This design comes from an exercise in tuning for small area on the open sky130 flow, not from production work.
Only simulation tests tie the RTL to the original design; equivalence was not proved.
Some runs may be left out. An edit can pass the tests and still lose a function that they never use.
In runs 7 to 9 the design's own scripts or RTL, not TritonCTS, make the clock network.
The clock port is modelled as an ideal driver, which makes a skipped or thinned clock tree look cheaper than it is; a real chip needs a root buffer or a tree.
Power figures rest on the tool's default switching activity, not on a simulated workload.

--- design/flow/run.sh ---
#!/bin/bash
# synth_recipe.tcl (not shown) runs the flow's synth.tcl, then flattens the netlist and writes it again
# the make line also repeats each setting of config.mk as NAME=value (left out here)
make -C /OpenROAD-flow-scripts/flow DESIGN_CONFIG=/design/flow/config.mk WORK_HOME=/design/flow/orfs CLKGATE_MAP_FILE= SYNTH_SCRIPT=/design/flow/synth_recipe.tcl finish
--- design/flow/constraint.sdc ---
create_clock -name core_clock -period 20.0 [get_ports {clk}]
set_input_delay 4.0000 -clock core_clock [delete_from_list [all_inputs] [get_ports {clk}]]
set_output_delay 4.0000 -clock core_clock [all_outputs]
set_load 0.01 [all_outputs]
--- design/flow/design.v ---
module clkdiv32(
    input clkin,
    input rst,
    output clkout,
    output rise,
    output fall
);
    reg [4:0] counter;
    always @ (posedge clkin)
        if (rst)
            counter <= 0;
        else
            counter <= counter + 1;
    assign clkout = counter[4];
    assign rise = (counter == 5'd15);
    assign fall = (counter == 5'd31);
endmodule
module adc(
    clk,
    rst,
    sclk,
    sclk_fall,
    start,
    done,
    dout,
    adc_cs,
    adc_clk,
    adc_din,
    adc_dout
);
input clk;
input rst;
input sclk;
input sclk_fall;
input start;
output done;
output reg [9:0] dout;
output adc_cs;
output adc_clk;
output reg adc_din;
input adc_dout;
assign adc_clk = sclk;
reg [5:0] state;
always @ (posedge clk)
    if (rst)
        state <= 6'd17;
    else if (sclk_fall)
        if (state == 6'd17)
            if (start == 1'b1)
                state <= 0;
            else
                state <= 6'd17;
        else
            state <= state + 1;
assign adc_cs = (state == 6'd17);
assign done = (state == 6'd17);
always @ (*)
    case (state)
        6'd0: adc_din = 1;  
        default: adc_din = 0;  
    endcase
always @ (posedge clk)
    if (rst)
        dout <= 0;
    else if (sclk_fall)
        if (state >= 6'd7 && state <= 6'd16)
            dout[6'd16 - state] <= adc_dout;
endmodule
module dac(
    clk,
    rst,
    sclk,
    sclk_fall,
    start,
    done,
    din,
    dac_cs,
    dac_clk,
    dac_sdi
);
input clk;
input rst;
input sclk;
input sclk_fall;
input start;
output done;
input [11:0] din;
output dac_cs;
output dac_clk;
output reg dac_sdi;
assign dac_clk = sclk;
reg [5:0] state;
always @ (posedge clk)
    if (rst)
        state <= 6'd17;
    else if (sclk_fall)
        if (state == 6'd17)
            if (start == 1'b1)
                state <= 0;
            else
                state <= 6'd17;
        else
            state <= state + 1;
assign dac_cs = (state == 6'd17);
assign done = (state == 6'd17);
always @ (*)
    if (state == 0)
        dac_sdi = 0;      
    else if (state == 1)
        dac_sdi = 0;      
    else if (state == 2)
        dac_sdi = 1;      
    else if (state == 3)
        dac_sdi = 1;      
    else if (state >= 4 && state <= 15)
        dac_sdi = din[15 - state];
    else
        dac_sdi = 0;
endmodule
module biquad_filter(
    clk,
    rst,
    en,
    x,
    y,
    x0,
    x0_neg,
    x1,
    x1_neg,
    x2,
    x2_neg,
    y1,
    y1_neg,
    y2,
    y2_neg
);
input clk, rst, en, x0_neg, x1_neg, x2_neg, y1_neg, y2_neg;
input [9:0] x;
input [16:0] x0, x1, x2, y1, y2;
output [9:0] y;
reg [9:0] x_1, x_2, y_1, y_2;
always @ (posedge clk) begin
    if (rst) begin
        x_1 <= 0;
        x_2 <= 0;
        y_1 <= 0;
        y_2 <= 0;
    end else if (en) begin
        x_1 <= x;
        x_2 <= x_1;
        y_1 <= y;
        y_2 <= y_1;
    end
end
wire [26:0] x0_calc, x1_calc, x2_calc, y1_calc, y2_calc;
assign x0_calc = (x0 * x) >> 10;
assign x1_calc = (x1 * x_1) >> 10;
assign x2_calc = (x2 * x_2) >> 10;
assign y1_calc = (y1 * y_1) >> 10;
assign y2_calc = (y2 * y_2) >> 10;
assign y = (x0_neg ? -x0_calc : x0_calc) + (x1_neg ? -x1_calc : x1_calc) + (x2_neg ? -x2_calc : x2_calc) + (y1_neg ? -y1_calc : y1_calc) + (y2_neg ? -y2_calc : y2_calc);
endmodule
module audiothrough(
    clk,
    rst,
    adc_cs,
    adc_clk,
    adc_din,
    adc_dout,
    dac_cs,
    dac_clk,
    dac_sdi,
    data_out,
    x0,
    x0_neg,
    x1,
    x1_neg,
    x2,
    x2_neg,
    y1,
    y1_neg,
    y2,
    y2_neg
);
output adc_cs, adc_clk, adc_din, dac_cs, dac_clk, dac_sdi;
input clk, rst, adc_dout, x0_neg, x1_neg, x2_neg, y1_neg, y2_neg;
input [16:0] x0, x1, x2, y1, y2;
output [9:0] data_out;
wire clk15;  
wire clk15_rise, clk15_fall;
clkdiv32 clkdiv32 (
    .clkin(clk),
    .rst(rst),
    .clkout(clk15),
    .rise(clk15_rise),
    .fall(clk15_fall)
);
reg [5:0] counter;
always @ (posedge clk)
    if (rst)
        counter <= 0;
    else if (clk15_rise)
        if (counter >= 21)
            counter <= 0;
        else
            counter <= counter + 1;
wire start;
assign start = (counter == 0);
reg [9:0] dac_in;
wire [9:0] adc_out, filter_out;
always @ (posedge clk)
    if (rst)
        dac_in <= 0;
    else if (clk15_rise)
        if (counter == 21)
            dac_in <= filter_out;
assign data_out = dac_in;
wire filter_step;
assign filter_step = clk15_rise && (counter == 20);
adc adc(
    .clk(clk),
    .rst(rst),
    .sclk(clk15),
    .sclk_fall(clk15_fall),
    .start(start),
    .done(),
    .dout(adc_out),
    .adc_cs(adc_cs),
    .adc_clk(adc_clk),
    .adc_din(adc_din),
    .adc_dout(adc_dout)
);
biquad_filter biquad_filter(
    .clk(clk),
    .rst(rst),
    .en(filter_step),
    .x(adc_out),
    .y(filter_out),
    .x0(x0),
    .x0_neg(x0_neg),
    .x1(x1),
    .x1_neg(x1_neg),
    .x2(x2),
    .x2_neg(x2_neg),
    .y1(y1),
    .y1_neg(y1_neg),
    .y2(y2),
    .y2_neg(y2_neg)
);
dac dac(
    .clk(clk),
    .rst(rst),
    .sclk(clk15),
    .sclk_fall(clk15_fall),
    .start(start),
    .done(),
    .din({dac_in, 2'b0}),
    .dac_cs(dac_cs),
    .dac_clk(dac_clk),
    .dac_sdi(dac_sdi)
);
endmodule
--- design/flow/config.mk ---
export PLATFORM = sky130hd
export DESIGN_NAME = audiothrough
export DESIGN_NICKNAME = audiothrough
export VERILOG_FILES = /design/flow/design.v
export SDC_FILE = /design/flow/constraint.sdc
export NUM_CORES = 4
export LEC_CHECK = 0
export CAP_MARGIN = 20
export CORE_MARGIN = 2
export CORE_UTILIZATION = 40
export SLEW_MARGIN = 20
### The metal 4 layer, run 1

Bar = 100 microns.
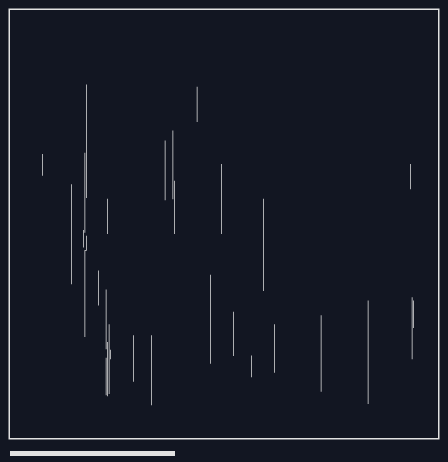
The layer carries 1040 microns of wire. The layer holds 1.5% of the routed length.

### Met1 routing, run 1

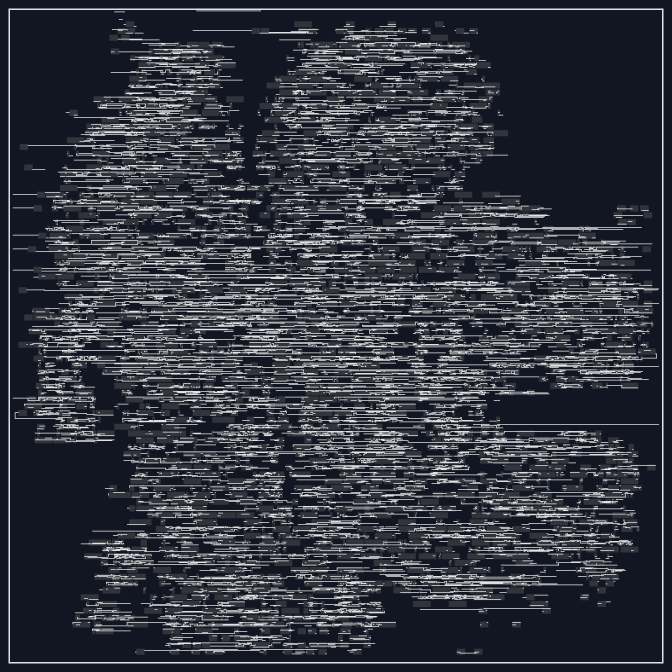
3531 nets have wire on it. The layer holds 43% of the routed length. The layer carries 29.7 mm of wire. The longest straight run is 65.8 microns.

### Where the registers sit, run 1

Bar = 100 microns. Other sequential cells in the stronger grey, the rest of the logic in the fainter grey.
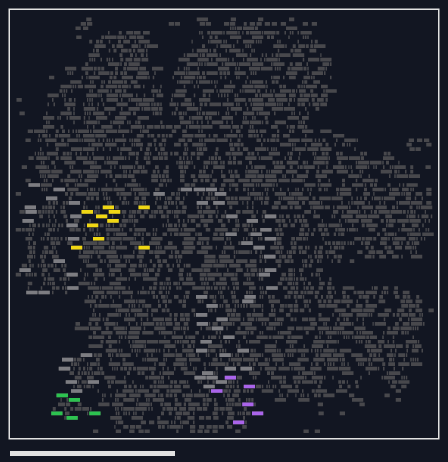
Purple is dac.state, sequential cells 6, where bottom centre. Yellow is biquad_filter.x_1, sequential cells 10, where middle left. Green is clkdiv32.counter, sequential cells 5, where lower left.

### Placed standard cells, run 1

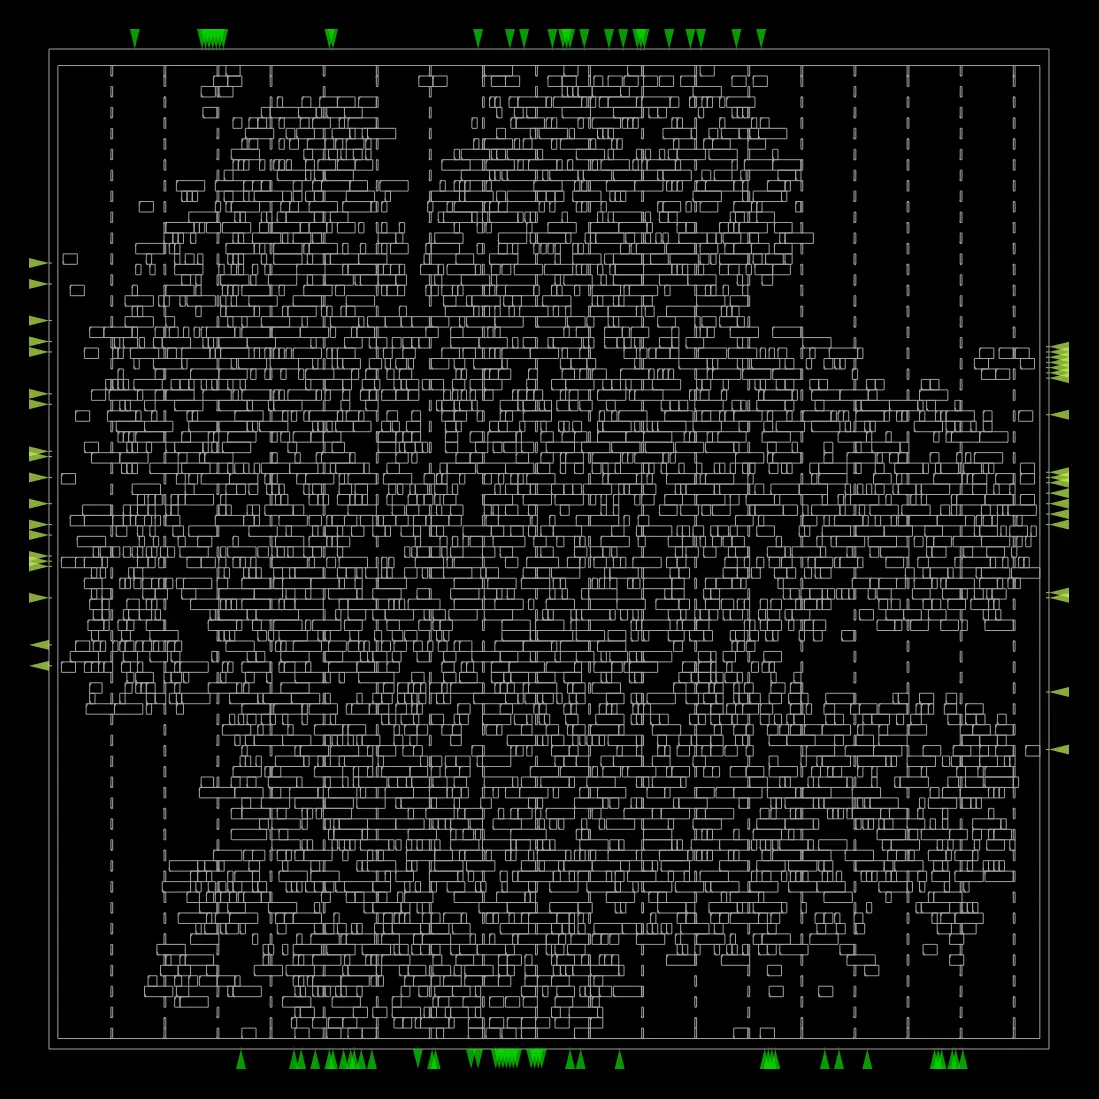
Filler cells: 6513
Rows: 93
n_taps: 855
core box area: 64600 sq um

==> out/metrics.yaml, run 1 <==
dpl_cell_area_sq_um: 27900
path_class: "input port to flip-flop"
yosys_warnings: 5
cts_resized: 0
rsz0062_at_grt: "false"
netlist-cell-type-count: 71
vdd_drop_max_mv: 0.0286
cts_tree: "yes"
status: "complete, no violations"
cts_sinks: 83
hpwl_microns: 55600
holdPathStages: 1
cts_buffer_depth: 2
synth_enable_flop_cells: 0
drv_slew: 0
fmax_mhz: 72.3
synth_top_area_share_pct: 39.4
setup_viol: 0
worstPathMaxFanout: 10
cts_root_buffer: "clkbuf_16"
io_buffers: 108
cp.required_ns: 20.20
ios: 109
skew_ns: 0.0112
nNetsFinal: 3917
max-slew-margin-rel_pct: 39.5
via_per_inst: 5.07
track_usage_pct: 21.2
arrival_ns: 14.03
syn_area_sq_um: 26200
async_reset_ff_share_pct: 0
synth.net_count: 3937
yosysMostFrequentCell: "nand2_1"
fin_crit_sh_pct: 69.2
synth_top_cells_by_area: "fa_1, ha_1, nand2_1"
gp_congestion: 0.891
crit_path_end_kind: "flip-flop"
drc: 0
[run 1: metrics by stage]
step | hold slack, ns | setup WS [ns] | instances
6_report | 0.449 | 6.17 | 3957
3_5_place_dp | 0.440 | 5.78 | 3943
2_1_floorplan | 0.418 | 6.93 | 3119
5_1_grt | 0.467 | 5.44 | 3957
4_1_cts | 0.455 | 6.15 | 3957
3_3_place_gp | 0.434 | 5.98 | 3943
[run 1: placed cells by master (no fill, tap or decap), types with 5 or more instances in the layout]
master,synthesis,layout
o31ai_1,7,7
nor4_1,6,6
ha_1,209,209
a211oi_1,6,6
inv_1,566,566
and4_1,5,5
nand2b_1,13,13
buf_4,2,17
a31oi_1,9,9
nand3_1,25,25
o21ai_0,49,49
o211ai_1,9,9
nand4_1,13,13
o21bai_1,5,5
xnor3_1,6,6
fa_1,516,516
nor2_1,76,76
and3_1,12,12
nand2_1,577,577
clkbuf_16,0,9
clkdlybuf4s50_1,0,107
a21oi_1,110,110
o21a_1,9,9
nor3_1,22,22
and2_1,323,323
mux2i_1,17,17
or3_1,10,10
or2_2,9,9
xor2_1,49,49
dfxtp_1,83,83
xnor2_1,115,115
a21o_1,15,15
nor3b_1,7,7
nor2b_1,19,19
[run 1: path summary, 6_finish.rpt]
kind,start,endpoint,slack (ns)
worst max-delay path,x0[7],dac_in[9],6.17
worst min-delay path,clkdiv32.counter[0],clkdiv32.counter[0],0.45
worst max register to register,adc.dout[3],dac_in[9],9.87
worst min register to register,clkdiv32.counter[0],clkdiv32.counter[0],0.45
[run 1: area by class of cell]
class                   instances  area, sq um
fillers                      6513        36400
multi-input cells            2313        21800
inverters                     567         2130
flip-flops and latches         83         1660
repair buffers                125         1200
well taps                     855         1070
clock buffers                   9          225
clock inverters                 5         56.3
[run 1: registers in the layout, indices dropped and copies added (netlist names)]
name               count
biquad_filter.y_1     10
adc.state              6
biquad_filter.x_2     10
biquad_filter.y_2     10
dac_in                10
clkdiv32.counter       5
counter                6
adc.dout              10
biquad_filter.x_1     10
dac.state              6
[run 1: worst max-delay path, delay by kind of cell]
| family | cells | cell delay (ns) |
|---|---|---|
| compound gates | 4 | 0.89 |
| buf+inv | 6 | 0.97 |
| simple gates | 7 | 1.48 |
| fa+ha+maj | 9 | 3.75 |
| xor+xnor | 11 | 2.95 |
[run 1: cells by family (layout without fill, tap and decap cells)]
| family | Yosys count | after routing | share of synthesized area [%] |
|---|---|---|---|
| XOR/XNOR | 170 | 170 | 6.00 |
| multiplexers | 21 | 21 | 0.821 |
| adder cells (fa/ha/maj) | 725 | 725 | 49.4 |
| AO/OA/AOI/OAI | 268 | 268 | 6.38 |
| flip-flops | 83 | 83 | 6.34 |
| AND/OR/NAND/NOR | 1129 | 1129 | 20.7 |
| buffers and inverters | 723 | 706 | 10.4 |
[run 1: power breakdown]
part	switching [W]	internal, W	leakage [nW]	total (W)
logic	0.0000350	0.0000169	12.7	0.0000518
registers	0.000000335	0.000166	0.669	0.000166
clock network	0.0000768	0.0000954	0.137	0.000172
total	0.000112	0.000278	13.5	0.000390
[run 1: per-layer routing]
| metal | track usage (%) | routed length (microns) | vias to the layer above |
|---|---|---|---|
| met3 | 1.63 | 3010 | 68 |
| met1 | 28.4 | 29700 | 10200 |
| met5 | 0 | 0 | - |
| li1 | - | - | 9373 |
| met4 | 3.88 | 1040 | 0 |
| met2 | 37.9 | 34900 | 452 |
==> run 2: changes to the inputs <==
==> design/flow/design.v (replaced) <==
module audiothrough(
    clk,
    rst,
    adc_cs,
    adc_clk,
    adc_din,
    adc_dout,
    dac_cs,
    dac_clk,
    dac_sdi,
    data_out,
    x0,
    x0_neg,
    x1,
    x1_neg,
    x2,
    x2_neg,
    y1,
    y1_neg,
    y2,
    y2_neg
);
output adc_cs, adc_clk, adc_din, dac_cs, dac_clk, dac_sdi;
input clk, rst, adc_dout, x0_neg, x1_neg, x2_neg, y1_neg, y2_neg;
input [16:0] x0, x1, x2, y1, y2;
output [9:0] data_out;
reg [4:0] c;
reg [4:0] row;
reg act;         
always @ (posedge clk)
    if (rst) begin
        c <= 0;
        row <= 0;
        act <= 0;
    end else begin
        c <= c + 1;
        if (c == 31) begin
            row <= (row == 21) ? 5'd0 : row + 1;
            if (row == 21)
                act <= 1;
        end
    end
wire busy = act && row <= 16;
assign adc_clk = c[4];
assign dac_clk = c[4];
assign adc_cs = !busy;
assign dac_cs = !busy;
assign adc_din = act && row == 0;
reg [9:0] dout_r;
assign data_out = dout_r;
reg dbit;
always @ (*)
    case (row)
        5'd4: dbit = dout_r[9];
        5'd5: dbit = dout_r[8];
        5'd6: dbit = dout_r[7];
        5'd7: dbit = dout_r[6];
        5'd8: dbit = dout_r[5];
        5'd9: dbit = dout_r[4];
        5'd10: dbit = dout_r[3];
        5'd11: dbit = dout_r[2];
        5'd12: dbit = dout_r[1];
        5'd13: dbit = dout_r[0];
        5'd2, 5'd3: dbit = 1'b1;
        default: dbit = 1'b0;
    endcase
assign dac_sdi = act && dbit;
reg [16:0] coef;
reg neg, vsel, bsel_a, bsel_b, wr_a, wr_b, swp, op;
reg [4:0] c0;
always @ (*) begin
    coef = x0; neg = x0_neg; vsel = 0; bsel_a = 0; bsel_b = 0;
    wr_a = 0; wr_b = 0; swp = 0; op = 1; c0 = 0;
    case (row)
        5'd17: begin c0 = 10; coef = x0; neg = x0_neg; bsel_a = 1; wr_a = 1; end
        5'd18: begin c0 = 0; coef = x1; neg = x1_neg; bsel_b = 1; wr_b = 1; end
        5'd19: begin c0 = 1; coef = x0; neg = x0_neg; bsel_b = 1; wr_b = 1; end
        5'd20: begin c0 = 2; coef = y1; neg = y1_neg; vsel = 1; bsel_b = 1; wr_b = 1; end
        5'd21: begin c0 = 3; coef = y2; neg = y2_neg; vsel = 1; wr_a = 1; end
        5'd0:  begin c0 = 4; coef = x2; neg = x2_neg; bsel_a = 1; wr_a = 1; end
        5'd1:  begin c0 = 5; coef = x0; neg = !x0_neg; bsel_b = 1; wr_a = 1; swp = 1; end
        default: op = 0;
    endcase
end
wire [4:0] step = c - c0;
wire clr = op && step == 0;
wire add = op && c >= c0 && step <= 9;
wire wr  = op && c >= c0 && step >= 11 && step <= 20;
reg [10:0] rx, ra, rb;
reg [16:0] acc;
reg d, cy;
wire vbit = add && (vsel ? ra[0] : rx[0]);
wire [17:0] s = (clr ? 17'd0 : acc) + (vbit ? coef : 17'd0);
wire p = d ^ neg;
wire base = (bsel_a && ra[0]) || (bsel_b && rb[0]);
wire sum = base ^ p ^ cy;
wire cap = c == 31 && row >= 7 && row <= 16;
always @ (posedge clk) begin
    acc <= s[17:1];
    d <= s[0];
    cy <= wr ? (base & p | base & cy | p & cy) : neg;
    rx <= {act && (cap ? adc_dout : rx[0]), rx[10:1]};
    ra <= {act && (wr && wr_a ? sum : ra[0]), ra[10:1]};
    rb <= {act && (wr && wr_b ? sum : (wr && swp ? ra[0] : rb[0])), rb[10:1]};
end
always @ (posedge clk)
    if (rst)
        dout_r <= 0;
    else if (row == 21 && c == 15)
        dout_r <= {rb[8:0], rb[10]};
endmodule
==> design/flow/flow/run.sh (new file) <==
#!/bin/bash
# Standard layout, with each port buffered by the smallest buffer cell.
set -euo pipefail
export BUFFER_PORTS_ARGS="-buffer_cell sky130_fd_sc_hd__buf_1"
bash standard.sh > flow.log 2>&1
==> design/flow/standard.sh (new file) <==
#!/bin/bash
# synth_recipe.tcl (not shown) runs the flow's synth.tcl, then flattens the netlist and writes it again
# the make line also repeats each setting of config.mk as NAME=value (left out here)
make -C /OpenROAD-flow-scripts/flow DESIGN_CONFIG=/design/flow/config.mk WORK_HOME=/design/flow/orfs CLKGATE_MAP_FILE= SYNTH_SCRIPT=/design/flow/synth_recipe.tcl "${@:-finish}"
removed: design/flow/run.sh
==> run 2 against run 1 <==
  * Synthesized cell count shrank 85%
  * Synthesized area shrank 85%
  * Setup slack better by 7.7 ns
  * Die area shrank 84%
  * Critical path type unchanged
==> out/metrics.yaml, run 2 <==
yosys_warnings: 1  # -4
fmax_mhz: 163  # +130%
drc: 0  # unchanged
status: "complete, no violations"
gp_congestion: 0.829  # -7.0%
max-slew-margin-rel_pct: 36.9  # -2.6 points
cts_tree: "yes"
io_buffers: 108  # unchanged
async_reset_ff_share_pct: 0  # unchanged
synth.net_count: 583  # -85%
synth_top_cells_by_area: "dfxtp_1, ha_1, a22oi_1"
drv_slew: 0  # unchanged
crit_path_end_kind: "flip-flop"
largest-register: "acc"
path_class: "input port to flip-flop"
nNetsFinal: 683  # -83%
die_w_microns: 104
fin_util_pct: 48.4
via_per_inst: 5.30  # +4.5%
synth_enable_flop_cells: 0  # unchanged
internal_power_w: 0.000237  # -15%
cts_resized: 0  # unchanged
largest_reg_flops: 17
cp.required_ns: 20.24  # +0.04 ns
final_antenna_net_count: 0
cts_root_buffer: "clkbuf_8"
areaGrowthSynthToFinish_pct: 18.2
pwr-share-seq_pct: 48.6  # +6.0 points
yosysMostFrequentCell: "dfxtp_1"
p_sw_share_pct: 21.4  # -7.4 points
final_cell_mix: "buf_1, dfxtp_1, nand2_1"
p_sw_w: 0.0000644  # -43%
rsz0062_at_grt: "false"
syn_area_sq_um: 3980  # -85%
arrival_ns: 6.36  # -7.67 ns
synth_top_area_share_pct: 36.7  # -2.7 points
track_usage_pct: 19.0  # -2.2 points
netlist-cell-type-count: 61  # -14%
cts_buffer_depth: 2  # unchanged
worst_slack_ns: 13.88  # +7.71 ns
core_area_sq_um: 9730  # -85%
ios: 109  # unchanged
pwr-share-comb_pct: 5.1  # -8.2 points
skew_ns: 0.0106  # -0.000621 ns
clkPwrFrac_pct: 46.4  # +2.2 points
setup_viol: 0  # unchanged
hold_ws_ns: 0.326  # -0.123 ns
vdd_drop_max_mv: 0.0373  # +31%
worstPathMaxFanout: 4  # -6
cts_sinks: 73  # -12%
hpwl_microns: 7470  # -87%
dp_slack_ns: 13.50  # +7.72 ns
==> run 2: final timing paths <==
path,endpoint,from,slack (ns),cells past startpoint
max,acc[11],x2[0],13.88,10
min,rx[6],rx[7],0.33,0
max reg2reg,acc[11],row[0],14.31,21
min reg2reg,rx[6],rx[7],0.33,0
==> run 2: layout make-up <==
type                    count  area [sq um]
fillers                   989          5020
multi-input cells         350          2350
flip-flops and latches     73          1460
repair buffers            112           435
well taps                 133           166
clock buffers              10           128
clock inverters             6           115
inverters                  13          48.8
==> run 2: logic make-up after synthesis <==
| family | after synthesis | synth area share [%] |
|---|---|---|
| compound gates | 147 | 24.7 |
| flops | 73 | 36.7 |
| xor+xnor | 19 | 4.18 |
| mux | 4 | 1.04 |
| simple gates | 149 | 18.7 |
| buf+inv | 36 | 4.40 |
| fa+ha+maj | 31 | 10.3 |
==> run 2: critical path, cell delays in order <==
cell and delay, ns:
buf_1 0.07, a22oi_1 0.16, a31oi_1 0.15, ha_1 0.27, fa_1 0.42, a211oi_1 0.31
o211ai_1 0.15, a41oi_1 0.33, nor2b_1 0.15, a311o_1 0.36
==> run 2: routing by layer <==
metal	vias up	GRT usage, %	wire (microns)
met5	-	0	0
met4	0	5.21	99
met3	10	3.59	551
met2	102	34.5	4940
met1	1711	23.0	4370
li1	1868	-	-
==> run 2: metrics by stage <==
step | instances | cell area, sq um
3_3_place_gp | 681 | 4460
4_1_cts | 697 | 4710
6_report | 697 | 4710
3_5_place_dp | 681 | 4460
2_1_floorplan | 459 | 3980
5_1_grt | 697 | 4710
==> run 2: power groups by stage <==
stage / combinational, W / clock, W / sequential, W
after global placement: 0.0000148 / 0 / 0.000150
after detailed placement: 0.0000151 / 0 / 0.000150
final: 0.0000153 / 0.000140 / 0.000147
after CTS: 0.0000152 / 0.000143 / 0.000147
after floorplan: 0.00000724 / 0 / 0.000150
after global routing: 0.0000172 / 0.000150 / 0.000147
### Placed standard cells, run 2

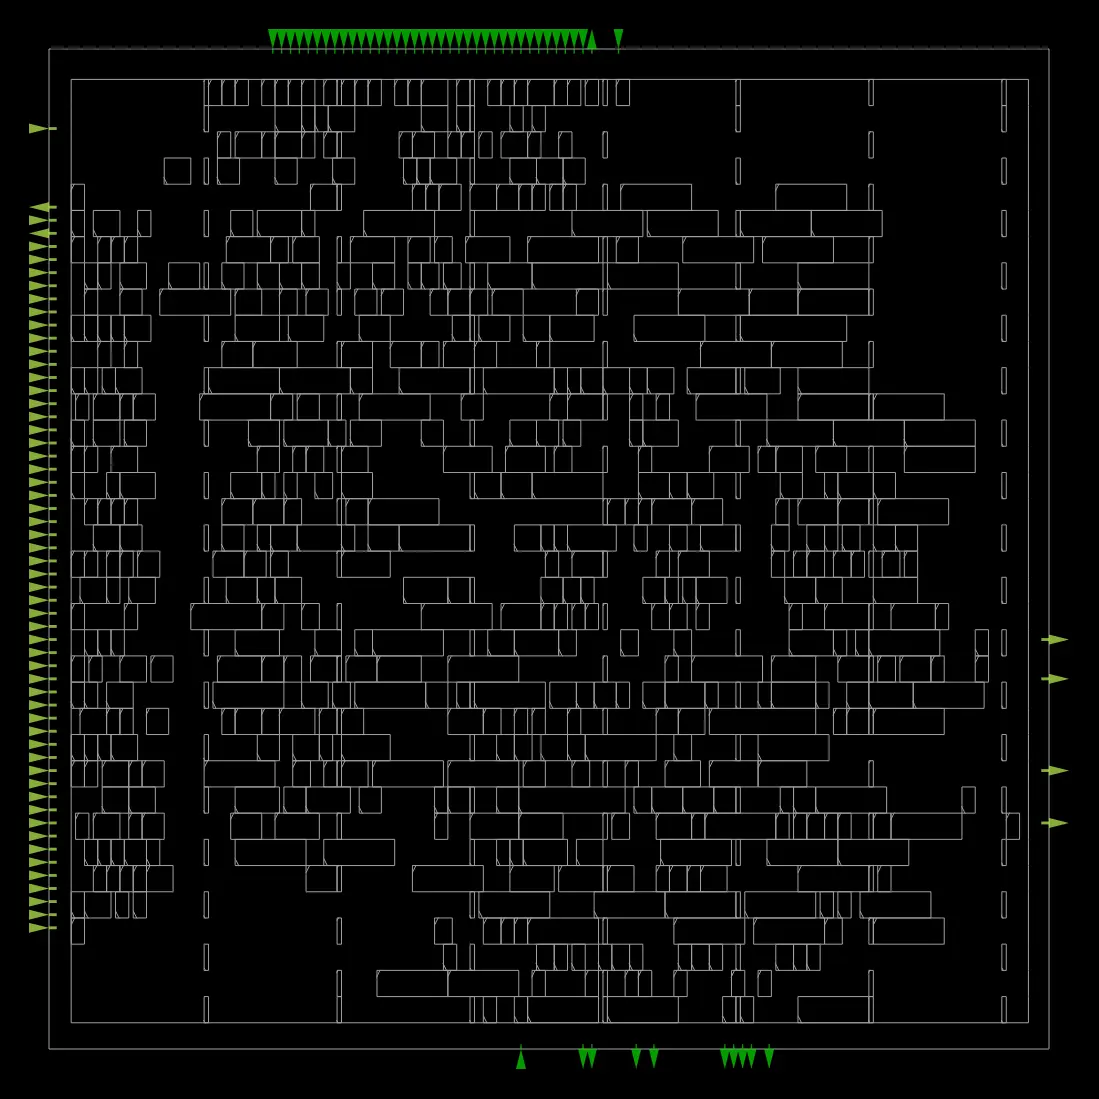
number of flip-flops and latches: 73
final non-filler cell total: 697
n_taps: 133
Rows: 36
sequential share of cell area: 31.0%

### Where the registers sit, run 2

Bar = 20 microns. Other sequential cells in the stronger grey, the rest of the logic in the fainter grey.
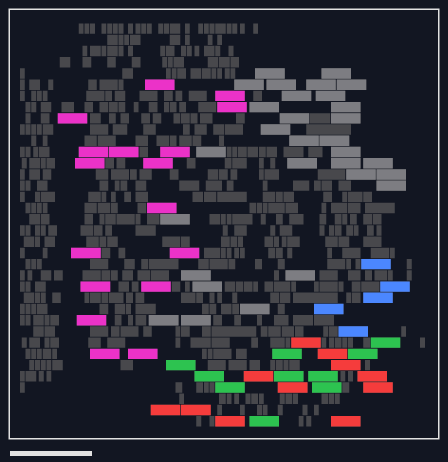
Blue is c, sequential cells 5. Magenta is acc, sequential cells 17. Green is dout_r, sequential cells 10. Red is rb, sequential cells 11.
Another 30 sequential cells are not coloured.

### Cell classes on the final placement, run 2

Bar = 20 microns. Fill, decap, tap and diode cells in grey.
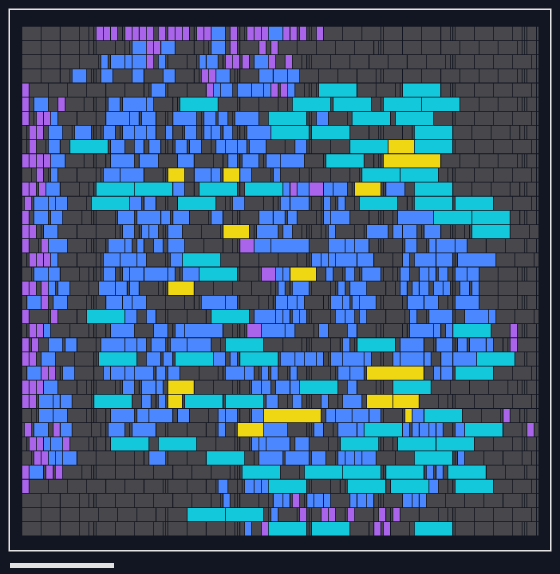
Cyan is flip-flops, cells 73. Yellow is clock drivers and dummy loads, cells 16. Blue is all other logic, cells 363. Purple is other buffers and delay cells, cells 112.

### Met1 routing, run 2

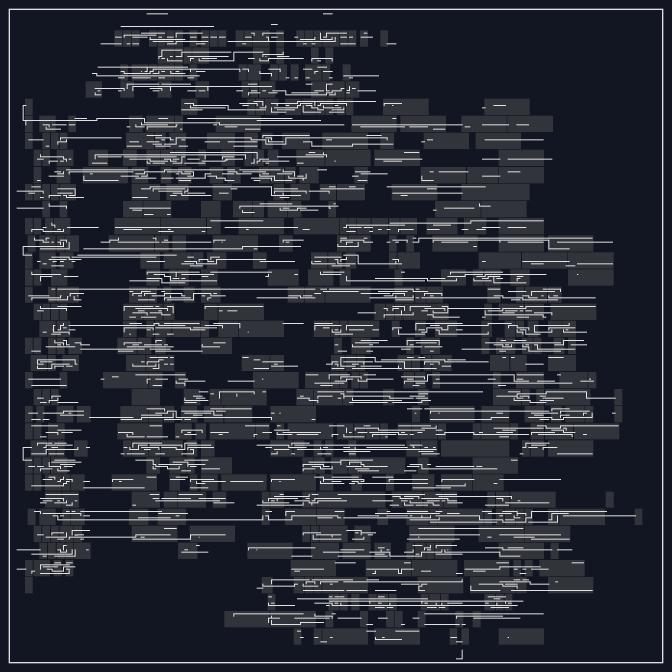
The longest straight run is 40.9 microns. The layer carries 4370 microns of wire. The wires run mostly horizontal.

==> run 3: changes to the inputs <==
==> design/flow/run.sh (new file) <==
#!/bin/bash
# synth_recipe.tcl (not shown) runs the flow's synth.tcl, then flattens the netlist and writes it again
# the make line also repeats each setting of config.mk as NAME=value (left out here)
make -C /OpenROAD-flow-scripts/flow DESIGN_CONFIG=/design/flow/config.mk WORK_HOME=/design/flow/orfs CLKGATE_MAP_FILE= SYNTH_SCRIPT=/design/flow/synth_recipe.tcl finish
removed: design/flow/flow/run.sh
removed: design/flow/standard.sh
==> run 3 against run 2 <==
  * Largest cell class unchanged
  * Critical endpoint is now dac_sdi
  * Worst hold slack worse by 0.0066 ns
  * Design area is 13% higher
  * Register-to-register slack improved by 0.18 ns
  * Global-route usage increased by 0.95 points
  * Clock power is 27% lower
  * Setup slack got worse by 0.40 ns
  * Largest power group unchanged
==> out/metrics.yaml, run 3 <==
status: "complete, no violations"
cp_slowest_cell: "dfxtp_1"
vdd_drop_max_mv: 0.0320  # -14%
via_per_inst: 5.27  # -0.53%
skew_ns: 0.0134  # +0.00276 ns
critical-path-max-stage-delay_ns: 0.75  # +0.33 ns
arrival_ns: 2.52  # -3.84 ns
num_rows: 36  # unchanged
yosys_warnings: 1  # unchanged
yosysMostFrequentCell: "dfxtp_1"
final_antenna_net_count: 0  # unchanged
areaGrowthSynthToFinish_pct: 33.4
crit_path_end_kind: "output port"
synth_top_area_share_pct: 36.7  # unchanged
gp_congestion: 0.860  # +3.7%
async_reset_ff_share_pct: 0  # unchanged
worstPathMaxFanout: 19  # +15
cts_sinks: 73  # unchanged
synth.net_count: 583  # unchanged
final_cell_mix: "clkdlybuf4s50_1, dfxtp_1, nand2_1"
io_buffers: 108  # unchanged
path_class: "flip-flop to output port"
die_w_microns: 104  # unchanged
crit_buf_inv: 2  # +1
cp.required_ns: 16.00  # -4.24 ns
-- run 3: metrics by stage --
step,total power [W],instance area (sq um),hold slack (ns),worst slack (ns),instances
after floorplan,0.000157,3980,0.310,13.89,459
after global routing,0.000287,5320,0.323,13.26,696
after global placement,0.000176,5150,0.311,13.24,682
after detailed placement,0.000177,5150,0.312,13.21,682
after CTS,0.000278,5320,0.324,13.46,696
final,0.000276,5320,0.319,13.48,696
-- run 3: path summary, 6_finish.rpt --
check / startpoint / endpoint / slack [ns] / cells after the start
min: ra[7] / ra[6] / 0.32 / 0
min reg2reg: ra[7] / ra[6] / 0.32 / 0
max reg2reg: row[0] / acc[11] / 14.49 / 20
max: row[2] / dac_sdi / 13.48 / 5
-- run 3: cell families after synthesis --
| kind of cell | count (synthesis) | synth area share [%] |
|---|---|---|
| AO/OA/AOI/OAI | 147 | 24.7 |
| XOR/XNOR | 19 | 4.18 |
| adder cells (fa/ha/maj) | 31 | 10.3 |
| buffers and inverters | 36 | 4.40 |
| flip-flops | 73 | 36.7 |
| multiplexers | 4 | 1.04 |
| AND/OR/NAND/NOR | 149 | 18.7 |
-- run 3: cell type report --
type / count / area, sq um
clock buffer: 11 / 151
clock inverter: 3 / 17.5
fill: 966 / 4410
inverter: 13 / 48.8
multi-input combinational: 350 / 2350
sequential: 73 / 1460
tap: 133 / 166
timing repair buffer: 113 / 1120
-- run 3: metal layers --
| layer | part of all wire [%] | track usage (%) | wire, microns |
|---|---|---|---|
| met4 | 3.0 | 9.17 | 311 |
| met1 | 45 | 23.8 | 4610 |
| met5 | 0 | 0 | 0 |
| met3 | 5.2 | 4.97 | 539 |
| met2 | 47 | 33.8 | 4850 |
-- run 3: where the power goes --
part	internal [W]	total, W	switching [W]
combinational	0.0000195	0.0000267	0.00000718
sequential	0.000146	0.000147	0.000000708
clock	0.0000500	0.000102	0.0000525
total	0.000215	0.000276	0.0000604
### Cell classes on the final placement, run 3

Bar = 20 microns. Fill, decap, tap and diode cells in grey.
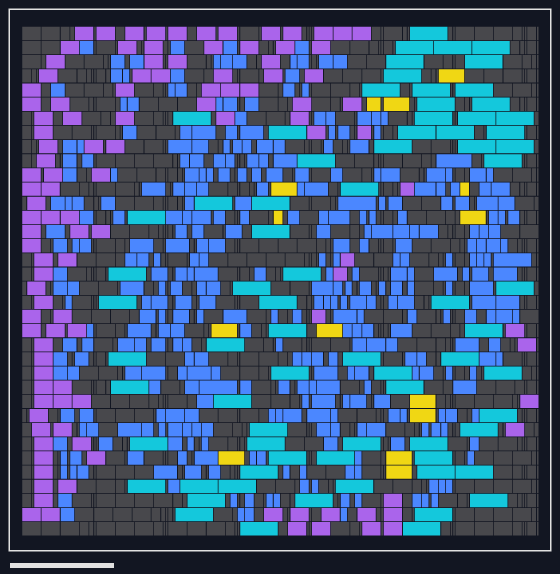
Purple is other buffers and delay cells, cells 113. Blue is all other logic, cells 363. Cyan is flip-flops, cells 73. Yellow is clock drivers and dummy loads, cells 14.

### The metal 4 layer, run 3

Bar = 20 microns.
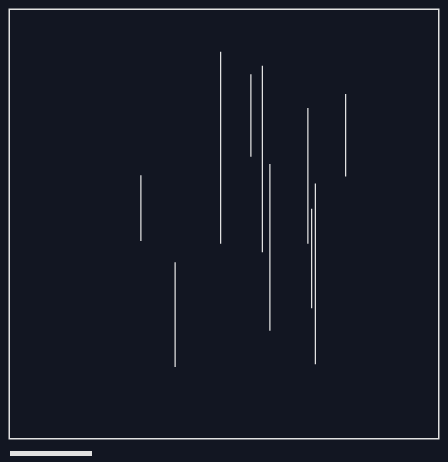
The wires run mostly vertical. 8 nets have wire on it. The longest straight run is 46.2 microns. The layer holds 3.0% of the routed length.

### Where the registers sit, run 3

Bar = 20 microns. Other sequential cells in the stronger grey, the rest of the logic in the fainter grey.
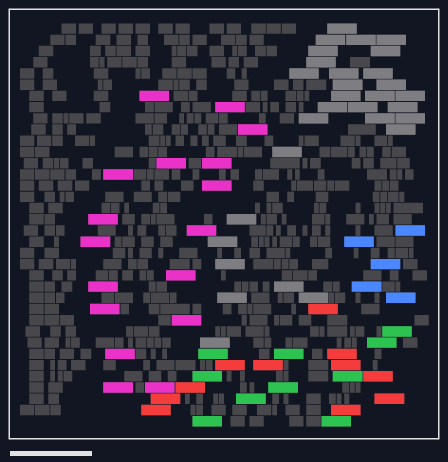
Blue is c, sequential cells 5, where middle right. Green is dout_r, sequential cells 10. Magenta is acc, sequential cells 17. Red is rb, sequential cells 11.
Another 30 sequential cells are not coloured.

### Placed standard cells, run 3

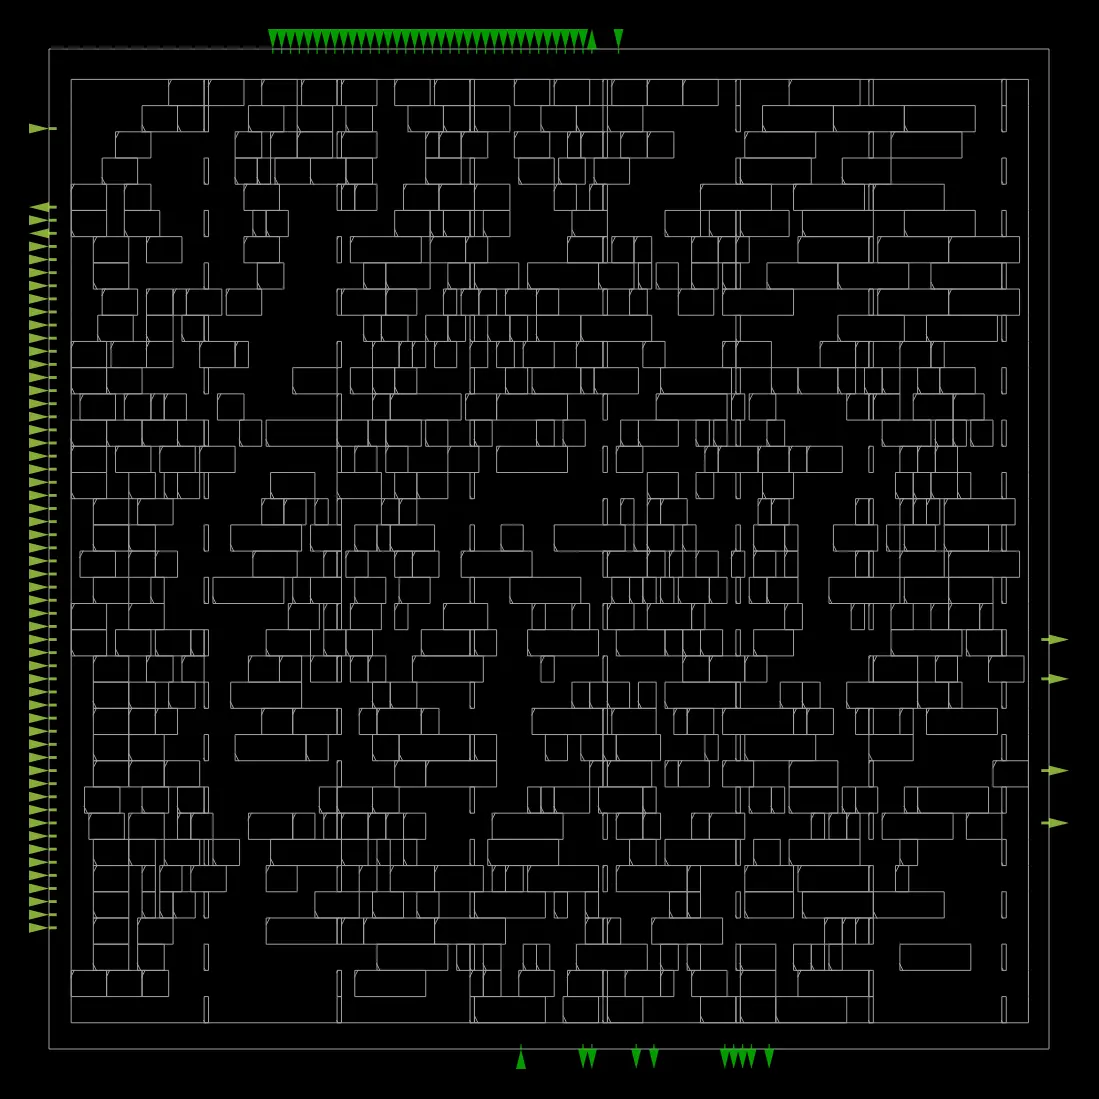
Filler cells: 966
fin util: 54.6%
core box area: 9730 sq um
sequential share of cell area: 27.5%

==> run 4: changes to the inputs <==
--- a/design/flow/config.mk
+++ b/design/flow/config.mk
@@ -10,2 +10,4 @@
 export CORE_UTILIZATION = 40
+export CTS_BUF_LIST = sky130_fd_sc_hd__clkbuf_4
+export CTS_CLUSTER_SIZE = 30
 export SLEW_MARGIN = 20
==> run 4 against run 3 <==
  * Still clean on timing, DRC and antenna
  * Flip-flop and latch count unchanged
  * Global-route usage is 0.067 points lower
  * Maximum frequency shrank 1.0%
  * Combinational power is essentially flat
  * Die area is the same
==> out/metrics.yaml, run 4 <==
yosysMostFrequentCell: "dfxtp_1"
hold_ws_ns: 0.324  # +0.00459 ns
finalInstanceArea_sq_um: 5240  # -1.4%
ff_latch_area_sq_um: 1460  # unchanged
final_antenna_net_count: 0  # unchanged
clkPwrFrac_pct: 29.4  # -7.7 points
arrival_ns: 2.59  # +0.07 ns
cts_sinks: 73  # unchanged
pwr-share-seq_pct: 59.8  # +6.6 points
path_class: "flip-flop to output port"
io_buffers: 108  # unchanged
die_w_microns: 104  # unchanged
cp.required_ns: 16.00  # about the same
skew_ns: 0.0224  # +0.00900 ns
worstPathMaxFanout: 8  # -11
via_per_inst: 5.26  # -0.14%
synth.net_count: 583  # unchanged
crit_path_end_kind: "output port"
num_rows: 36  # unchanged
status: "complete, no violations"
synth_top_area_share_pct: 36.7  # unchanged
vdd_drop_max_mv: 0.0228  # -29%
pwr-share-comb_pct: 10.9  # +1.2 points
fin_total_pwr_w: 0.000245  # -11%
areaGrowthSynthToFinish_pct: 31.5
yosys_warnings: 1  # unchanged
async_reset_ff_share_pct: 0  # unchanged
dpl_cell_area_sq_um: 5150  # unchanged
-- run 4: cell types whose count changed in the layout (fill, tap and decap cells not counted) --
cell	before	now
clkbuf_8	11	0
clkinv_1	0	2
clkbuf_4	0	9
-- run 4: worst paths after layout --
kind | from | to | slack (ns) | cells after the start
worst max-delay path | row[1] | dac_sdi | 13.41 | 7
worst min-delay path | rx[10] | rx[9] | 0.32 | 0
worst max register to register | row[0] | acc[11] | 14.48 | 20
worst min register to register | rx[10] | rx[9] | 0.32 | 0
-- run 4: routing by layer --
layer | vias up | track usage, % | part of all wire [%]
li1 | 1865 | - | -
met1 | 1667 | 23.6 | 44
met2 | 105 | 34.0 | 48
met3 | 24 | 4.59 | 5.5
met4 | 0 | 9.46 | 2.8
met5 | - | 0 | 0
-- run 4: cell families after synthesis --
family | count (synthesis) | share of synthesized area [%]
simple gates | 149 | 18.7
compound gates | 147 | 24.7
flops | 73 | 36.7
buf+inv | 36 | 4.40
fa+ha+maj | 31 | 10.3
xor+xnor | 19 | 4.18
mux | 4 | 1.04
-- run 4: stage by stage --
stage	setup slack [ns]	cells	util, %
2_1_floorplan	13.89	459	-
3_3_place_gp	13.24	682	52.9
3_5_place_dp	13.21	682	52.9
4_1_cts	13.35	696	53.9
5_1_grt	13.16	696	53.9
6_report	13.41	696	53.9
-- run 4: critical path, stage by stage (launching register included) --
cell and delay, ns:
dfxtp_1 0.37, inv_1 0.10, ha_1 0.34, a22oi_1 0.14
a31oi_1 0.19, a311oi_1 0.07, nor4b_1 0.35, clkdlybuf4s50_1 0.61
-- run 4: power by group through the flow --
| stage | sequential (W) | clock (W) | combinational, W |
|---|---|---|---|
| 2_1_floorplan | 0.000150 | 0 | 0.00000724 |
| 5_1_grt | 0.000147 | 0.0000813 | 0.0000290 |
| 6_report | 0.000147 | 0.0000720 | 0.0000267 |
| 3_3_place_gp | 0.000150 | 0 | 0.0000263 |
| 3_5_place_dp | 0.000150 | 0 | 0.0000268 |
| 4_1_cts | 0.000147 | 0.0000750 | 0.0000269 |
-- run 4: final cells by class --
cell class / instances / share of cell area (%)
Inverter: 13 / 0.931
Tap cell: 133 / 3.18
Timing Repair Buffer: 113 / 21.3
Clock buffer: 9 / 1.29
Sequential cell: 73 / 27.9
Multi-Input combinational cell: 350 / 44.9
Clock inverter: 5 / 0.478
### The metal 4 layer, run 4

Bar = 20 microns.
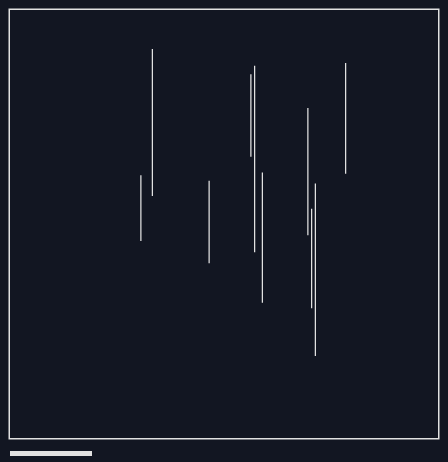
The layer carries 289 microns of wire. The longest straight run is 44.9 microns.

### Met1 routing, run 4

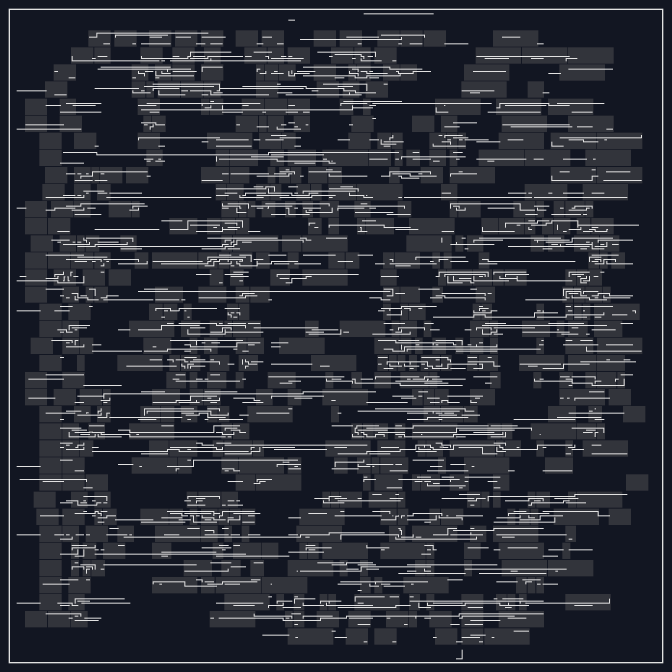
The longest straight run is 40.0 microns. The layer holds 44% of the routed length. The layer carries 4510 microns of wire.

### Placed standard cells, run 4

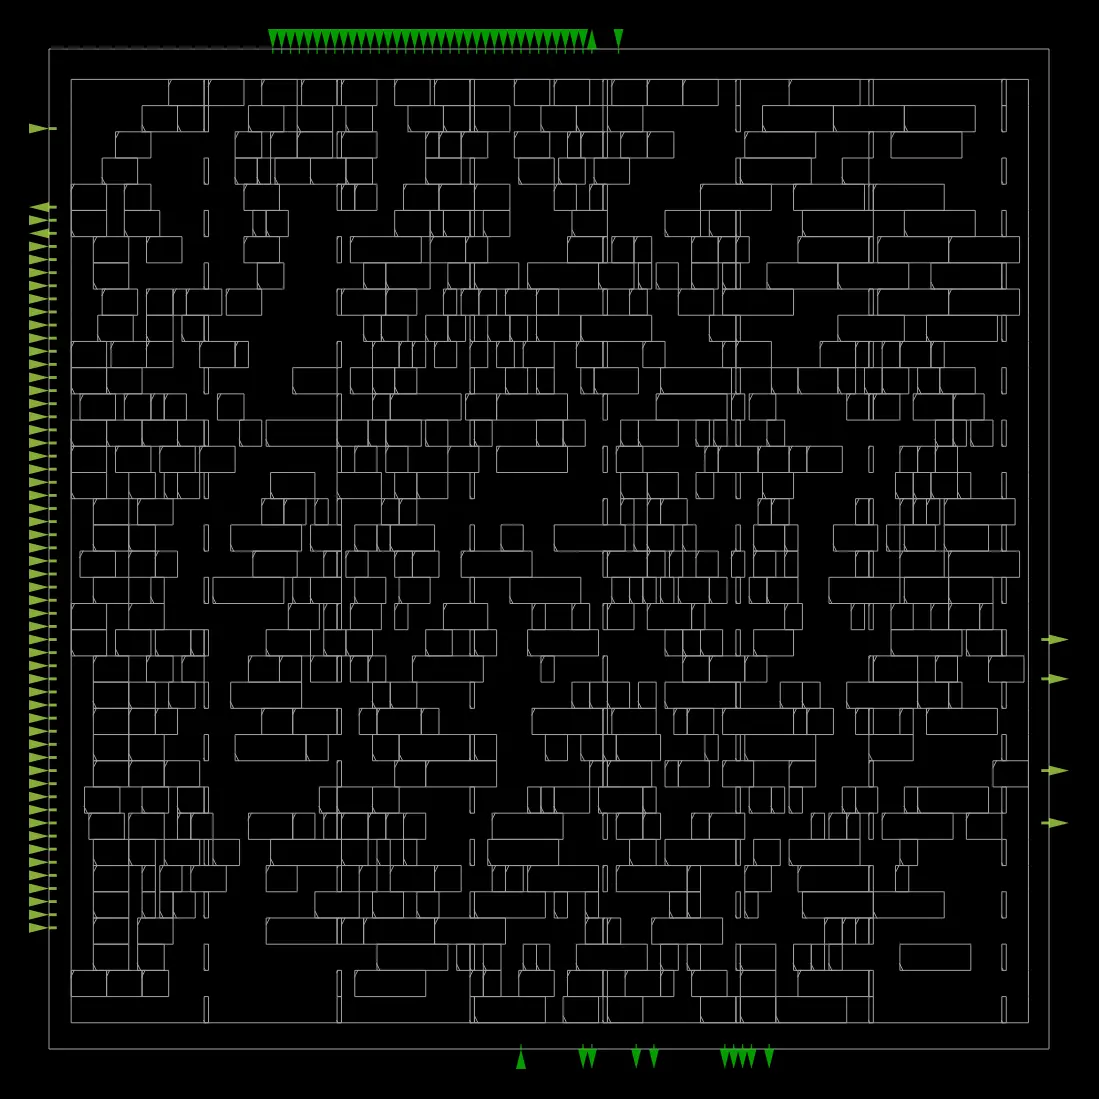
final non-filler cell total: 696
fin util: 53.9%
Filler cells: 972

### Where the registers sit, run 4

Bar = 20 microns. Other sequential cells in the stronger grey, the rest of the logic in the fainter grey.
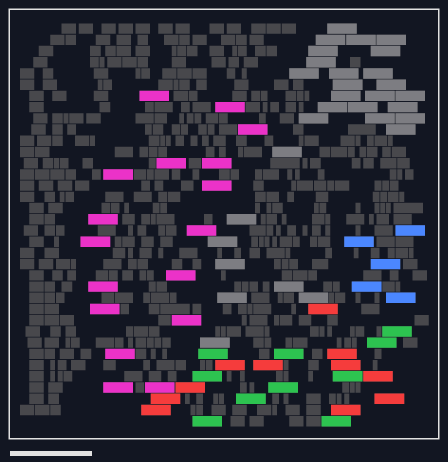
Magenta is acc, sequential cells 17. Red is rb, sequential cells 11. Green is dout_r, sequential cells 10. Blue is c, sequential cells 5, where middle right.
Another 30 sequential cells are not coloured.

==> run 5: changes to the inputs <==
==> design/flow/flow/run.sh (new file) <==
#!/bin/bash
# Standard layout, with each port buffered by the smallest buffer cell and
# a clock tree of few buffers and no dummy loads.
set -euo pipefail
export BUFFER_PORTS_ARGS="-buffer_cell sky130_fd_sc_hd__buf_1"
export CTS_ARGS="-sink_clustering_enable -repair_clock_nets -dont_use_dummy_load -buf_list sky130_fd_sc_hd__clkbuf_8 -sink_clustering_size 30 -sink_clustering_max_diameter 200"
bash standard.sh > flow.log 2>&1
==> design/flow/standard.sh (new file) <==
#!/bin/bash
# synth_recipe.tcl (not shown) runs the flow's synth.tcl, then flattens the netlist and writes it again
# the make line also repeats each setting of config.mk as NAME=value (left out here)
make -C /OpenROAD-flow-scripts/flow DESIGN_CONFIG=/design/flow/config.mk WORK_HOME=/design/flow/orfs CLKGATE_MAP_FILE= SYNTH_SCRIPT=/design/flow/synth_recipe.tcl "${@:-finish}"
--- a/design/flow/config.mk
+++ b/design/flow/config.mk
@@ -10,4 +10,2 @@
 export CORE_UTILIZATION = 40
-export CTS_BUF_LIST = sky130_fd_sc_hd__clkbuf_4
-export CTS_CLUSTER_SIZE = 30
 export SLEW_MARGIN = 20
removed: design/flow/run.sh
==> run 5 against run 4 <==
  * Largest power group unchanged
  * Largest cell class unchanged
  * First-iteration DRC count up 29%
  * Still clean on timing, DRC and antenna
  * Register-to-register slack worse by 0.17 ns
  * Routed wire length down 3.6%
  * Highest routed layer unchanged
==> out/metrics.yaml, run 5 <==
skew_ns: 0.0235  # +0.00110 ns
crit_chain: "buf_1 -> a22oi_1 -> a31oi_1 -> ha_1 -> fa_1 -> a211oi_1 -> o211ai_1 -> a41oi_1 -> nor2b_1 -> a311o_1"
arrival_ns: 6.36  # +3.77 ns
vdd_drop_max_mv: 0.0291  # +27%
drt_iter0_markers: 188
dpl_cell_area_sq_um: 4460  # -13%
syn_inst: 459
grt_max_degree: 22
areaGrowthSynthToFinish_pct: 15.2
synth_mux_area_share_pct: 1.04  # unchanged
netlist-cell-type-count: 61
synth.net_count: 583  # unchanged
min_period_ns: 6.15
path_clk_slew_ns: 0.08
cts_tree: "yes"
dp_slack_ns: 13.50  # +0.290 ns
wl_met1_microns: 4340  # -3.7%
met3WireLength_microns: 533  # -5.8%
cp.required_ns: 20.22  # +4.22 ns
fin_util_pct: 47.2  # -6.7 points
yosys_warnings: 1  # unchanged
post_cts_buffers: 0
synth_xor_area_share_pct: 4.18  # unchanged
hold_ws_ns: 0.312  # -0.0112 ns
die_w_microns: 104  # unchanged
highest_layer: "met4"
status: "complete, no violations"
rsz0062_at_grt: "false"
worstPathMaxFanout: 4  # -4
crit_buf_inv: 1  # -1
die_height_microns: 104
grt_pass1_vias: 3555
fmax_mhz: 163
via_per_inst: 5.34  # +1.6%
finalInstanceArea_sq_um: 4590  # -12%
grt_overflow: 0
met2_length_microns: 4960  # +0.40%
cts_sinks: 73  # unchanged
path_class: "input port to flip-flop"
dominantRegCellSynth: "dfxtp_1"
yosysMostFrequentCell: "dfxtp_1"
crit_path_end_kind: "flip-flop"
largest_reg_flops: 17
io_buffers: 108  # unchanged
num_rows: 36  # unchanged
routedWlPerCell_microns: 14.4
synth_top_area_share_pct: 36.7  # unchanged
cp_top_family: "compound AO/OA/AOI/OAI gates"
synthAdderAreaFrac_pct: 10.3  # unchanged
h-tree-depth: 3
cp_slowest_cell: "fa_1"
async_reset_ff_share_pct: 0  # unchanged
synth_top_family_by_area: "compound AO/OA/AOI/OAI gates"
worst_slack_ns: 13.85  # +0.441 ns
critical-path-max-stage-delay_ns: 0.42  # -0.19 ns
synthSimpleGateAreaFrac_pct: 18.7  # unchanged
synth-compound-area-share_pct: 24.7  # unchanged
power_density_nw_per_um2: 53.9
final_antenna_net_count: 0  # unchanged
cts_resized: 0
==> run 5: cell counts after synthesis <==
Identical to the previous run, type by type.
==> run 5: metrics by stage <==
stage,cells,total power [W]
6_report,690,0.000247
2_1_floorplan,459,0.000157
4_1_cts,690,0.000251
3_5_place_dp,681,0.000165
5_1_grt,690,0.000260
3_3_place_gp,681,0.000165
==> run 5: final timing paths <==
path,start,to,slack (ns),depth (start not counted)
worst max-delay path,x2[0],acc[11],13.85,10
worst min-delay path,rb[9],rb[8],0.31,0
worst max register to register,row[0],acc[11],14.31,21
worst min register to register,rb[9],rb[8],0.31,0
==> run 5: final cells by class <==
type,instances,area (sq um)
Timing Repair Buffer,112,435
Clock buffer,9,124
Sequential cell,73,1460
Fill cell,1001,5140
Multi-Input combinational cell,350,2350
Tap cell,133,166
Inverter,13,48.8
==> run 5: power breakdown <==
part | leakage (nW) | internal, W | total [W] | switching, W
combinational | 1.10 | 0.00000800 | 0.0000152 | 0.00000724
clock | 0.0647 | 0.0000401 | 0.0000855 | 0.0000454
sequential | 0.589 | 0.000146 | 0.000147 | 0.000000722
total | 1.76 | 0.000194 | 0.000247 | 0.0000533
==> run 5: per-layer routing <==
layer	up-vias	track usage [%]
met2	99	34.3
li1	1859	-
met4	0	4.63
met1	1723	22.9
met5	-	0
met3	6	4.15
==> run 5: cells by family (layout without fill, tap and decap cells) <==
family                     after synthesis  count (layout)
DFF                                     73              73
AOI/OAI and AO/OA                      147             147
adders and majority gates               31              31
muxes                                    4               4
buffers and inverters                   36             134
xor gates and xnor gates                19              19
and+or+nand+nor                        149             149
### Met1 routing, run 5

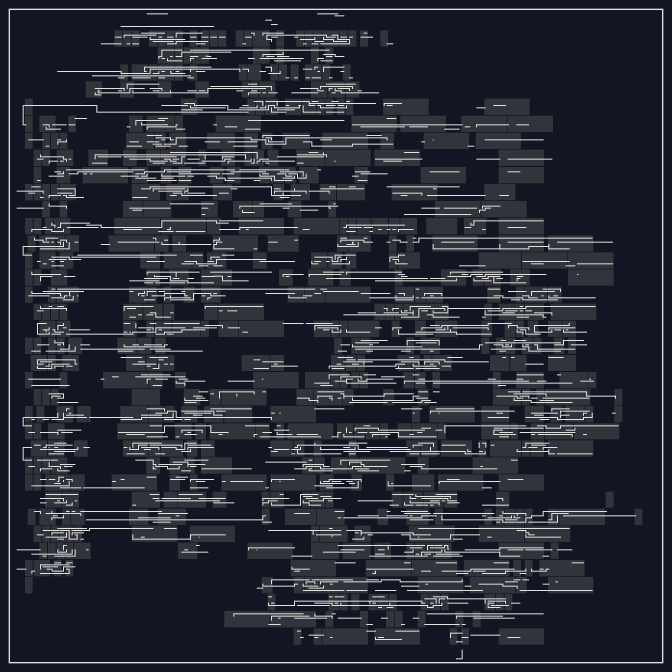
The wires run mostly horizontal. The longest straight run is 40.9 microns. The layer holds 44% of the routed length.

### The metal 3 layer, run 5

Bar = 20 microns.
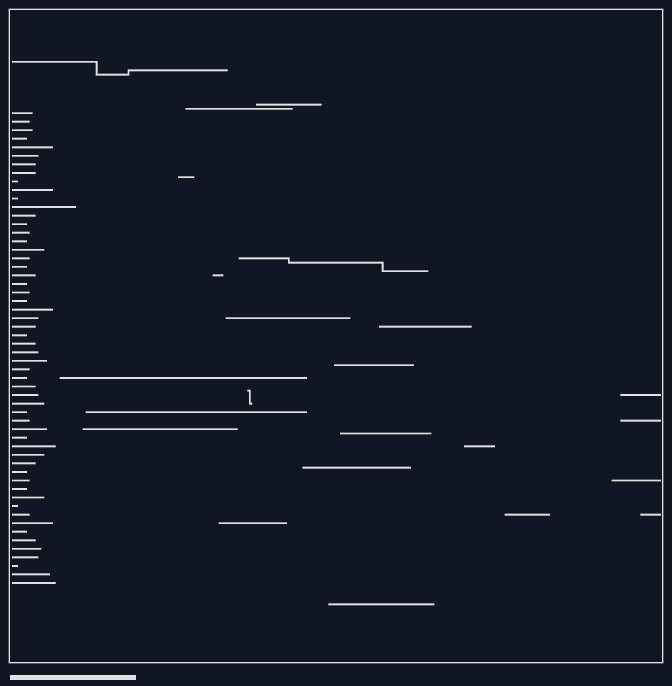
71 nets have wire on it. The layer holds 5.4% of the routed length. The longest straight run is 39.1 microns.

### Placed standard cells, run 5

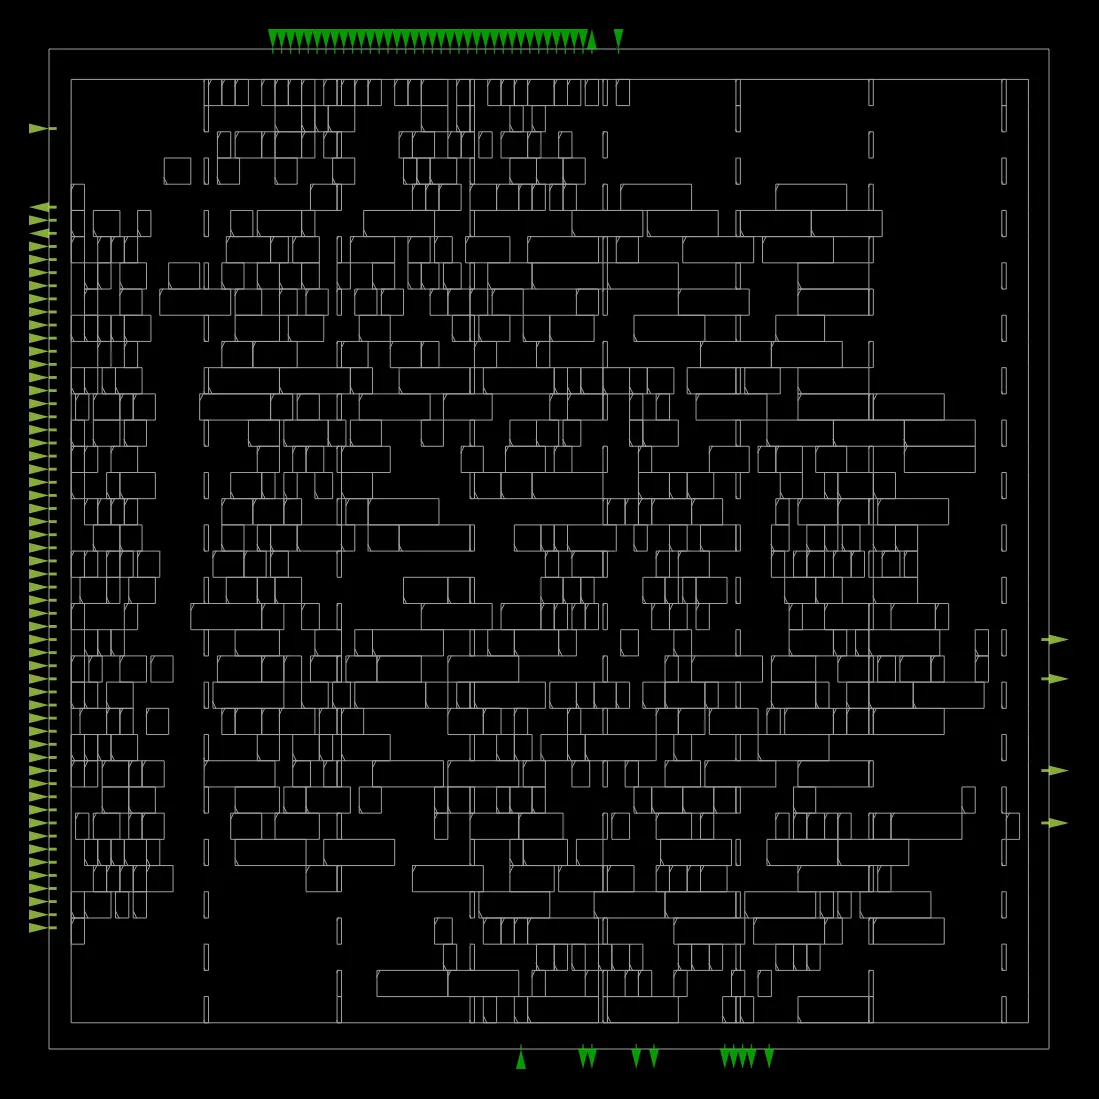
Filler cells: 1001
final non-filler cell total: 690

### Cell classes on the final placement, run 5

Bar = 20 microns. Fill, decap, tap and diode cells in grey.
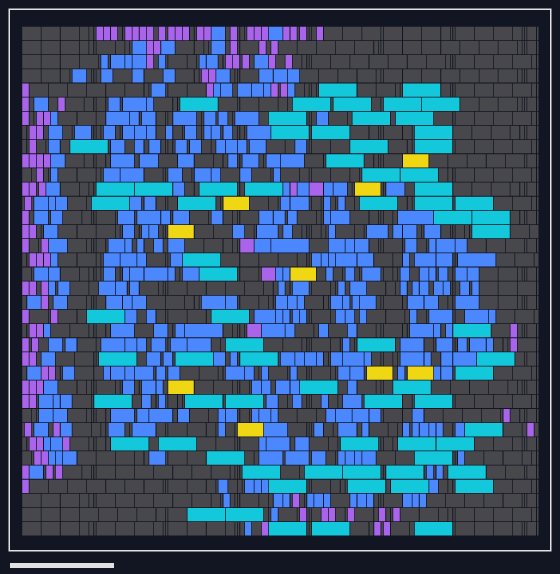
Cyan is flip-flops, cells 73. Blue is all other logic, cells 363. Purple is other buffers and delay cells, cells 112. Yellow is cells driving clock nets, cells 9.

==> run 6: a larger rewrite; changed files in full <==
==> design/flow/design.v <==
module audiothrough(
    clk,
    rst,
    adc_cs,
    adc_clk,
    adc_din,
    adc_dout,
    dac_cs,
    dac_clk,
    dac_sdi,
    data_out,
    x0,
    x0_neg,
    x1,
    x1_neg,
    x2,
    x2_neg,
    y1,
    y1_neg,
    y2,
    y2_neg
);
output adc_cs, adc_clk, adc_din, dac_cs, dac_clk, dac_sdi;
input clk, rst, adc_dout, x0_neg, x1_neg, x2_neg, y1_neg, y2_neg;
input [16:0] x0, x1, x2, y1, y2;
output [9:0] data_out;
reg [4:0] c;
reg [4:0] row;
reg act;         
always @ (posedge clk)
    if (rst) begin
        c <= 0;
        row <= 0;
        act <= 0;
    end else begin
        c <= c + 1;
        if (c == 31) begin
            row <= (row == 21) ? 5'd0 : row + 1;
            if (row == 21)
                act <= 1;
        end
    end
wire busy = act && row <= 16;
assign adc_clk = c[4];
assign dac_clk = c[4];
assign adc_cs = !busy;
assign dac_cs = !busy;
assign adc_din = act && row == 0;
reg [9:0] dout_r;
assign data_out = dout_r;
reg dbit;
always @ (*)
    case (row)
        5'd4: dbit = dout_r[9];
        5'd5: dbit = dout_r[8];
        5'd6: dbit = dout_r[7];
        5'd7: dbit = dout_r[6];
        5'd8: dbit = dout_r[5];
        5'd9: dbit = dout_r[4];
        5'd10: dbit = dout_r[3];
        5'd11: dbit = dout_r[2];
        5'd12: dbit = dout_r[1];
        5'd13: dbit = dout_r[0];
        5'd2, 5'd3: dbit = 1'b1;
        default: dbit = 1'b0;
    endcase
assign dac_sdi = act && dbit;
reg [16:0] coef;
reg neg, vsel, bsel_a, bsel_b, wr_a, wr_b, swp, op;
always @ (*) begin
    coef = x0; neg = x0_neg; vsel = 0; bsel_a = 0; bsel_b = 0;
    wr_a = 0; wr_b = 0; swp = 0; op = 1;
    case (row)
        5'd17: begin coef = x0; neg = x0_neg; bsel_a = 1; wr_a = 1; end
        5'd18: begin coef = x1; neg = x1_neg; bsel_b = 1; wr_b = 1; end
        5'd19: begin coef = x0; neg = x0_neg; bsel_b = 1; wr_b = 1; end
        5'd20: begin coef = y1; neg = y1_neg; vsel = 1; bsel_b = 1; wr_b = 1; end
        5'd21: begin coef = y2; neg = y2_neg; vsel = 1; wr_a = 1; end
        5'd0:  begin coef = x2; neg = x2_neg; bsel_a = 1; wr_a = 1; end
        5'd1:  begin coef = x0; neg = !x0_neg; bsel_b = 1; wr_a = 1; swp = 1; end
        default: op = 0;
    endcase
end
reg [3:0] q;
reg pa, pw;
wire start = q == 10 && ((op && c <= 9) || (row == 17 && c == 31));
always @ (posedge clk)
    if (rst) begin
        q <= 7;
        pa <= 0;
        pw <= 0;
    end else begin
        q <= (q == 10) ? 4'd0 : q + 1;
        pa <= start || (pa && q != 9);
        pw <= (pa && q == 9) || (pw && q != 8);
    end
wire clr = pa && q == 0;
reg [10:0] rx, ra, rb;
reg [16:0] acc;
reg cy;
wire vbit = pa && (vsel ? ra[10] : rx[0]);
wire [16:0] acc_in = {acc[16:5], clr ? 5'd0 : acc[4:0]};
wire [16:0] addend = vbit ? coef : 17'd0;
wire [17:0] s;
wire [17:0] ca;
assign ca[0] = 1'b0;
genvar gi;
generate
    for (gi = 0; gi < 17; gi = gi + 1) begin : fa
        assign s[gi] = acc_in[gi] ^ addend[gi] ^ ca[gi];
        assign ca[gi+1] = (acc_in[gi] & addend[gi]) | (acc_in[gi] & ca[gi]) | (addend[gi] & ca[gi]);
    end
endgenerate
assign s[17] = ca[17];
wire p = s[0] ^ neg;
wire base = (bsel_a && ra[0]) || (bsel_b && rb[0]);
wire sum = base ^ p ^ cy;
wire cap = c == 31 && row >= 7 && row <= 16;
always @ (posedge clk) begin
    acc <= s[17:1];
    cy <= pw ? (base & p | base & cy | p & cy) : neg;
    rx <= {act && (cap ? adc_dout : rx[0]), rx[10:1]};
    ra <= {act && (pw && wr_a ? sum : ra[0]), ra[10:1]};
    rb <= {act && (pw && wr_b ? sum : (pw && swp ? ra[0] : rb[0])), rb[10:1]};
end
always @ (posedge clk)
    if (rst)
        dout_r <= 0;
    else if (row == 21 && c == 15)
        dout_r <= {rb[7:0], rb[10], rb[9]};
endmodule
==> design/flow/flow/run.sh <==
#!/bin/bash
# The standard layout (standard.sh) with three changes to how the
# layout is made:
#  - synthesis maps logic with an area-oriented ABC script (flow/abc.script)
#    in place of ORFS's abc_speed.script; the rest of the synthesis script
#    is ORFS's own, so registers and names are those of standard synthesis;
#  - each port is buffered by the smallest buffer cell;
#  - the clock tree uses sky130_fd_sc_hd__clkbuf_8 cells and no dummy loads.
set -euo pipefail
here=$(pwd)
rm -rf "$here/orfs_scripts"
cp -r "$FLOW_HOME/scripts" "$here/orfs_scripts"
cp "$here/flow/abc.script" "$here/orfs_scripts/abc_speed.script"
SCRIPTS_DIR="$here/orfs_scripts" bash standard.sh synth > synth.log 2>&1
export BUFFER_PORTS_ARGS="-buffer_cell sky130_fd_sc_hd__buf_1"
export CTS_ARGS="-sink_clustering_enable -repair_clock_nets -dont_use_dummy_load -buf_list sky130_fd_sc_hd__clkbuf_8"
bash standard.sh > flow.log 2>&1
==> design/flow/flow/abc.script <==
&get -n
&st
&deepsyn -T 30
&dch
&nf -R 1000
&put
topo
==> run 6 against run 5 <==
  * Still clean on timing, DRC and antenna
  * Design area is 15% lower
  * Critical path depth is 12 higher
  * Clock power rose by 2%
  * Combinational power is 18% lower
  * Cell count fell by 23%
  * Count of clock-buffer cells in the layout unchanged
  * Non-clock buffer count down 1
  * Power is 4.7% higher
  * Maximum frequency shrank 43%
  * Routed wire length decreased by 27%
  * Global-route usage decreased by 1.8 points
  * Synthesized area decreased by 20%
  * Critical endpoint is now acc[15]
==> out/metrics.yaml, run 6 <==
grt_pass1_vias: 2501  # -30%
hold_ws_ns: 0.306  # -0.00679 ns
grt_overflow: 0  # unchanged
power_density_nw_per_um2: 66.7  # +24%
r2r_start: "row[1]"
synth.net_count: 429  # -26%
post_cts_buffers: 0  # unchanged
cts_tree: "yes"
grt_max_degree: 18  # -18%
status: "complete, no violations"
io_buffers: 108  # unchanged
holdCritStartpoint: "rx[3]"
cts_sinks: 78  # +6.8%
arrival_ns: 11.06  # +4.70 ns
areaGrowthSynthToFinish_pct: 21.2
final_antenna_net_count: 0  # unchanged
critPathLaunch: "y1[0]"
min_period_ns: 10.77  # +4.62 ns
cp.required_ns: 20.30  # +0.08 ns
die_height_microns: 93.5  # -9.9%
netlist-cell-type-count: 41  # -33%
cts_resized: 0  # unchanged
worstPathMaxFanout: 1  # -3
dominantRegCellSynth: "dfxtp_1"
via_per_inst: 5.21  # -2.5%
largest_reg_flops: 17  # unchanged
skew_ns: 0.0191  # -0.00432 ns
## run 6: changes by cell type after synthesis, moves of 15 or more
| cell | delta |
|---|---|
| nor2b_1 | -24 |
| a21oi_1 | -23 |
| clkbuf_1 | -15 |
| ha_1 | -19 |
| a222oi_1 | +17 |
| a31oi_1 | -16 |
| a22oi_1 | -38 |
## run 6: kinds of logic (layout without fill, tap and decap cells)
logic type,Yosys count,in the layout,share of synthesized area [%]
fa+ha+maj,26,26,14.1
compound gates,70,70,16.9
flops,78,78,48.7
buf+inv,16,134,2.11
mux,1,1,0.312
simple gates,114,114,16.4
xor+xnor,5,5,1.37
## run 6: stage by stage
stage          std cells  utilization, %  setup slack (ns)  power (W)
2_1_floorplan        310               -              9.19   0.000167
5_1_grt              530            50.2              8.99   0.000272
4_1_cts              530            50.2              9.21   0.000263
6_report             530            50.2              9.23   0.000259
3_5_place_dp         521            48.6              8.85   0.000176
3_3_place_gp         520            48.5              8.96   0.000175
## run 6: routing by layer
metal | wire length (microns) | GRT usage [%] | vias to the layer above
met2 | 3570 | 27.0 | 76
li1 | - | - | 1367
met3 | 345 | 5.32 | 9
met1 | 3260 | 22.5 | 1309
met4 | 123 | 5.64 | 0
met5 | 0 | 0 | -
## run 6: path summary, 6_finish.rpt
path	end	slack (ns)	cells past startpoint
min reg2reg	rx[2]	0.31	0
max	acc[15]	9.23	22
max reg2reg	acc[15]	11.24	25
min	rx[2]	0.31	0
## run 6: cell type report
type / instances / area [sq um]
Clock buffer: 9 / 124
Fill cell: 759 / 3840
Inverter: 14 / 52.6
Multi-Input combinational cell: 216 / 1590
Sequential cell: 78 / 1560
Tap cell: 102 / 128
Timing Repair Buffer: 111 / 428
## run 6: worst max-delay path, cell delays in order
cell and delay [ns]:
buf_1 0.07, a222oi_1 0.33, nand3_1 0.13, ha_1 0.20
fa_1 0.38, fa_1 0.40, fa_1 0.40, fa_1 0.38
fa_1 0.38, fa_1 0.38, fa_1 0.38, fa_1 0.39
fa_1 0.39, fa_1 0.39, fa_1 0.39, fa_1 0.39
fa_1 0.39, fa_1 0.39, fa_1 0.38, clkinv_1 0.06
fa_1 0.40, clkinv_1 0.06
## run 6: power by group
group	internal (W)	total, W	switching (W)
registers	0.000157	0.000160	0.00000244
clock network	0.0000402	0.0000870	0.0000468
logic	0.00000681	0.0000125	0.00000568
total	0.000204	0.000259	0.0000549
### Wires after detailed routing, run 6

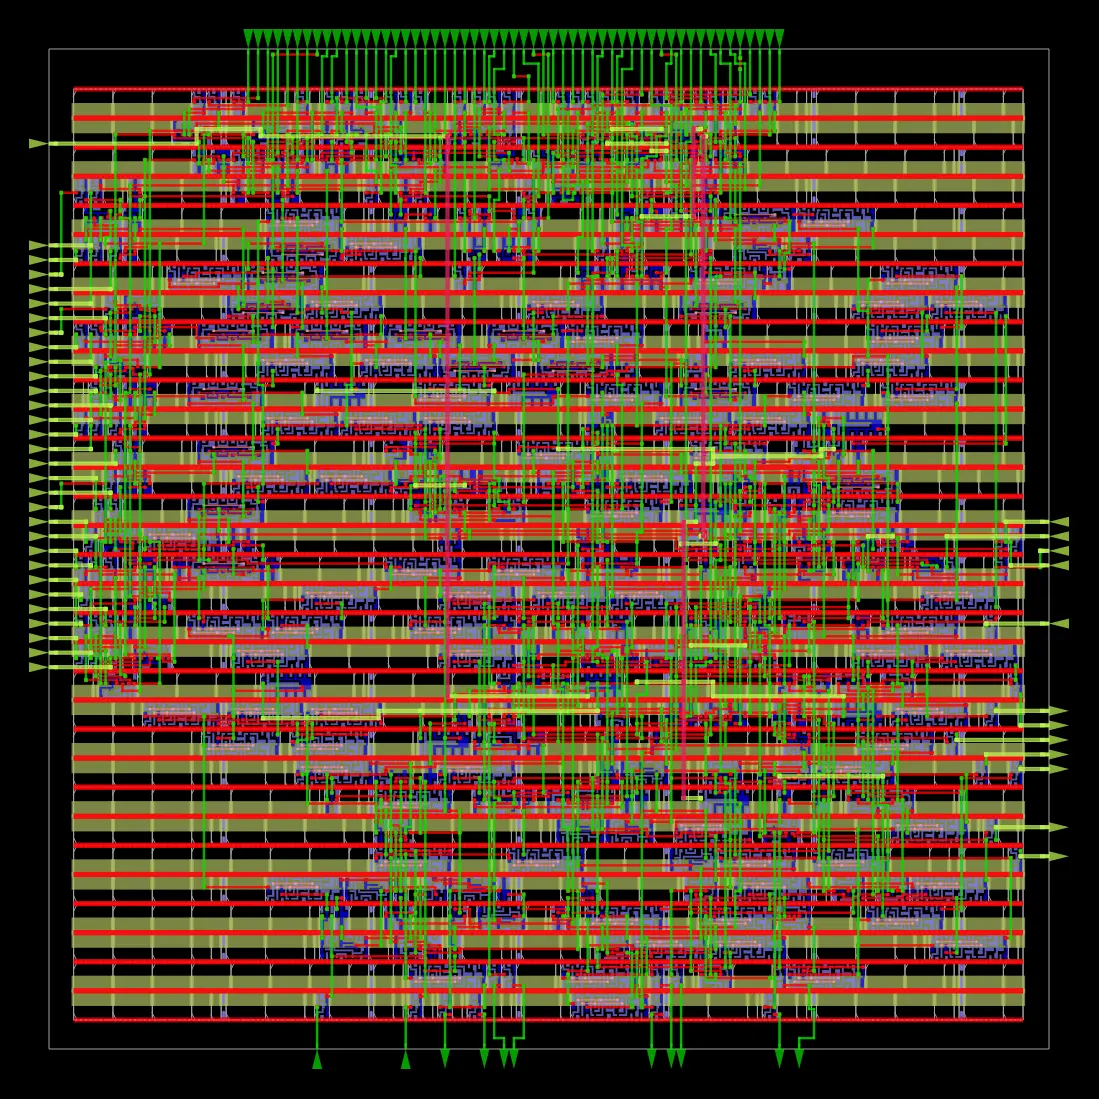
met3 WL: 345 microns
met2 WL: 3570 microns
WL/cell: 13.8 microns
highest routed layer: met4

### Placed standard cells, run 6

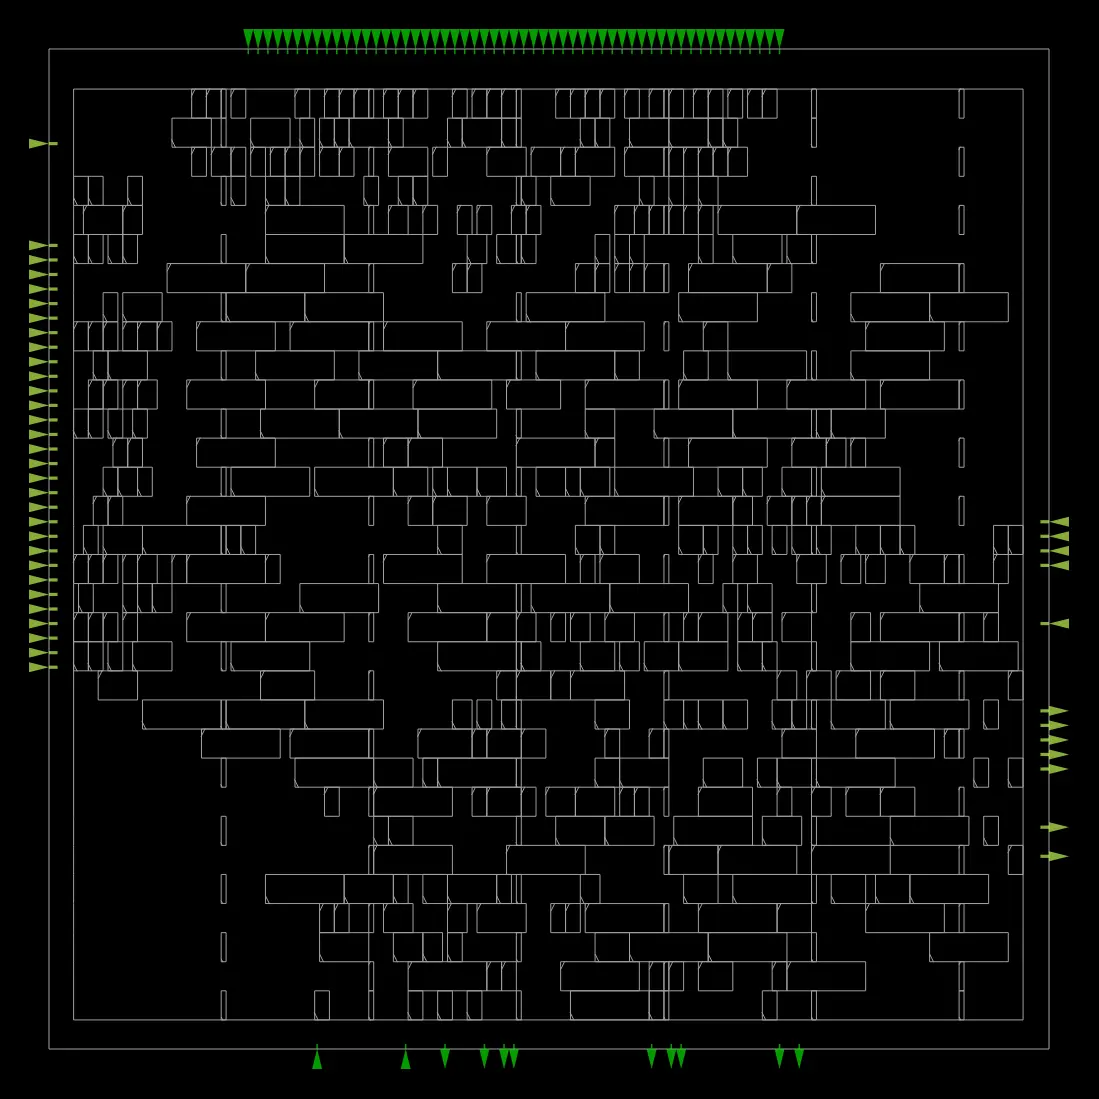
number of flip-flops and latches: 78
n_taps: 102
Rows: 32
final non-filler cell total: 530
sequential share of cell area: 40.2%

### The metal 3 layer, run 6

Bar = 20 microns.
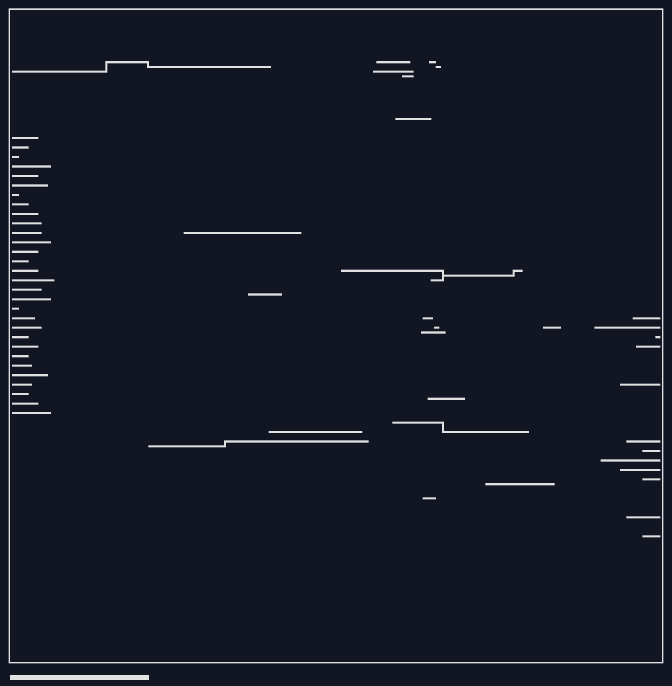
The layer holds 4.7% of the routed length. 54 nets have wire on it.

### Cell classes on the final placement, run 6

Bar = 20 microns. Fill, decap, tap and diode cells in grey.
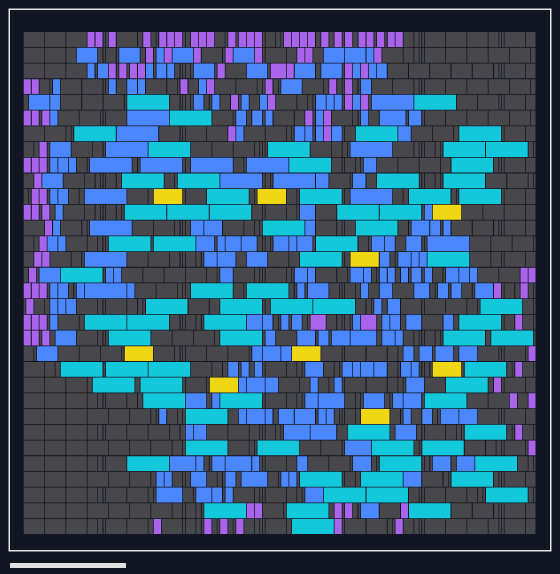
Purple is other buffers and delay cells, cells 111. Yellow is cells driving clock nets, cells 9. Blue is all other logic, cells 230. Cyan is flip-flops, cells 78.

==> run 7: changes to the inputs <==
--- a/design/flow/design.v
+++ b/design/flow/design.v
@@ -31,12 +31,8 @@
     if (rst) begin
-        c <= 0;
-        row <= 0;
+        {row, c} <= 0;
         act <= 0;
     end else begin
-        c <= c + 1;
-        if (c == 31) begin
-            row <= (row == 21) ? 5'd0 : row + 1;
-            if (row == 21)
-                act <= 1;
-        end
+        {row, c} <= ({row, c} == 10'd703) ? 10'd0 : {row, c} + 10'd1;
+        if ({row, c} == 10'd703)
+            act <= 1;
     end
==> design/flow/flow/run.sh (replaced) <==
#!/bin/bash
# The standard layout (standard.sh), run on a copy of ORFS's scripts
# with these changes to how the layout is made:
#  - synthesis maps logic with an area-oriented ABC script (flow/abc.script)
#    in place of abc_speed.script; the rest of the synthesis script is
#    ORFS's own, so registers and names are those of standard synthesis;
#  - each port is buffered by the smallest buffer cell (buf_1);
#  - the clock tree is built by flow/manual_cts.tcl in place of
#    clock_tree_synthesis: the clock port drives three clkbuf_16 cells,
#    each driving the clock pins of one group of nearby registers.  The
#    rest of ORFS's CTS step (placement legalisation, timing repair) runs
#    as usual.
# Each step's full output is in orfs/logs/; make's own output is in
# flow.log.
set -euo pipefail
here=$(pwd)
rm -rf "$here/orfs_scripts"
cp -r "$FLOW_HOME/scripts" "$here/orfs_scripts"
cp "$here/flow/abc.script" "$here/orfs_scripts/abc_speed.script"
python3 - "$here/orfs_scripts/cts.tcl" "$here/flow/manual_cts.tcl" <<'PY'
import sys
path, manual = sys.argv[1], sys.argv[2]
s = open(path).read()
old = "log_cmd clock_tree_synthesis {*}$cts_args"
assert s.count(old) == 1
s = s.replace(old, "source " + manual + "\nmanual_cts 3 sky130_fd_sc_hd__clkbuf_16")
open(path, "w").write(s)
PY
export SCRIPTS_DIR="$here/orfs_scripts"
export BUFFER_PORTS_ARGS="-buffer_cell sky130_fd_sc_hd__buf_1"
bash standard.sh > flow.log 2>&1
==> design/flow/flow/manual_cts.tcl (new file) <==
# Clock buffering by hand: the clock port drives NBUF buffers, each of
# which drives the clock pins of one group of registers, grouped by place.
proc manual_cts {nbuf master_name} {
  set block [ord::get_db_block]
  set db [ord::get_db]
  set master [$db findMaster $master_name]
  set clk [$block findNet clk]
  set sinks {}
  foreach it [$clk getITerms] {
    if {[$it isInputSignal] || [[$it getMTerm] getSigType] == "CLOCK" || [$it getIoType] == "INPUT"} {
      set box [[$it getInst] getBBox]
      lappend sinks [list $it [expr {([$box xMin] + [$box xMax]) / 2}] [expr {([$box yMin] + [$box yMax]) / 2}]]
    }
  }
  # Recursive bisection along the longer side into nbuf groups.
  set groups [list $sinks]
  while {[llength $groups] < $nbuf} {
    # split the largest group
    set bi 0; set bn 0
    for {set i 0} {$i < [llength $groups]} {incr i} {
      if {[llength [lindex $groups $i]] > $bn} { set bn [llength [lindex $groups $i]]; set bi $i }
    }
    set grp [lindex $groups $bi]
    set xs [lsort -integer [lmap s $grp {lindex $s 1}]]
    set ys [lsort -integer [lmap s $grp {lindex $s 2}]]
    set key [expr {([lindex $xs end] - [lindex $xs 0]) >= ([lindex $ys end] - [lindex $ys 0]) ? 1 : 2}]
    set grp [lsort -integer -index $key $grp]
    set h [expr {[llength $grp] / 2}]
    set groups [lreplace $groups $bi $bi [lrange $grp 0 [expr {$h - 1}]] [lrange $grp $h end]]
  }
  # Refine with a few rounds of k-means on the group centres.
  for {set it 0} {$it < 10} {incr it} {
    set cen {}
    foreach grp $groups {
      set sx 0; set sy 0
      foreach s $grp { incr sx [lindex $s 1]; incr sy [lindex $s 2] }
      lappend cen [list [expr {$sx / max(1,[llength $grp])}] [expr {$sy / max(1,[llength $grp])}]]
    }
    set newg {}
    foreach c $cen { lappend newg {} }
    foreach s $sinks {
      set bi 0; set bd -1
      for {set i 0} {$i < [llength $cen]} {incr i} {
        set c [lindex $cen $i]
        set d [expr {abs([lindex $s 1] - [lindex $c 0]) + abs([lindex $s 2] - [lindex $c 1])}]
        if {$bd < 0 || $d < $bd} { set bd $d; set bi $i }
      }
      lset newg $bi [concat [lindex $newg $bi] [list $s]]
    }
    set groups $newg
  }
  for {set g 0} {$g < $nbuf} {incr g} {
    set grp [lindex $groups $g]
    set sx 0; set sy 0
    foreach s $grp { incr sx [lindex $s 1]; incr sy [lindex $s 2] }
    set cx [expr {$sx / [llength $grp]}]
    set cy [expr {$sy / [llength $grp]}]
    set inst [odb::dbInst_create $block $master "clkbuf_manual_$g"]
    $inst setLocation $cx $cy
    $inst setPlacementStatus PLACED
    set net [odb::dbNet_create $block "clknet_manual_$g"]
    $net setSigType CLOCK
    foreach s $grp {
      set it [lindex $s 0]
      $it disconnect
      $it connect $net
    }
    [$inst findITerm A] connect $clk
    [$inst findITerm X] connect $net
  }
}
==> run 7 against run 6 <==
  * Clock skew grew 0.0073 ns
  * Die area is 1.1% lower
  * Synthesized cell count down 2.6%
  * Critical path depth unchanged
  * Via count down 0.98%
  * Largest cell class is now flip-flops and latches
==> out/metrics.yaml, run 7 <==
grt_use_met2_pct: 25.7  # -1.4 points
cp_top_family: "adder cells"
worstPathMaxFanout: 1  # unchanged
num_rows: 32  # unchanged
hold_ws_ns: 0.336  # +0.0305 ns
n_fill_cell: 752  # -0.92%
rr_worst_depth: 28  # +12%
die_height_microns: 93.0  # -0.57%
cp.required_ns: 20.13  # -0.17 ns
critical-path-max-stage-delay_ns: 0.40  # about the same
clkPwrFrac_pct: 26.6  # -7.0 points
crit_buf_inv: 3  # unchanged
dominantRegCellSynth: "dfxtp_1"
crit_chain: "buf_1 -> a222oi_1 -> nand2_1 -> ha_1 -> fa_1 -> fa_1 -> fa_1 -> fa_1 -> fa_1 -> fa_1 -> fa_1 -> fa_1 -> fa_1 -> fa_1 -> fa_1 -> fa_1 -> fa_1 -> fa_1 -> fa_1 -> clkinv_1 -> fa_1 -> clkinv_1"
holdPathStages: 0  # unchanged
grt_use_met3_pct: 1.21  # -4.1 points
internal_power_w: 0.000192  # -5.9%
hold_end: "rb[7]"
fin_total_pwr_w: 0.000236  # -9.0%
final_antenna_net_count: 0  # unchanged
pwr-share-comb_pct: 5.6  # +0.8 points
netlist-cell-type-count: 37  # -9.8%
via_per_inst: 5.31  # +1.9%
status: "complete, no violations"
holdCritStartpoint: "rb[8]"
r2r_start: "row[1]"
top_usage_layer: "met2"
grt_max_degree: 34  # +16
critPathMostFrequentCell: "fa_1"
areaGrowthSynthToFinish_pct: 19.5
synth.net_count: 417  # -2.8%
dpl.cell_count: 512  # -1.7%
p_sw_w: 0.0000437  # -20%
r2r_slack_ns: 10.57  # -0.67 ns
largest_reg_flops: 17  # unchanged
met1_usage_pct: 24.2  # +1.7 points
io_buffers: 108  # unchanged
==> run 7: power groups by stage <==
stage	logic [W]	clock network, W	registers, W
6_report	0.0000132	0.0000629	0.000160
5_1_grt	0.0000146	0.0000708	0.000160
4_1_cts	0.0000133	0.0000507	0.000163
3_5_place_dp	0.0000132	0	0.000163
3_3_place_gp	0.0000128	0	0.000163
2_1_floorplan	0.00000547	0	0.000163
==> run 7: how the worst max path moves through the flow <==
stage           from       to  slack [ns]  cells past startpoint
2_1_floorplan  y2[0]  acc[15]        9.22                     21
3_3_place_gp   y2[0]  acc[15]        9.04                     22
3_5_place_dp   y2[0]  acc[15]        8.88                     22
4_1_cts        y2[0]  acc[15]        8.90                     22
5_1_grt        y2[0]  acc[15]        8.90                     22
6_report       y2[0]  acc[15]        9.14                     22
==> run 7: area by class of cell <==
type                            instances  area [sq um]  share of cell area (%)
Multi-Input combinational cell        209          1550                    41.0
Sequential cell                        78          1560                    41.3
Timing Repair Buffer                  110           420                    11.1
Inverter                               13          48.8                    1.29
Tap cell                              102           128                    3.37
Buffer                                  3          75.1                    1.98
==> run 7: stage by stage <==
step / instance area [sq um] / setup slack (ns)
global placement: 3710 / 9.04
detailed placement: 3710 / 8.88
global route: 3780 / 8.90
finish: 3780 / 9.14
floorplan: 3170 / 9.22
CTS: 3780 / 8.90
==> run 7: logic make-up after synthesis <==
logic type / count (synthesis) / share of synthesized area, %
AOI/OAI and AO/OA: 89 / 20.7
adders and majority gates: 22 / 12.7
and+or+nand+nor: 93 / 13.9
buffers and inverters: 15 / 2.01
xor gates and xnor gates: 5 / 1.38
DFF: 78 / 49.3
==> run 7: routing by layer <==
layer | vias to the layer above | share of wire [%]
met5 | - | 0
met4 | 0 | 0.90
met3 | 5 | 4.7
met2 | 77 | 49
met1 | 1304 | 45
li1 | 1348 | -
### Cell classes on the final placement, run 7

Bar = 20 microns. Fill, decap, tap and diode cells in grey.
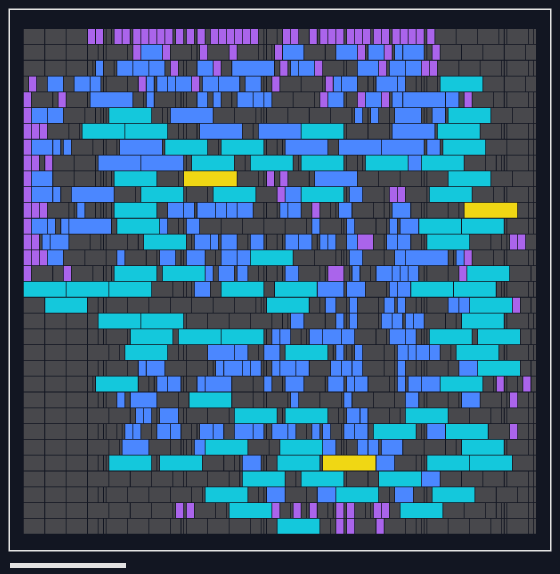
Purple is other buffers and delay cells, cells 110. Cyan is flip-flops, cells 78. Yellow is cells driving clock nets, cells 3. Blue is all other logic, cells 222.

### Wires after detailed routing, run 7

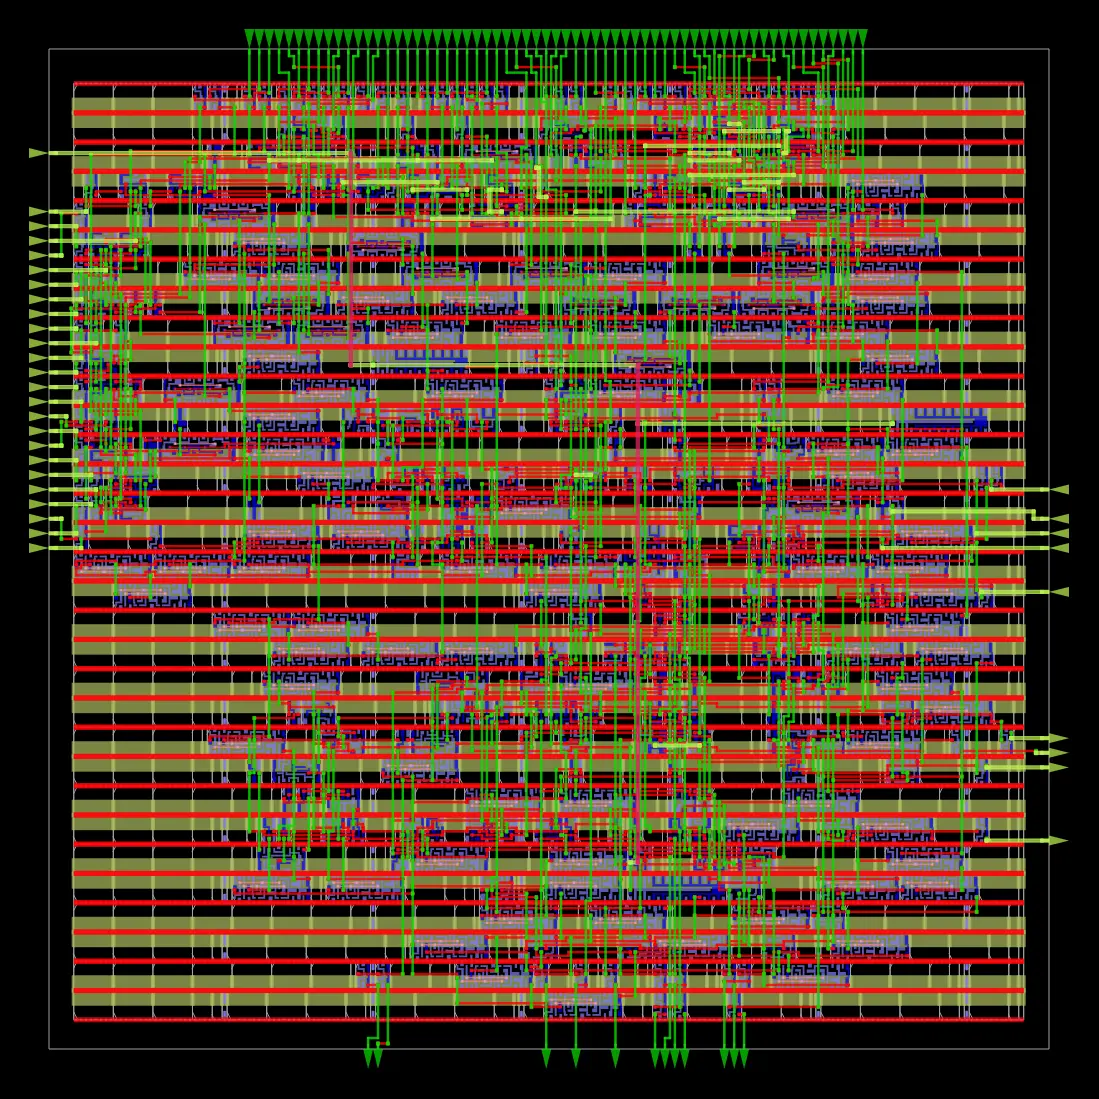
WL/cell: 14.0 microns
vias: 2734
total track usage: 15.9%

### Met1 routing, run 7

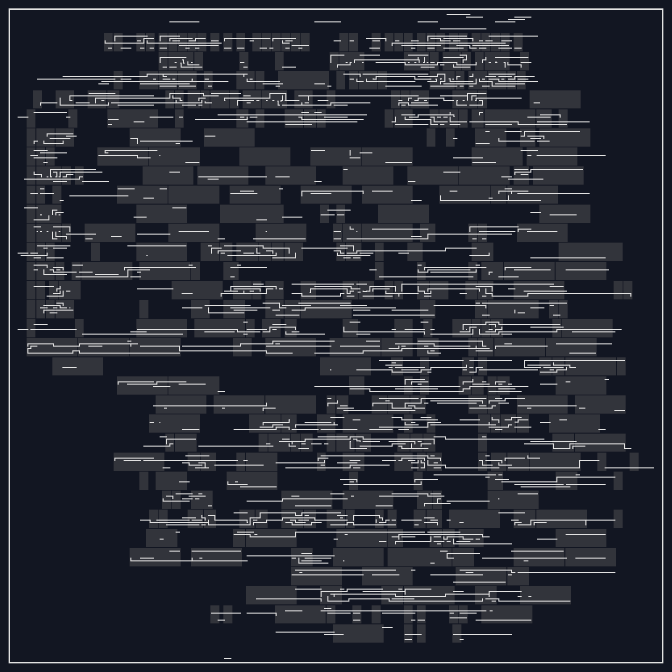
The longest straight run is 23.5 microns. 467 nets have wire on it. The wires run mostly horizontal.

### Where the registers sit, run 7

Bar = 20 microns. Other sequential cells in the stronger grey, the rest of the logic in the fainter grey.
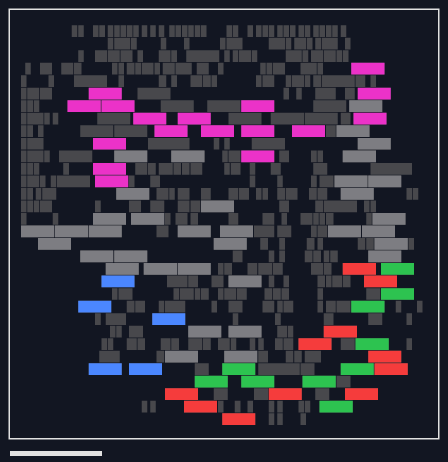
Red is rb, sequential cells 11. Blue is c, sequential cells 5, where lower left. Green is dout_r, sequential cells 10, where lower right. Magenta is acc, sequential cells 17.
Another 35 sequential cells are not coloured.

==> run 8: changes to the inputs <==
--- a/design/flow/design.v
+++ b/design/flow/design.v
@@ -83,11 +83,10 @@
 always @ (posedge clk)
-    if (rst) begin
+    if (rst)
         q <= 7;
-        pa <= 0;
-        pw <= 0;
-    end else begin
+    else
         q <= (q == 10) ? 4'd0 : q + 1;
-        pa <= start || (pa && q != 9);
-        pw <= (pa && q == 9) || (pw && q != 8);
-    end
+always @ (posedge clk) begin
+    pa <= start || (pa && q != 9);
+    pw <= (pa && q == 9) || (pw && q != 8);
+end
 wire clr = pa && q == 0;
--- a/design/flow/flow/run.sh
+++ b/design/flow/flow/run.sh
@@ -4,4 +4,5 @@
 #  - synthesis maps logic with an area-oriented ABC script (flow/abc.script)
-#    in place of abc_speed.script; the rest of the synthesis script is
-#    ORFS's own, so registers and names are those of standard synthesis;
+#    in place of abc_speed.script, and buffers pass-through wires with
+#    buf_1 in place of buf_4; the rest of the synthesis script is ORFS's
+#    own, so registers and names are those of standard synthesis;
 #  - each port is buffered by the smallest buffer cell (buf_1);
@@ -19,10 +20,14 @@
 cp "$here/flow/abc.script" "$here/orfs_scripts/abc_speed.script"
-python3 - "$here/orfs_scripts/cts.tcl" "$here/flow/manual_cts.tcl" <<'PY'
+python3 - "$here/orfs_scripts" "$here/flow/manual_cts.tcl" <<'PY'
 import sys
-path, manual = sys.argv[1], sys.argv[2]
-s = open(path).read()
-old = "log_cmd clock_tree_synthesis {*}$cts_args"
-assert s.count(old) == 1
-s = s.replace(old, "source " + manual + "\nmanual_cts 3 sky130_fd_sc_hd__clkbuf_16")
-open(path, "w").write(s)
+scripts, manual = sys.argv[1], sys.argv[2]
+def edit(name, old, new):
+    path = scripts + "/" + name
+    s = open(path).read()
+    assert s.count(old) == 1, (name, old)
+    open(path, "w").write(s.replace(old, new))
+edit("cts.tcl", "log_cmd clock_tree_synthesis {*}$cts_args",
+     "source " + manual + "\nmanual_cts 3 sky130_fd_sc_hd__clkbuf_16")
+edit("synth.tcl", "insbuf -buf {*}$::env(MIN_BUF_CELL_AND_PORTS)",
+     "insbuf -buf sky130_fd_sc_hd__buf_1 A X")
 PY
==> design/flow/flow/abc.script (replaced) <==
&get -n
&st
&deepsyn -T 30
&dch
&nf -R 1000
&put
mfs2
strash
&get -n
&dch
&nf -R 1000
&put
topo
--- a/design/flow/config.mk
+++ b/design/flow/config.mk
@@ -7,5 +7,5 @@
 export LEC_CHECK = 0
-export CAP_MARGIN = 20
+export CAP_MARGIN = 0
 export CORE_MARGIN = 2
 export CORE_UTILIZATION = 40
-export SLEW_MARGIN = 20
+export SLEW_MARGIN = 0
==> run 8 against run 7 <==
  * Still clean on timing, DRC and antenna
  * Synthesized area is 1.1% lower
  * Via count decreased by 1.5%
  * Register-to-register slack improved by 0.46 ns
  * Clock power grew 2%
  * Critical path depth unchanged
  * First-iteration DRC count rose by 21%
  * Synthesized cell count decreased by 3.0%
  * Worst hold slack got worse by 0.0013 ns
  * Combinational power increased by about 30%
  * Global-route usage increased by 0.45 points
  * Utilization up 0.29 points
  * Maximum frequency fell by 0.46%
  * Critical endpoint unchanged
  * Largest power group unchanged
==> out/metrics.yaml, run 8 <==
status: "complete, no violations"
internal_power_w: 0.000197  # +2.4%
largest_reg_flops: 17  # unchanged
p_sw_w: 0.0000496  # +13%
synth.net_count: 408  # -2.2%
dpl_cell_area_sq_um: 3710  # +0.14%
ios: 109
drive_gt1_share_pct: 2.70
r2r_start: "row[1]"
via_count: 2693  # -1.5%
grt_max_degree: 29  # -15%
holdCritStartpoint: "ra[5]"
track_usage_pct: 16.3  # +0.45 points
final_common_cell: "buf_1"
pwr-share-comb_pct: 6.9  # +1.3 points
finalInstanceArea_sq_um: 3790  # about the same
critPathLaunch: "x2[0]"
worstPathMaxFanout: 1  # unchanged
final_antenna_net_count: 0  # unchanged
via_per_inst: 5.29  # -0.34%
dp_slack_ns: 8.90  # +0.0118 ns
dominantRegCellSynth: "dfxtp_1"
io_buffers: 108  # unchanged
r2r_slack_ns: 11.03  # +0.46 ns
clkPwrFrac_pct: 26.1  # -0.5 points
die_height_microns: 92.5  # -0.53%
num_rows: 32  # unchanged
rr_worst_depth: 30  # +7.1%
ff_latch_area_sq_um: 1560  # unchanged
-- run 8: cell families after synthesis --
kind of cell	Yosys count	synth area share, %
buffers and inverters	14	1.68
multiplexers	4	1.36
AO/OA/AOI/OAI	78	19.0
AND/OR/NAND/NOR	90	13.3
flip-flops	78	49.9
XOR/XNOR	7	1.96
adder cells (fa/ha/maj)	22	12.9
-- run 8: power groups by stage --
stage	clock [W]	sequential [W]	combinational (W)
floorplan	0	0.000167	0.00000903
global placement	0	0.000168	0.0000167
detailed placement	0	0.000169	0.0000171
CTS	0.0000507	0.000169	0.0000172
global route	0.0000721	0.000166	0.0000201
finish	0.0000643	0.000165	0.0000171
-- run 8: routing by layer --
metal | wire [microns] | track usage [%] | up-vias
met5 | 0 | 0 | -
met4 | 89 | 2.24 | 0
met3 | 419 | 1.22 | 9
met2 | 3380 | 26.9 | 78
met1 | 3210 | 24.1 | 1292
li1 | - | - | 1314
-- run 8: critical path: stages --
cell      delay, ns
buf_1          0.07
a222oi_1       0.32
nand2_1        0.10
ha_1           0.20
fa_1           0.38
fa_1           0.38
fa_1           0.38
fa_1           0.38
fa_1           0.39
fa_1           0.39
fa_1           0.39
fa_1           0.39
fa_1           0.39
fa_1           0.39
fa_1           0.39
fa_1           0.39
fa_1           0.39
fa_1           0.39
fa_1           0.37
clkinv_1       0.07
fa_1           0.41
clkinv_1       0.05
-- run 8: how the worst min path moves through the flow --
stage,end,slack (ns),depth (start not counted)
finish,ra[4],0.33,0
global route,rx[3],0.34,0
CTS,ra[4],0.31,0
detailed placement,ra[4],0.31,0
global placement,ra[5],0.31,0
floorplan,ra[0],0.31,0
-- run 8: layout make-up --
cell class | instances | area share [%]
flip-flops and latches | 78 | 41.2
plain buffers | 3 | 1.98
multi-input cells | 201 | 40.5
well taps | 102 | 3.37
repair buffers | 113 | 11.7
inverters | 12 | 1.19
-- run 8: metrics by stage --
stage          total power, W  hold slack (ns)  cells
6_report             0.000246            0.335    509
3_3_place_gp         0.000185            0.312    506
4_1_cts              0.000237            0.312    509
5_1_grt              0.000258            0.344    509
3_5_place_dp         0.000186            0.312    506
2_1_floorplan        0.000176            0.310    293
### Where the registers sit, run 8

Bar = 20 microns. Other sequential cells in the stronger grey, the rest of the logic in the fainter grey.
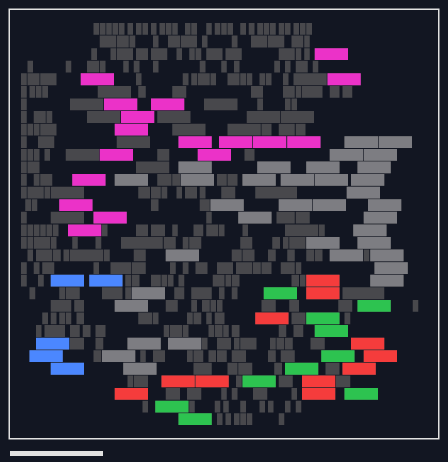
Blue is c, sequential cells 5, where lower left. Red is rb, sequential cells 11. Magenta is acc, sequential cells 17. Green is dout_r, sequential cells 10.
Another 35 sequential cells are not coloured.

### Cell classes on the final placement, run 8

Bar = 20 microns. Fill, decap, tap and diode cells in grey.
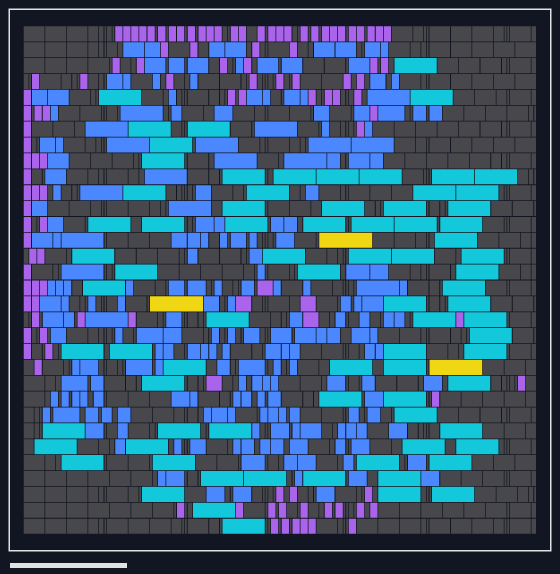
Yellow is cells driving clock nets, cells 3. Cyan is flip-flops, cells 78. Purple is other buffers and delay cells, cells 113. Blue is all other logic, cells 213.

### Met1 routing, run 8

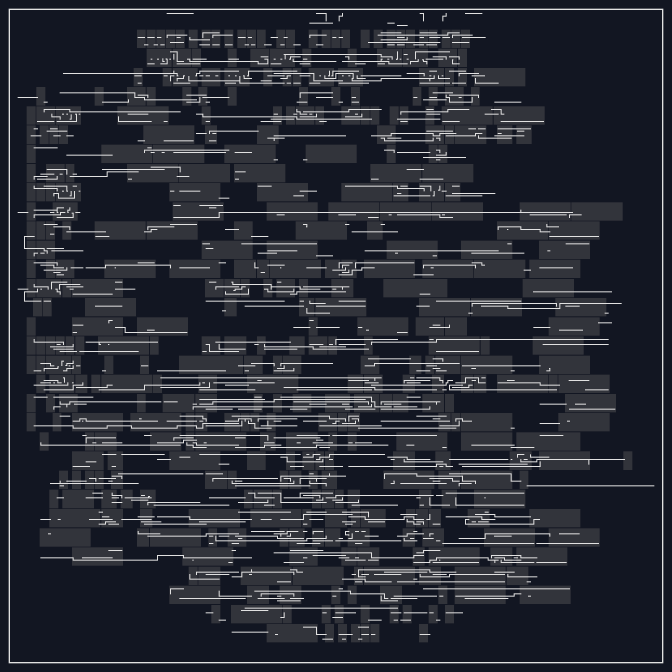
The layer holds 45% of the routed length. The wires run mostly horizontal. The layer carries 3210 microns of wire. The longest straight run is 50.1 microns.

### Placed standard cells, run 8

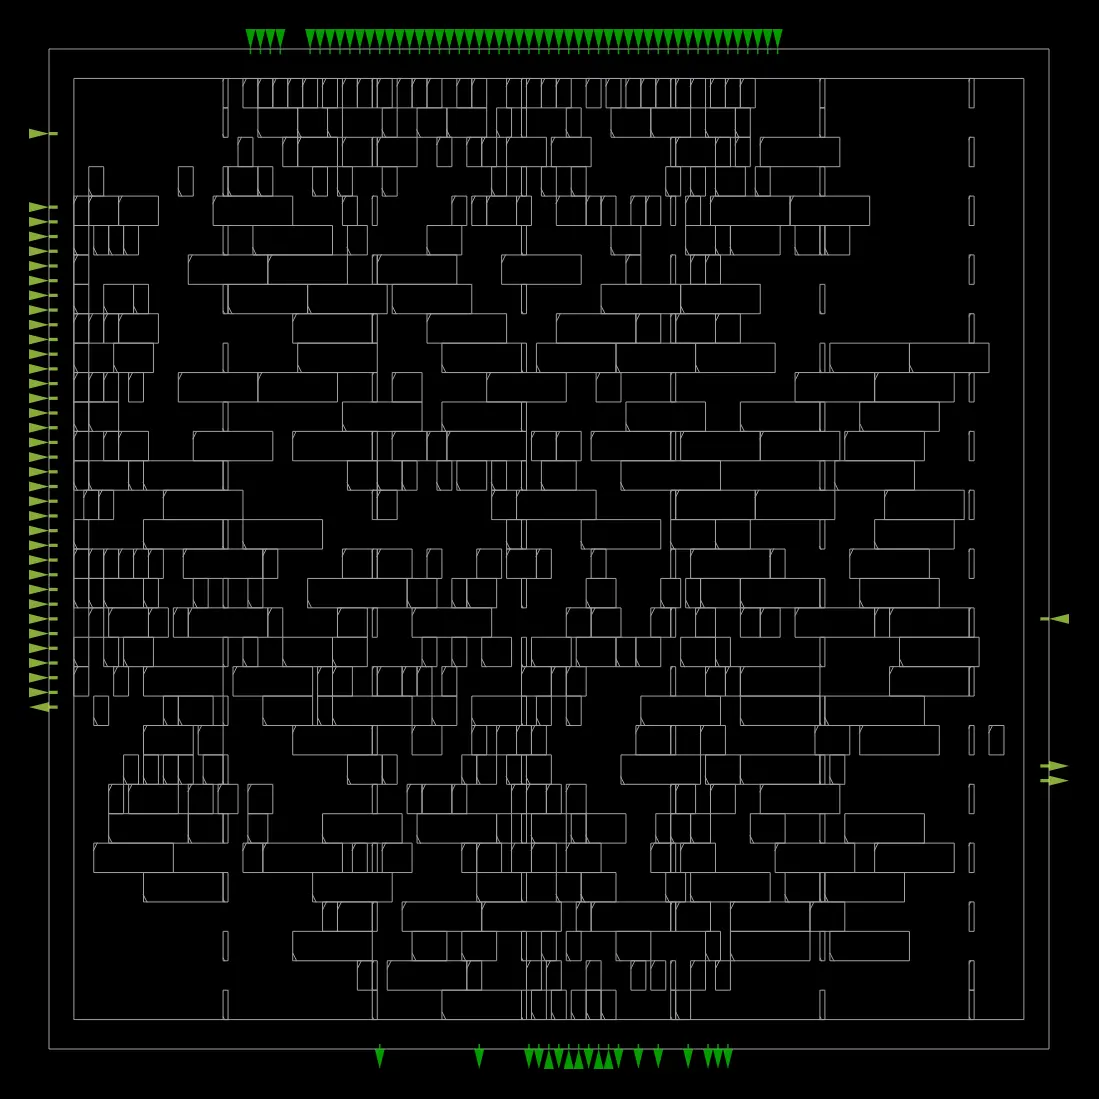
final non-filler cell total: 509
fin util: 49.5%
Filler cells: 747
core box area: 7650 sq um

==> run 9: changes to the inputs <==
--- a/design/flow/config.mk
+++ b/design/flow/config.mk
@@ -7,5 +7,6 @@
 export LEC_CHECK = 0
-export CAP_MARGIN = 0
+export CAP_MARGIN = 20
 export CORE_MARGIN = 2
 export CORE_UTILIZATION = 40
-export SLEW_MARGIN = 0
+export PLACE_DENSITY = 0.9
+export SLEW_MARGIN = 20
==> run 9 against run 8 <==
  * Still clean on timing, DRC and antenna
  * Register-to-register slack gained 0.03 ns
  * Sequential share of layout area is 0.25 points higher
  * Combinational power decreased by 2%
  * Maximum frequency increased by 0.36%
  * Cell count grew 0.39%
  * Via count is 4.5% higher
  * Synthesized area rose by 0.40%
  * Setup slack better by 0.040 ns
  * Design area decreased by 0.59%
  * First-iteration DRC count shrank 6.6%
  * Largest cell class unchanged
  * Highest routed layer unchanged
==> out/metrics.yaml, run 9 <==
num_antenna_cells: 0
ios: 109  # unchanged
dominantRegCellSynth: "dfxtp_1"
setup_viol: 0
via_per_inst: 5.51  # +4.1%
path_clk_slew_ns: 0.11
critPathMostFrequentCell: "fa_1"
worstPathMaxFanout: 1  # unchanged
syn_area_sq_um: 3140
synth_enable_flop_cells: 0
final_common_cell: "buf_1"
final_antenna_net_count: 0  # unchanged
power_density_nw_per_um2: 65.6
num_rows: 32  # unchanged
ys_seq_area_share_pct: 49.7
io_buffers: 108  # unchanged
netlist-cell-type-count: 34
largest_reg_flops: 17  # unchanged
yosys.area.top_type: "dfxtp_1"
skew_ns: 0.0311
core_area_sq_um: 7690  # +0.52%
synth.net_count: 414  # +1.5%
drtPass1Iterations: 5
die_height_microns: 92.7  # +0.19%
crit_chain: "buf_1 -> a222oi_1 -> nand2_1 -> ha_1 -> fa_1 -> fa_1 -> fa_1 -> fa_1 -> fa_1 -> fa_1 -> fa_1 -> fa_1 -> fa_1 -> fa_1 -> fa_1 -> fa_1 -> fa_1 -> fa_1 -> fa_1 -> clkinv_1 -> fa_1 -> clkinv_1"
synth_common_cells: "dfxtp_1, nand2_1, nor2_1, a22oi_1, fa_1"
dp_slack_ns: 8.87  # -0.0246 ns
min_period_ns: 10.87
crit_path_end_kind: "flip-flop"
drive_gt1_share_pct: 1.22  # -1.5 points
grt_max_degree: 34  # +17%
status: "complete, no violations"
areaGrowthSynthToFinish_pct: 19.7
hold_ws_ns: 0.332  # -0.00257 ns
r2r_slack_ns: 11.06  # +0.03 ns
cp_slowest_cell: "fa_1"
critical-path-max-stage-delay_ns: 0.41  # about the same
## run 9: final cells by class
type	count	area [sq um]
Multi-Input combinational cell	208	1550
Sequential cell	78	1560
Timing Repair Buffer	109	413
Fill cell	713	3920
Tap cell	102	128
Inverter	11	41.3
Buffer	3	75.1
## run 9: final timing paths
| path | start | endpoint | depth (start not counted) |
|---|---|---|---|
| worst max register to register | row[2] | acc[15] | 26 |
| worst min-delay path | ra[3] | ra[2] | 0 |
| worst min register to register | ra[3] | ra[2] | 0 |
| worst max-delay path | x2[0] | acc[15] | 22 |
## run 9: power breakdown
group	total, W	internal [W]	switching (W)
Sequential	0.000166	0.000159	0.00000615
Clock	0.0000645	0.0000276	0.0000369
Combinational	0.0000167	0.00000868	0.00000806
Total	0.000247	0.000196	0.0000511
## run 9: layer usage
metal / track usage, % / up-vias / wire [microns] / part of all wire [%]
met1: 23.8 / 1382 / 3260 / 42
met4: 3.19 / 0 / 123 / 1.6
met2: 30.2 / 89 / 3970 / 52
met5: 0 / - / 0 / 0
met3: 1.30 / 10 / 342 / 4.4
li1: - / 1334 / - / -
## run 9: kinds of logic (layout without fill, tap and decap cells)
group,after synthesis,count (layout),synth area share (%)
flops,78,78,49.7
simple gates,99,99,14.7
xor+xnor,4,4,1.11
fa+ha+maj,22,22,12.8
mux,1,1,0.318
buf+inv,13,123,1.55
compound gates,82,82,19.8
## run 9: critical path: cells and delay by family
family | cells | cell delay [ns]
AND/OR/NAND/NOR | 1 | 0.10
buffers and inverters | 3 | 0.18
AO/OA/AOI/OAI | 1 | 0.31
adder cells (fa/ha/maj) | 17 | 6.41
## run 9: per-stage QoR
| stage | cell area [sq um] | power [W] | std cells |
|---|---|---|---|
| 6_report | 3760 | 0.000247 | 511 |
| 5_1_grt | 3760 | 0.000258 | 511 |
| 3_5_place_dp | 3680 | 0.000186 | 508 |
| 4_1_cts | 3760 | 0.000237 | 511 |
| 3_3_place_gp | 3680 | 0.000184 | 508 |
| 2_1_floorplan | 3140 | 0.000175 | 299 |
### Placed standard cells, run 9

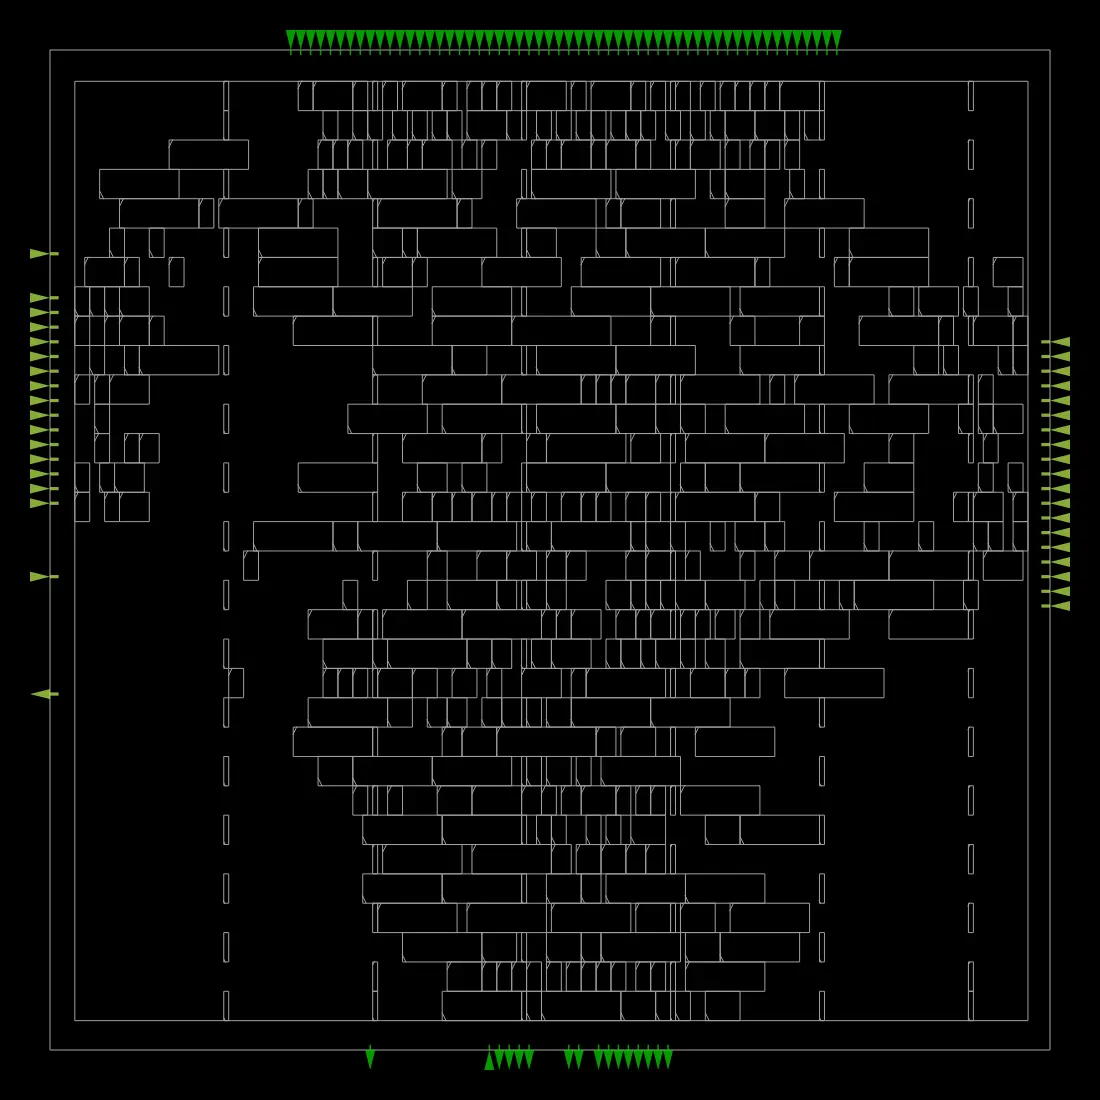
sequential share of cell area: 41.5%
final non-filler cell total: 511
fin util: 49.0%

### Where the registers sit, run 9

Bar = 20 microns. Other sequential cells in the stronger grey, the rest of the logic in the fainter grey.
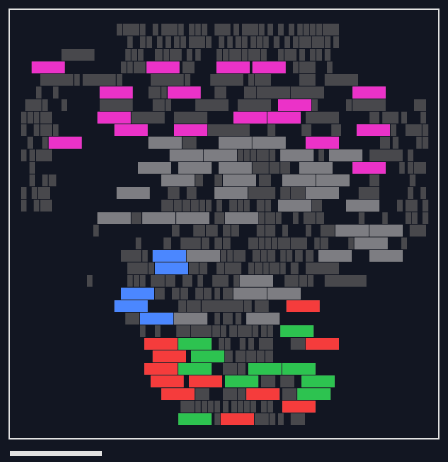
Blue is c, sequential cells 5. Red is rb, sequential cells 11, where bottom centre. Green is dout_r, sequential cells 10, where bottom centre. Magenta is acc, sequential cells 17.
Another 35 sequential cells are not coloured.

### Wires after detailed routing, run 9

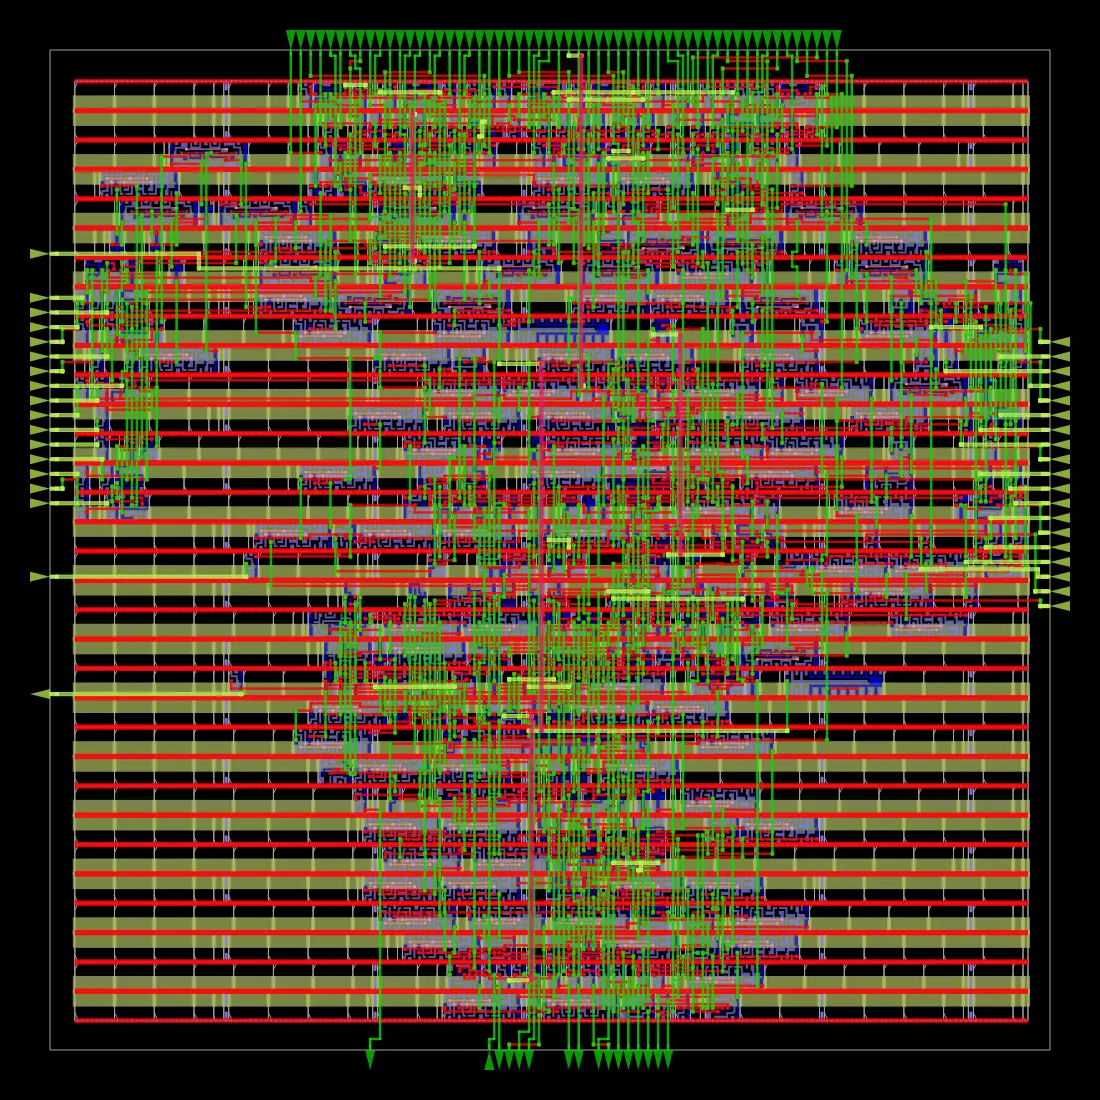
total track usage: 17.3%
routed wire length: 7700 microns
WL/cell: 15.1 microns
metal1 wirelength: 3260 microns
vias: 2815

### Cell classes on the final placement, run 9

Bar = 20 microns. Fill, decap, tap and diode cells in grey.
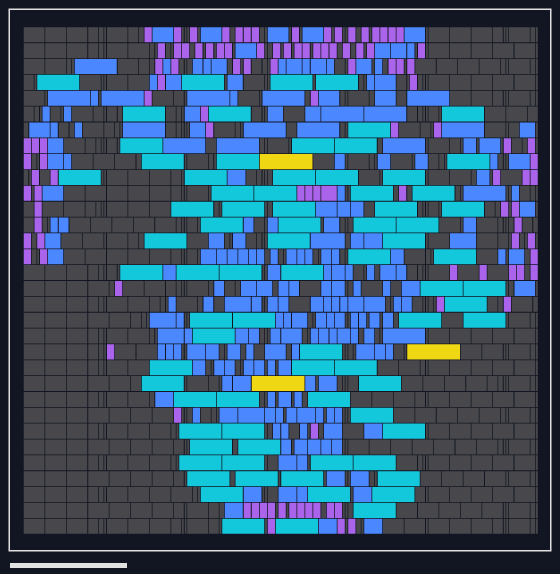
Cyan is flip-flops, cells 78. Yellow is cells driving clock nets, cells 3. Blue is all other logic, cells 219. Purple is other buffers and delay cells, cells 109.

==> static timing again, ports no longer ideal <==
The results above use ideal ports. As a check the final layouts listed here were re-extracted and re-timed, cells and wires unchanged. Step 1: set_driving_cell puts a clkbuf_16 on clk and a buf_2 on each other input, an assumption about the parent block. Step 2, shift: input delay + t, output delay - t, t = (earliest + latest rising clock arrival at the registers) / 2. This alone moves slack from input paths to output paths. Slacks: ideal / step 1 / step 2; pairs: ideal / step 1.
run | t, ns | setup slack, ns | latest minus earliest clock arrival (ns)
run 1 | 0.395 | 6.169 / 6.174 / 5.779 | 0.011 / 0.012
run 2 | 0.382 | 13.876 / 13.852 / 13.510 | 0.012 / 0.011
run 3 | 0.384 | 13.478 / 13.441 / 13.236 | 0.014 / 0.014
run 4 | 0.457 | 13.412 / 13.379 / 13.248 | 0.023 / 0.023
run 5 | 0.365 | 13.853 / 13.866 / 13.501 | 0.025 / 0.024
run 6 | 0.370 | 9.233 / 9.239 / 8.868 | 0.019 / 0.019
run 7 | 0.221 | 9.137 / 9.181 / 8.959 | 0.027 / 0.027
run 8 | 0.217 | 9.087 / 9.120 / 8.903 | 0.017 / 0.016
run 9 | 0.220 | 9.127 / 9.168 / 8.948 | 0.032 / 0.032
After both steps every run listed still meets setup and hold. The setup slack of run 1, which loses most, moves by +0.005 ns with the drivers and by -0.390 ns with both steps.
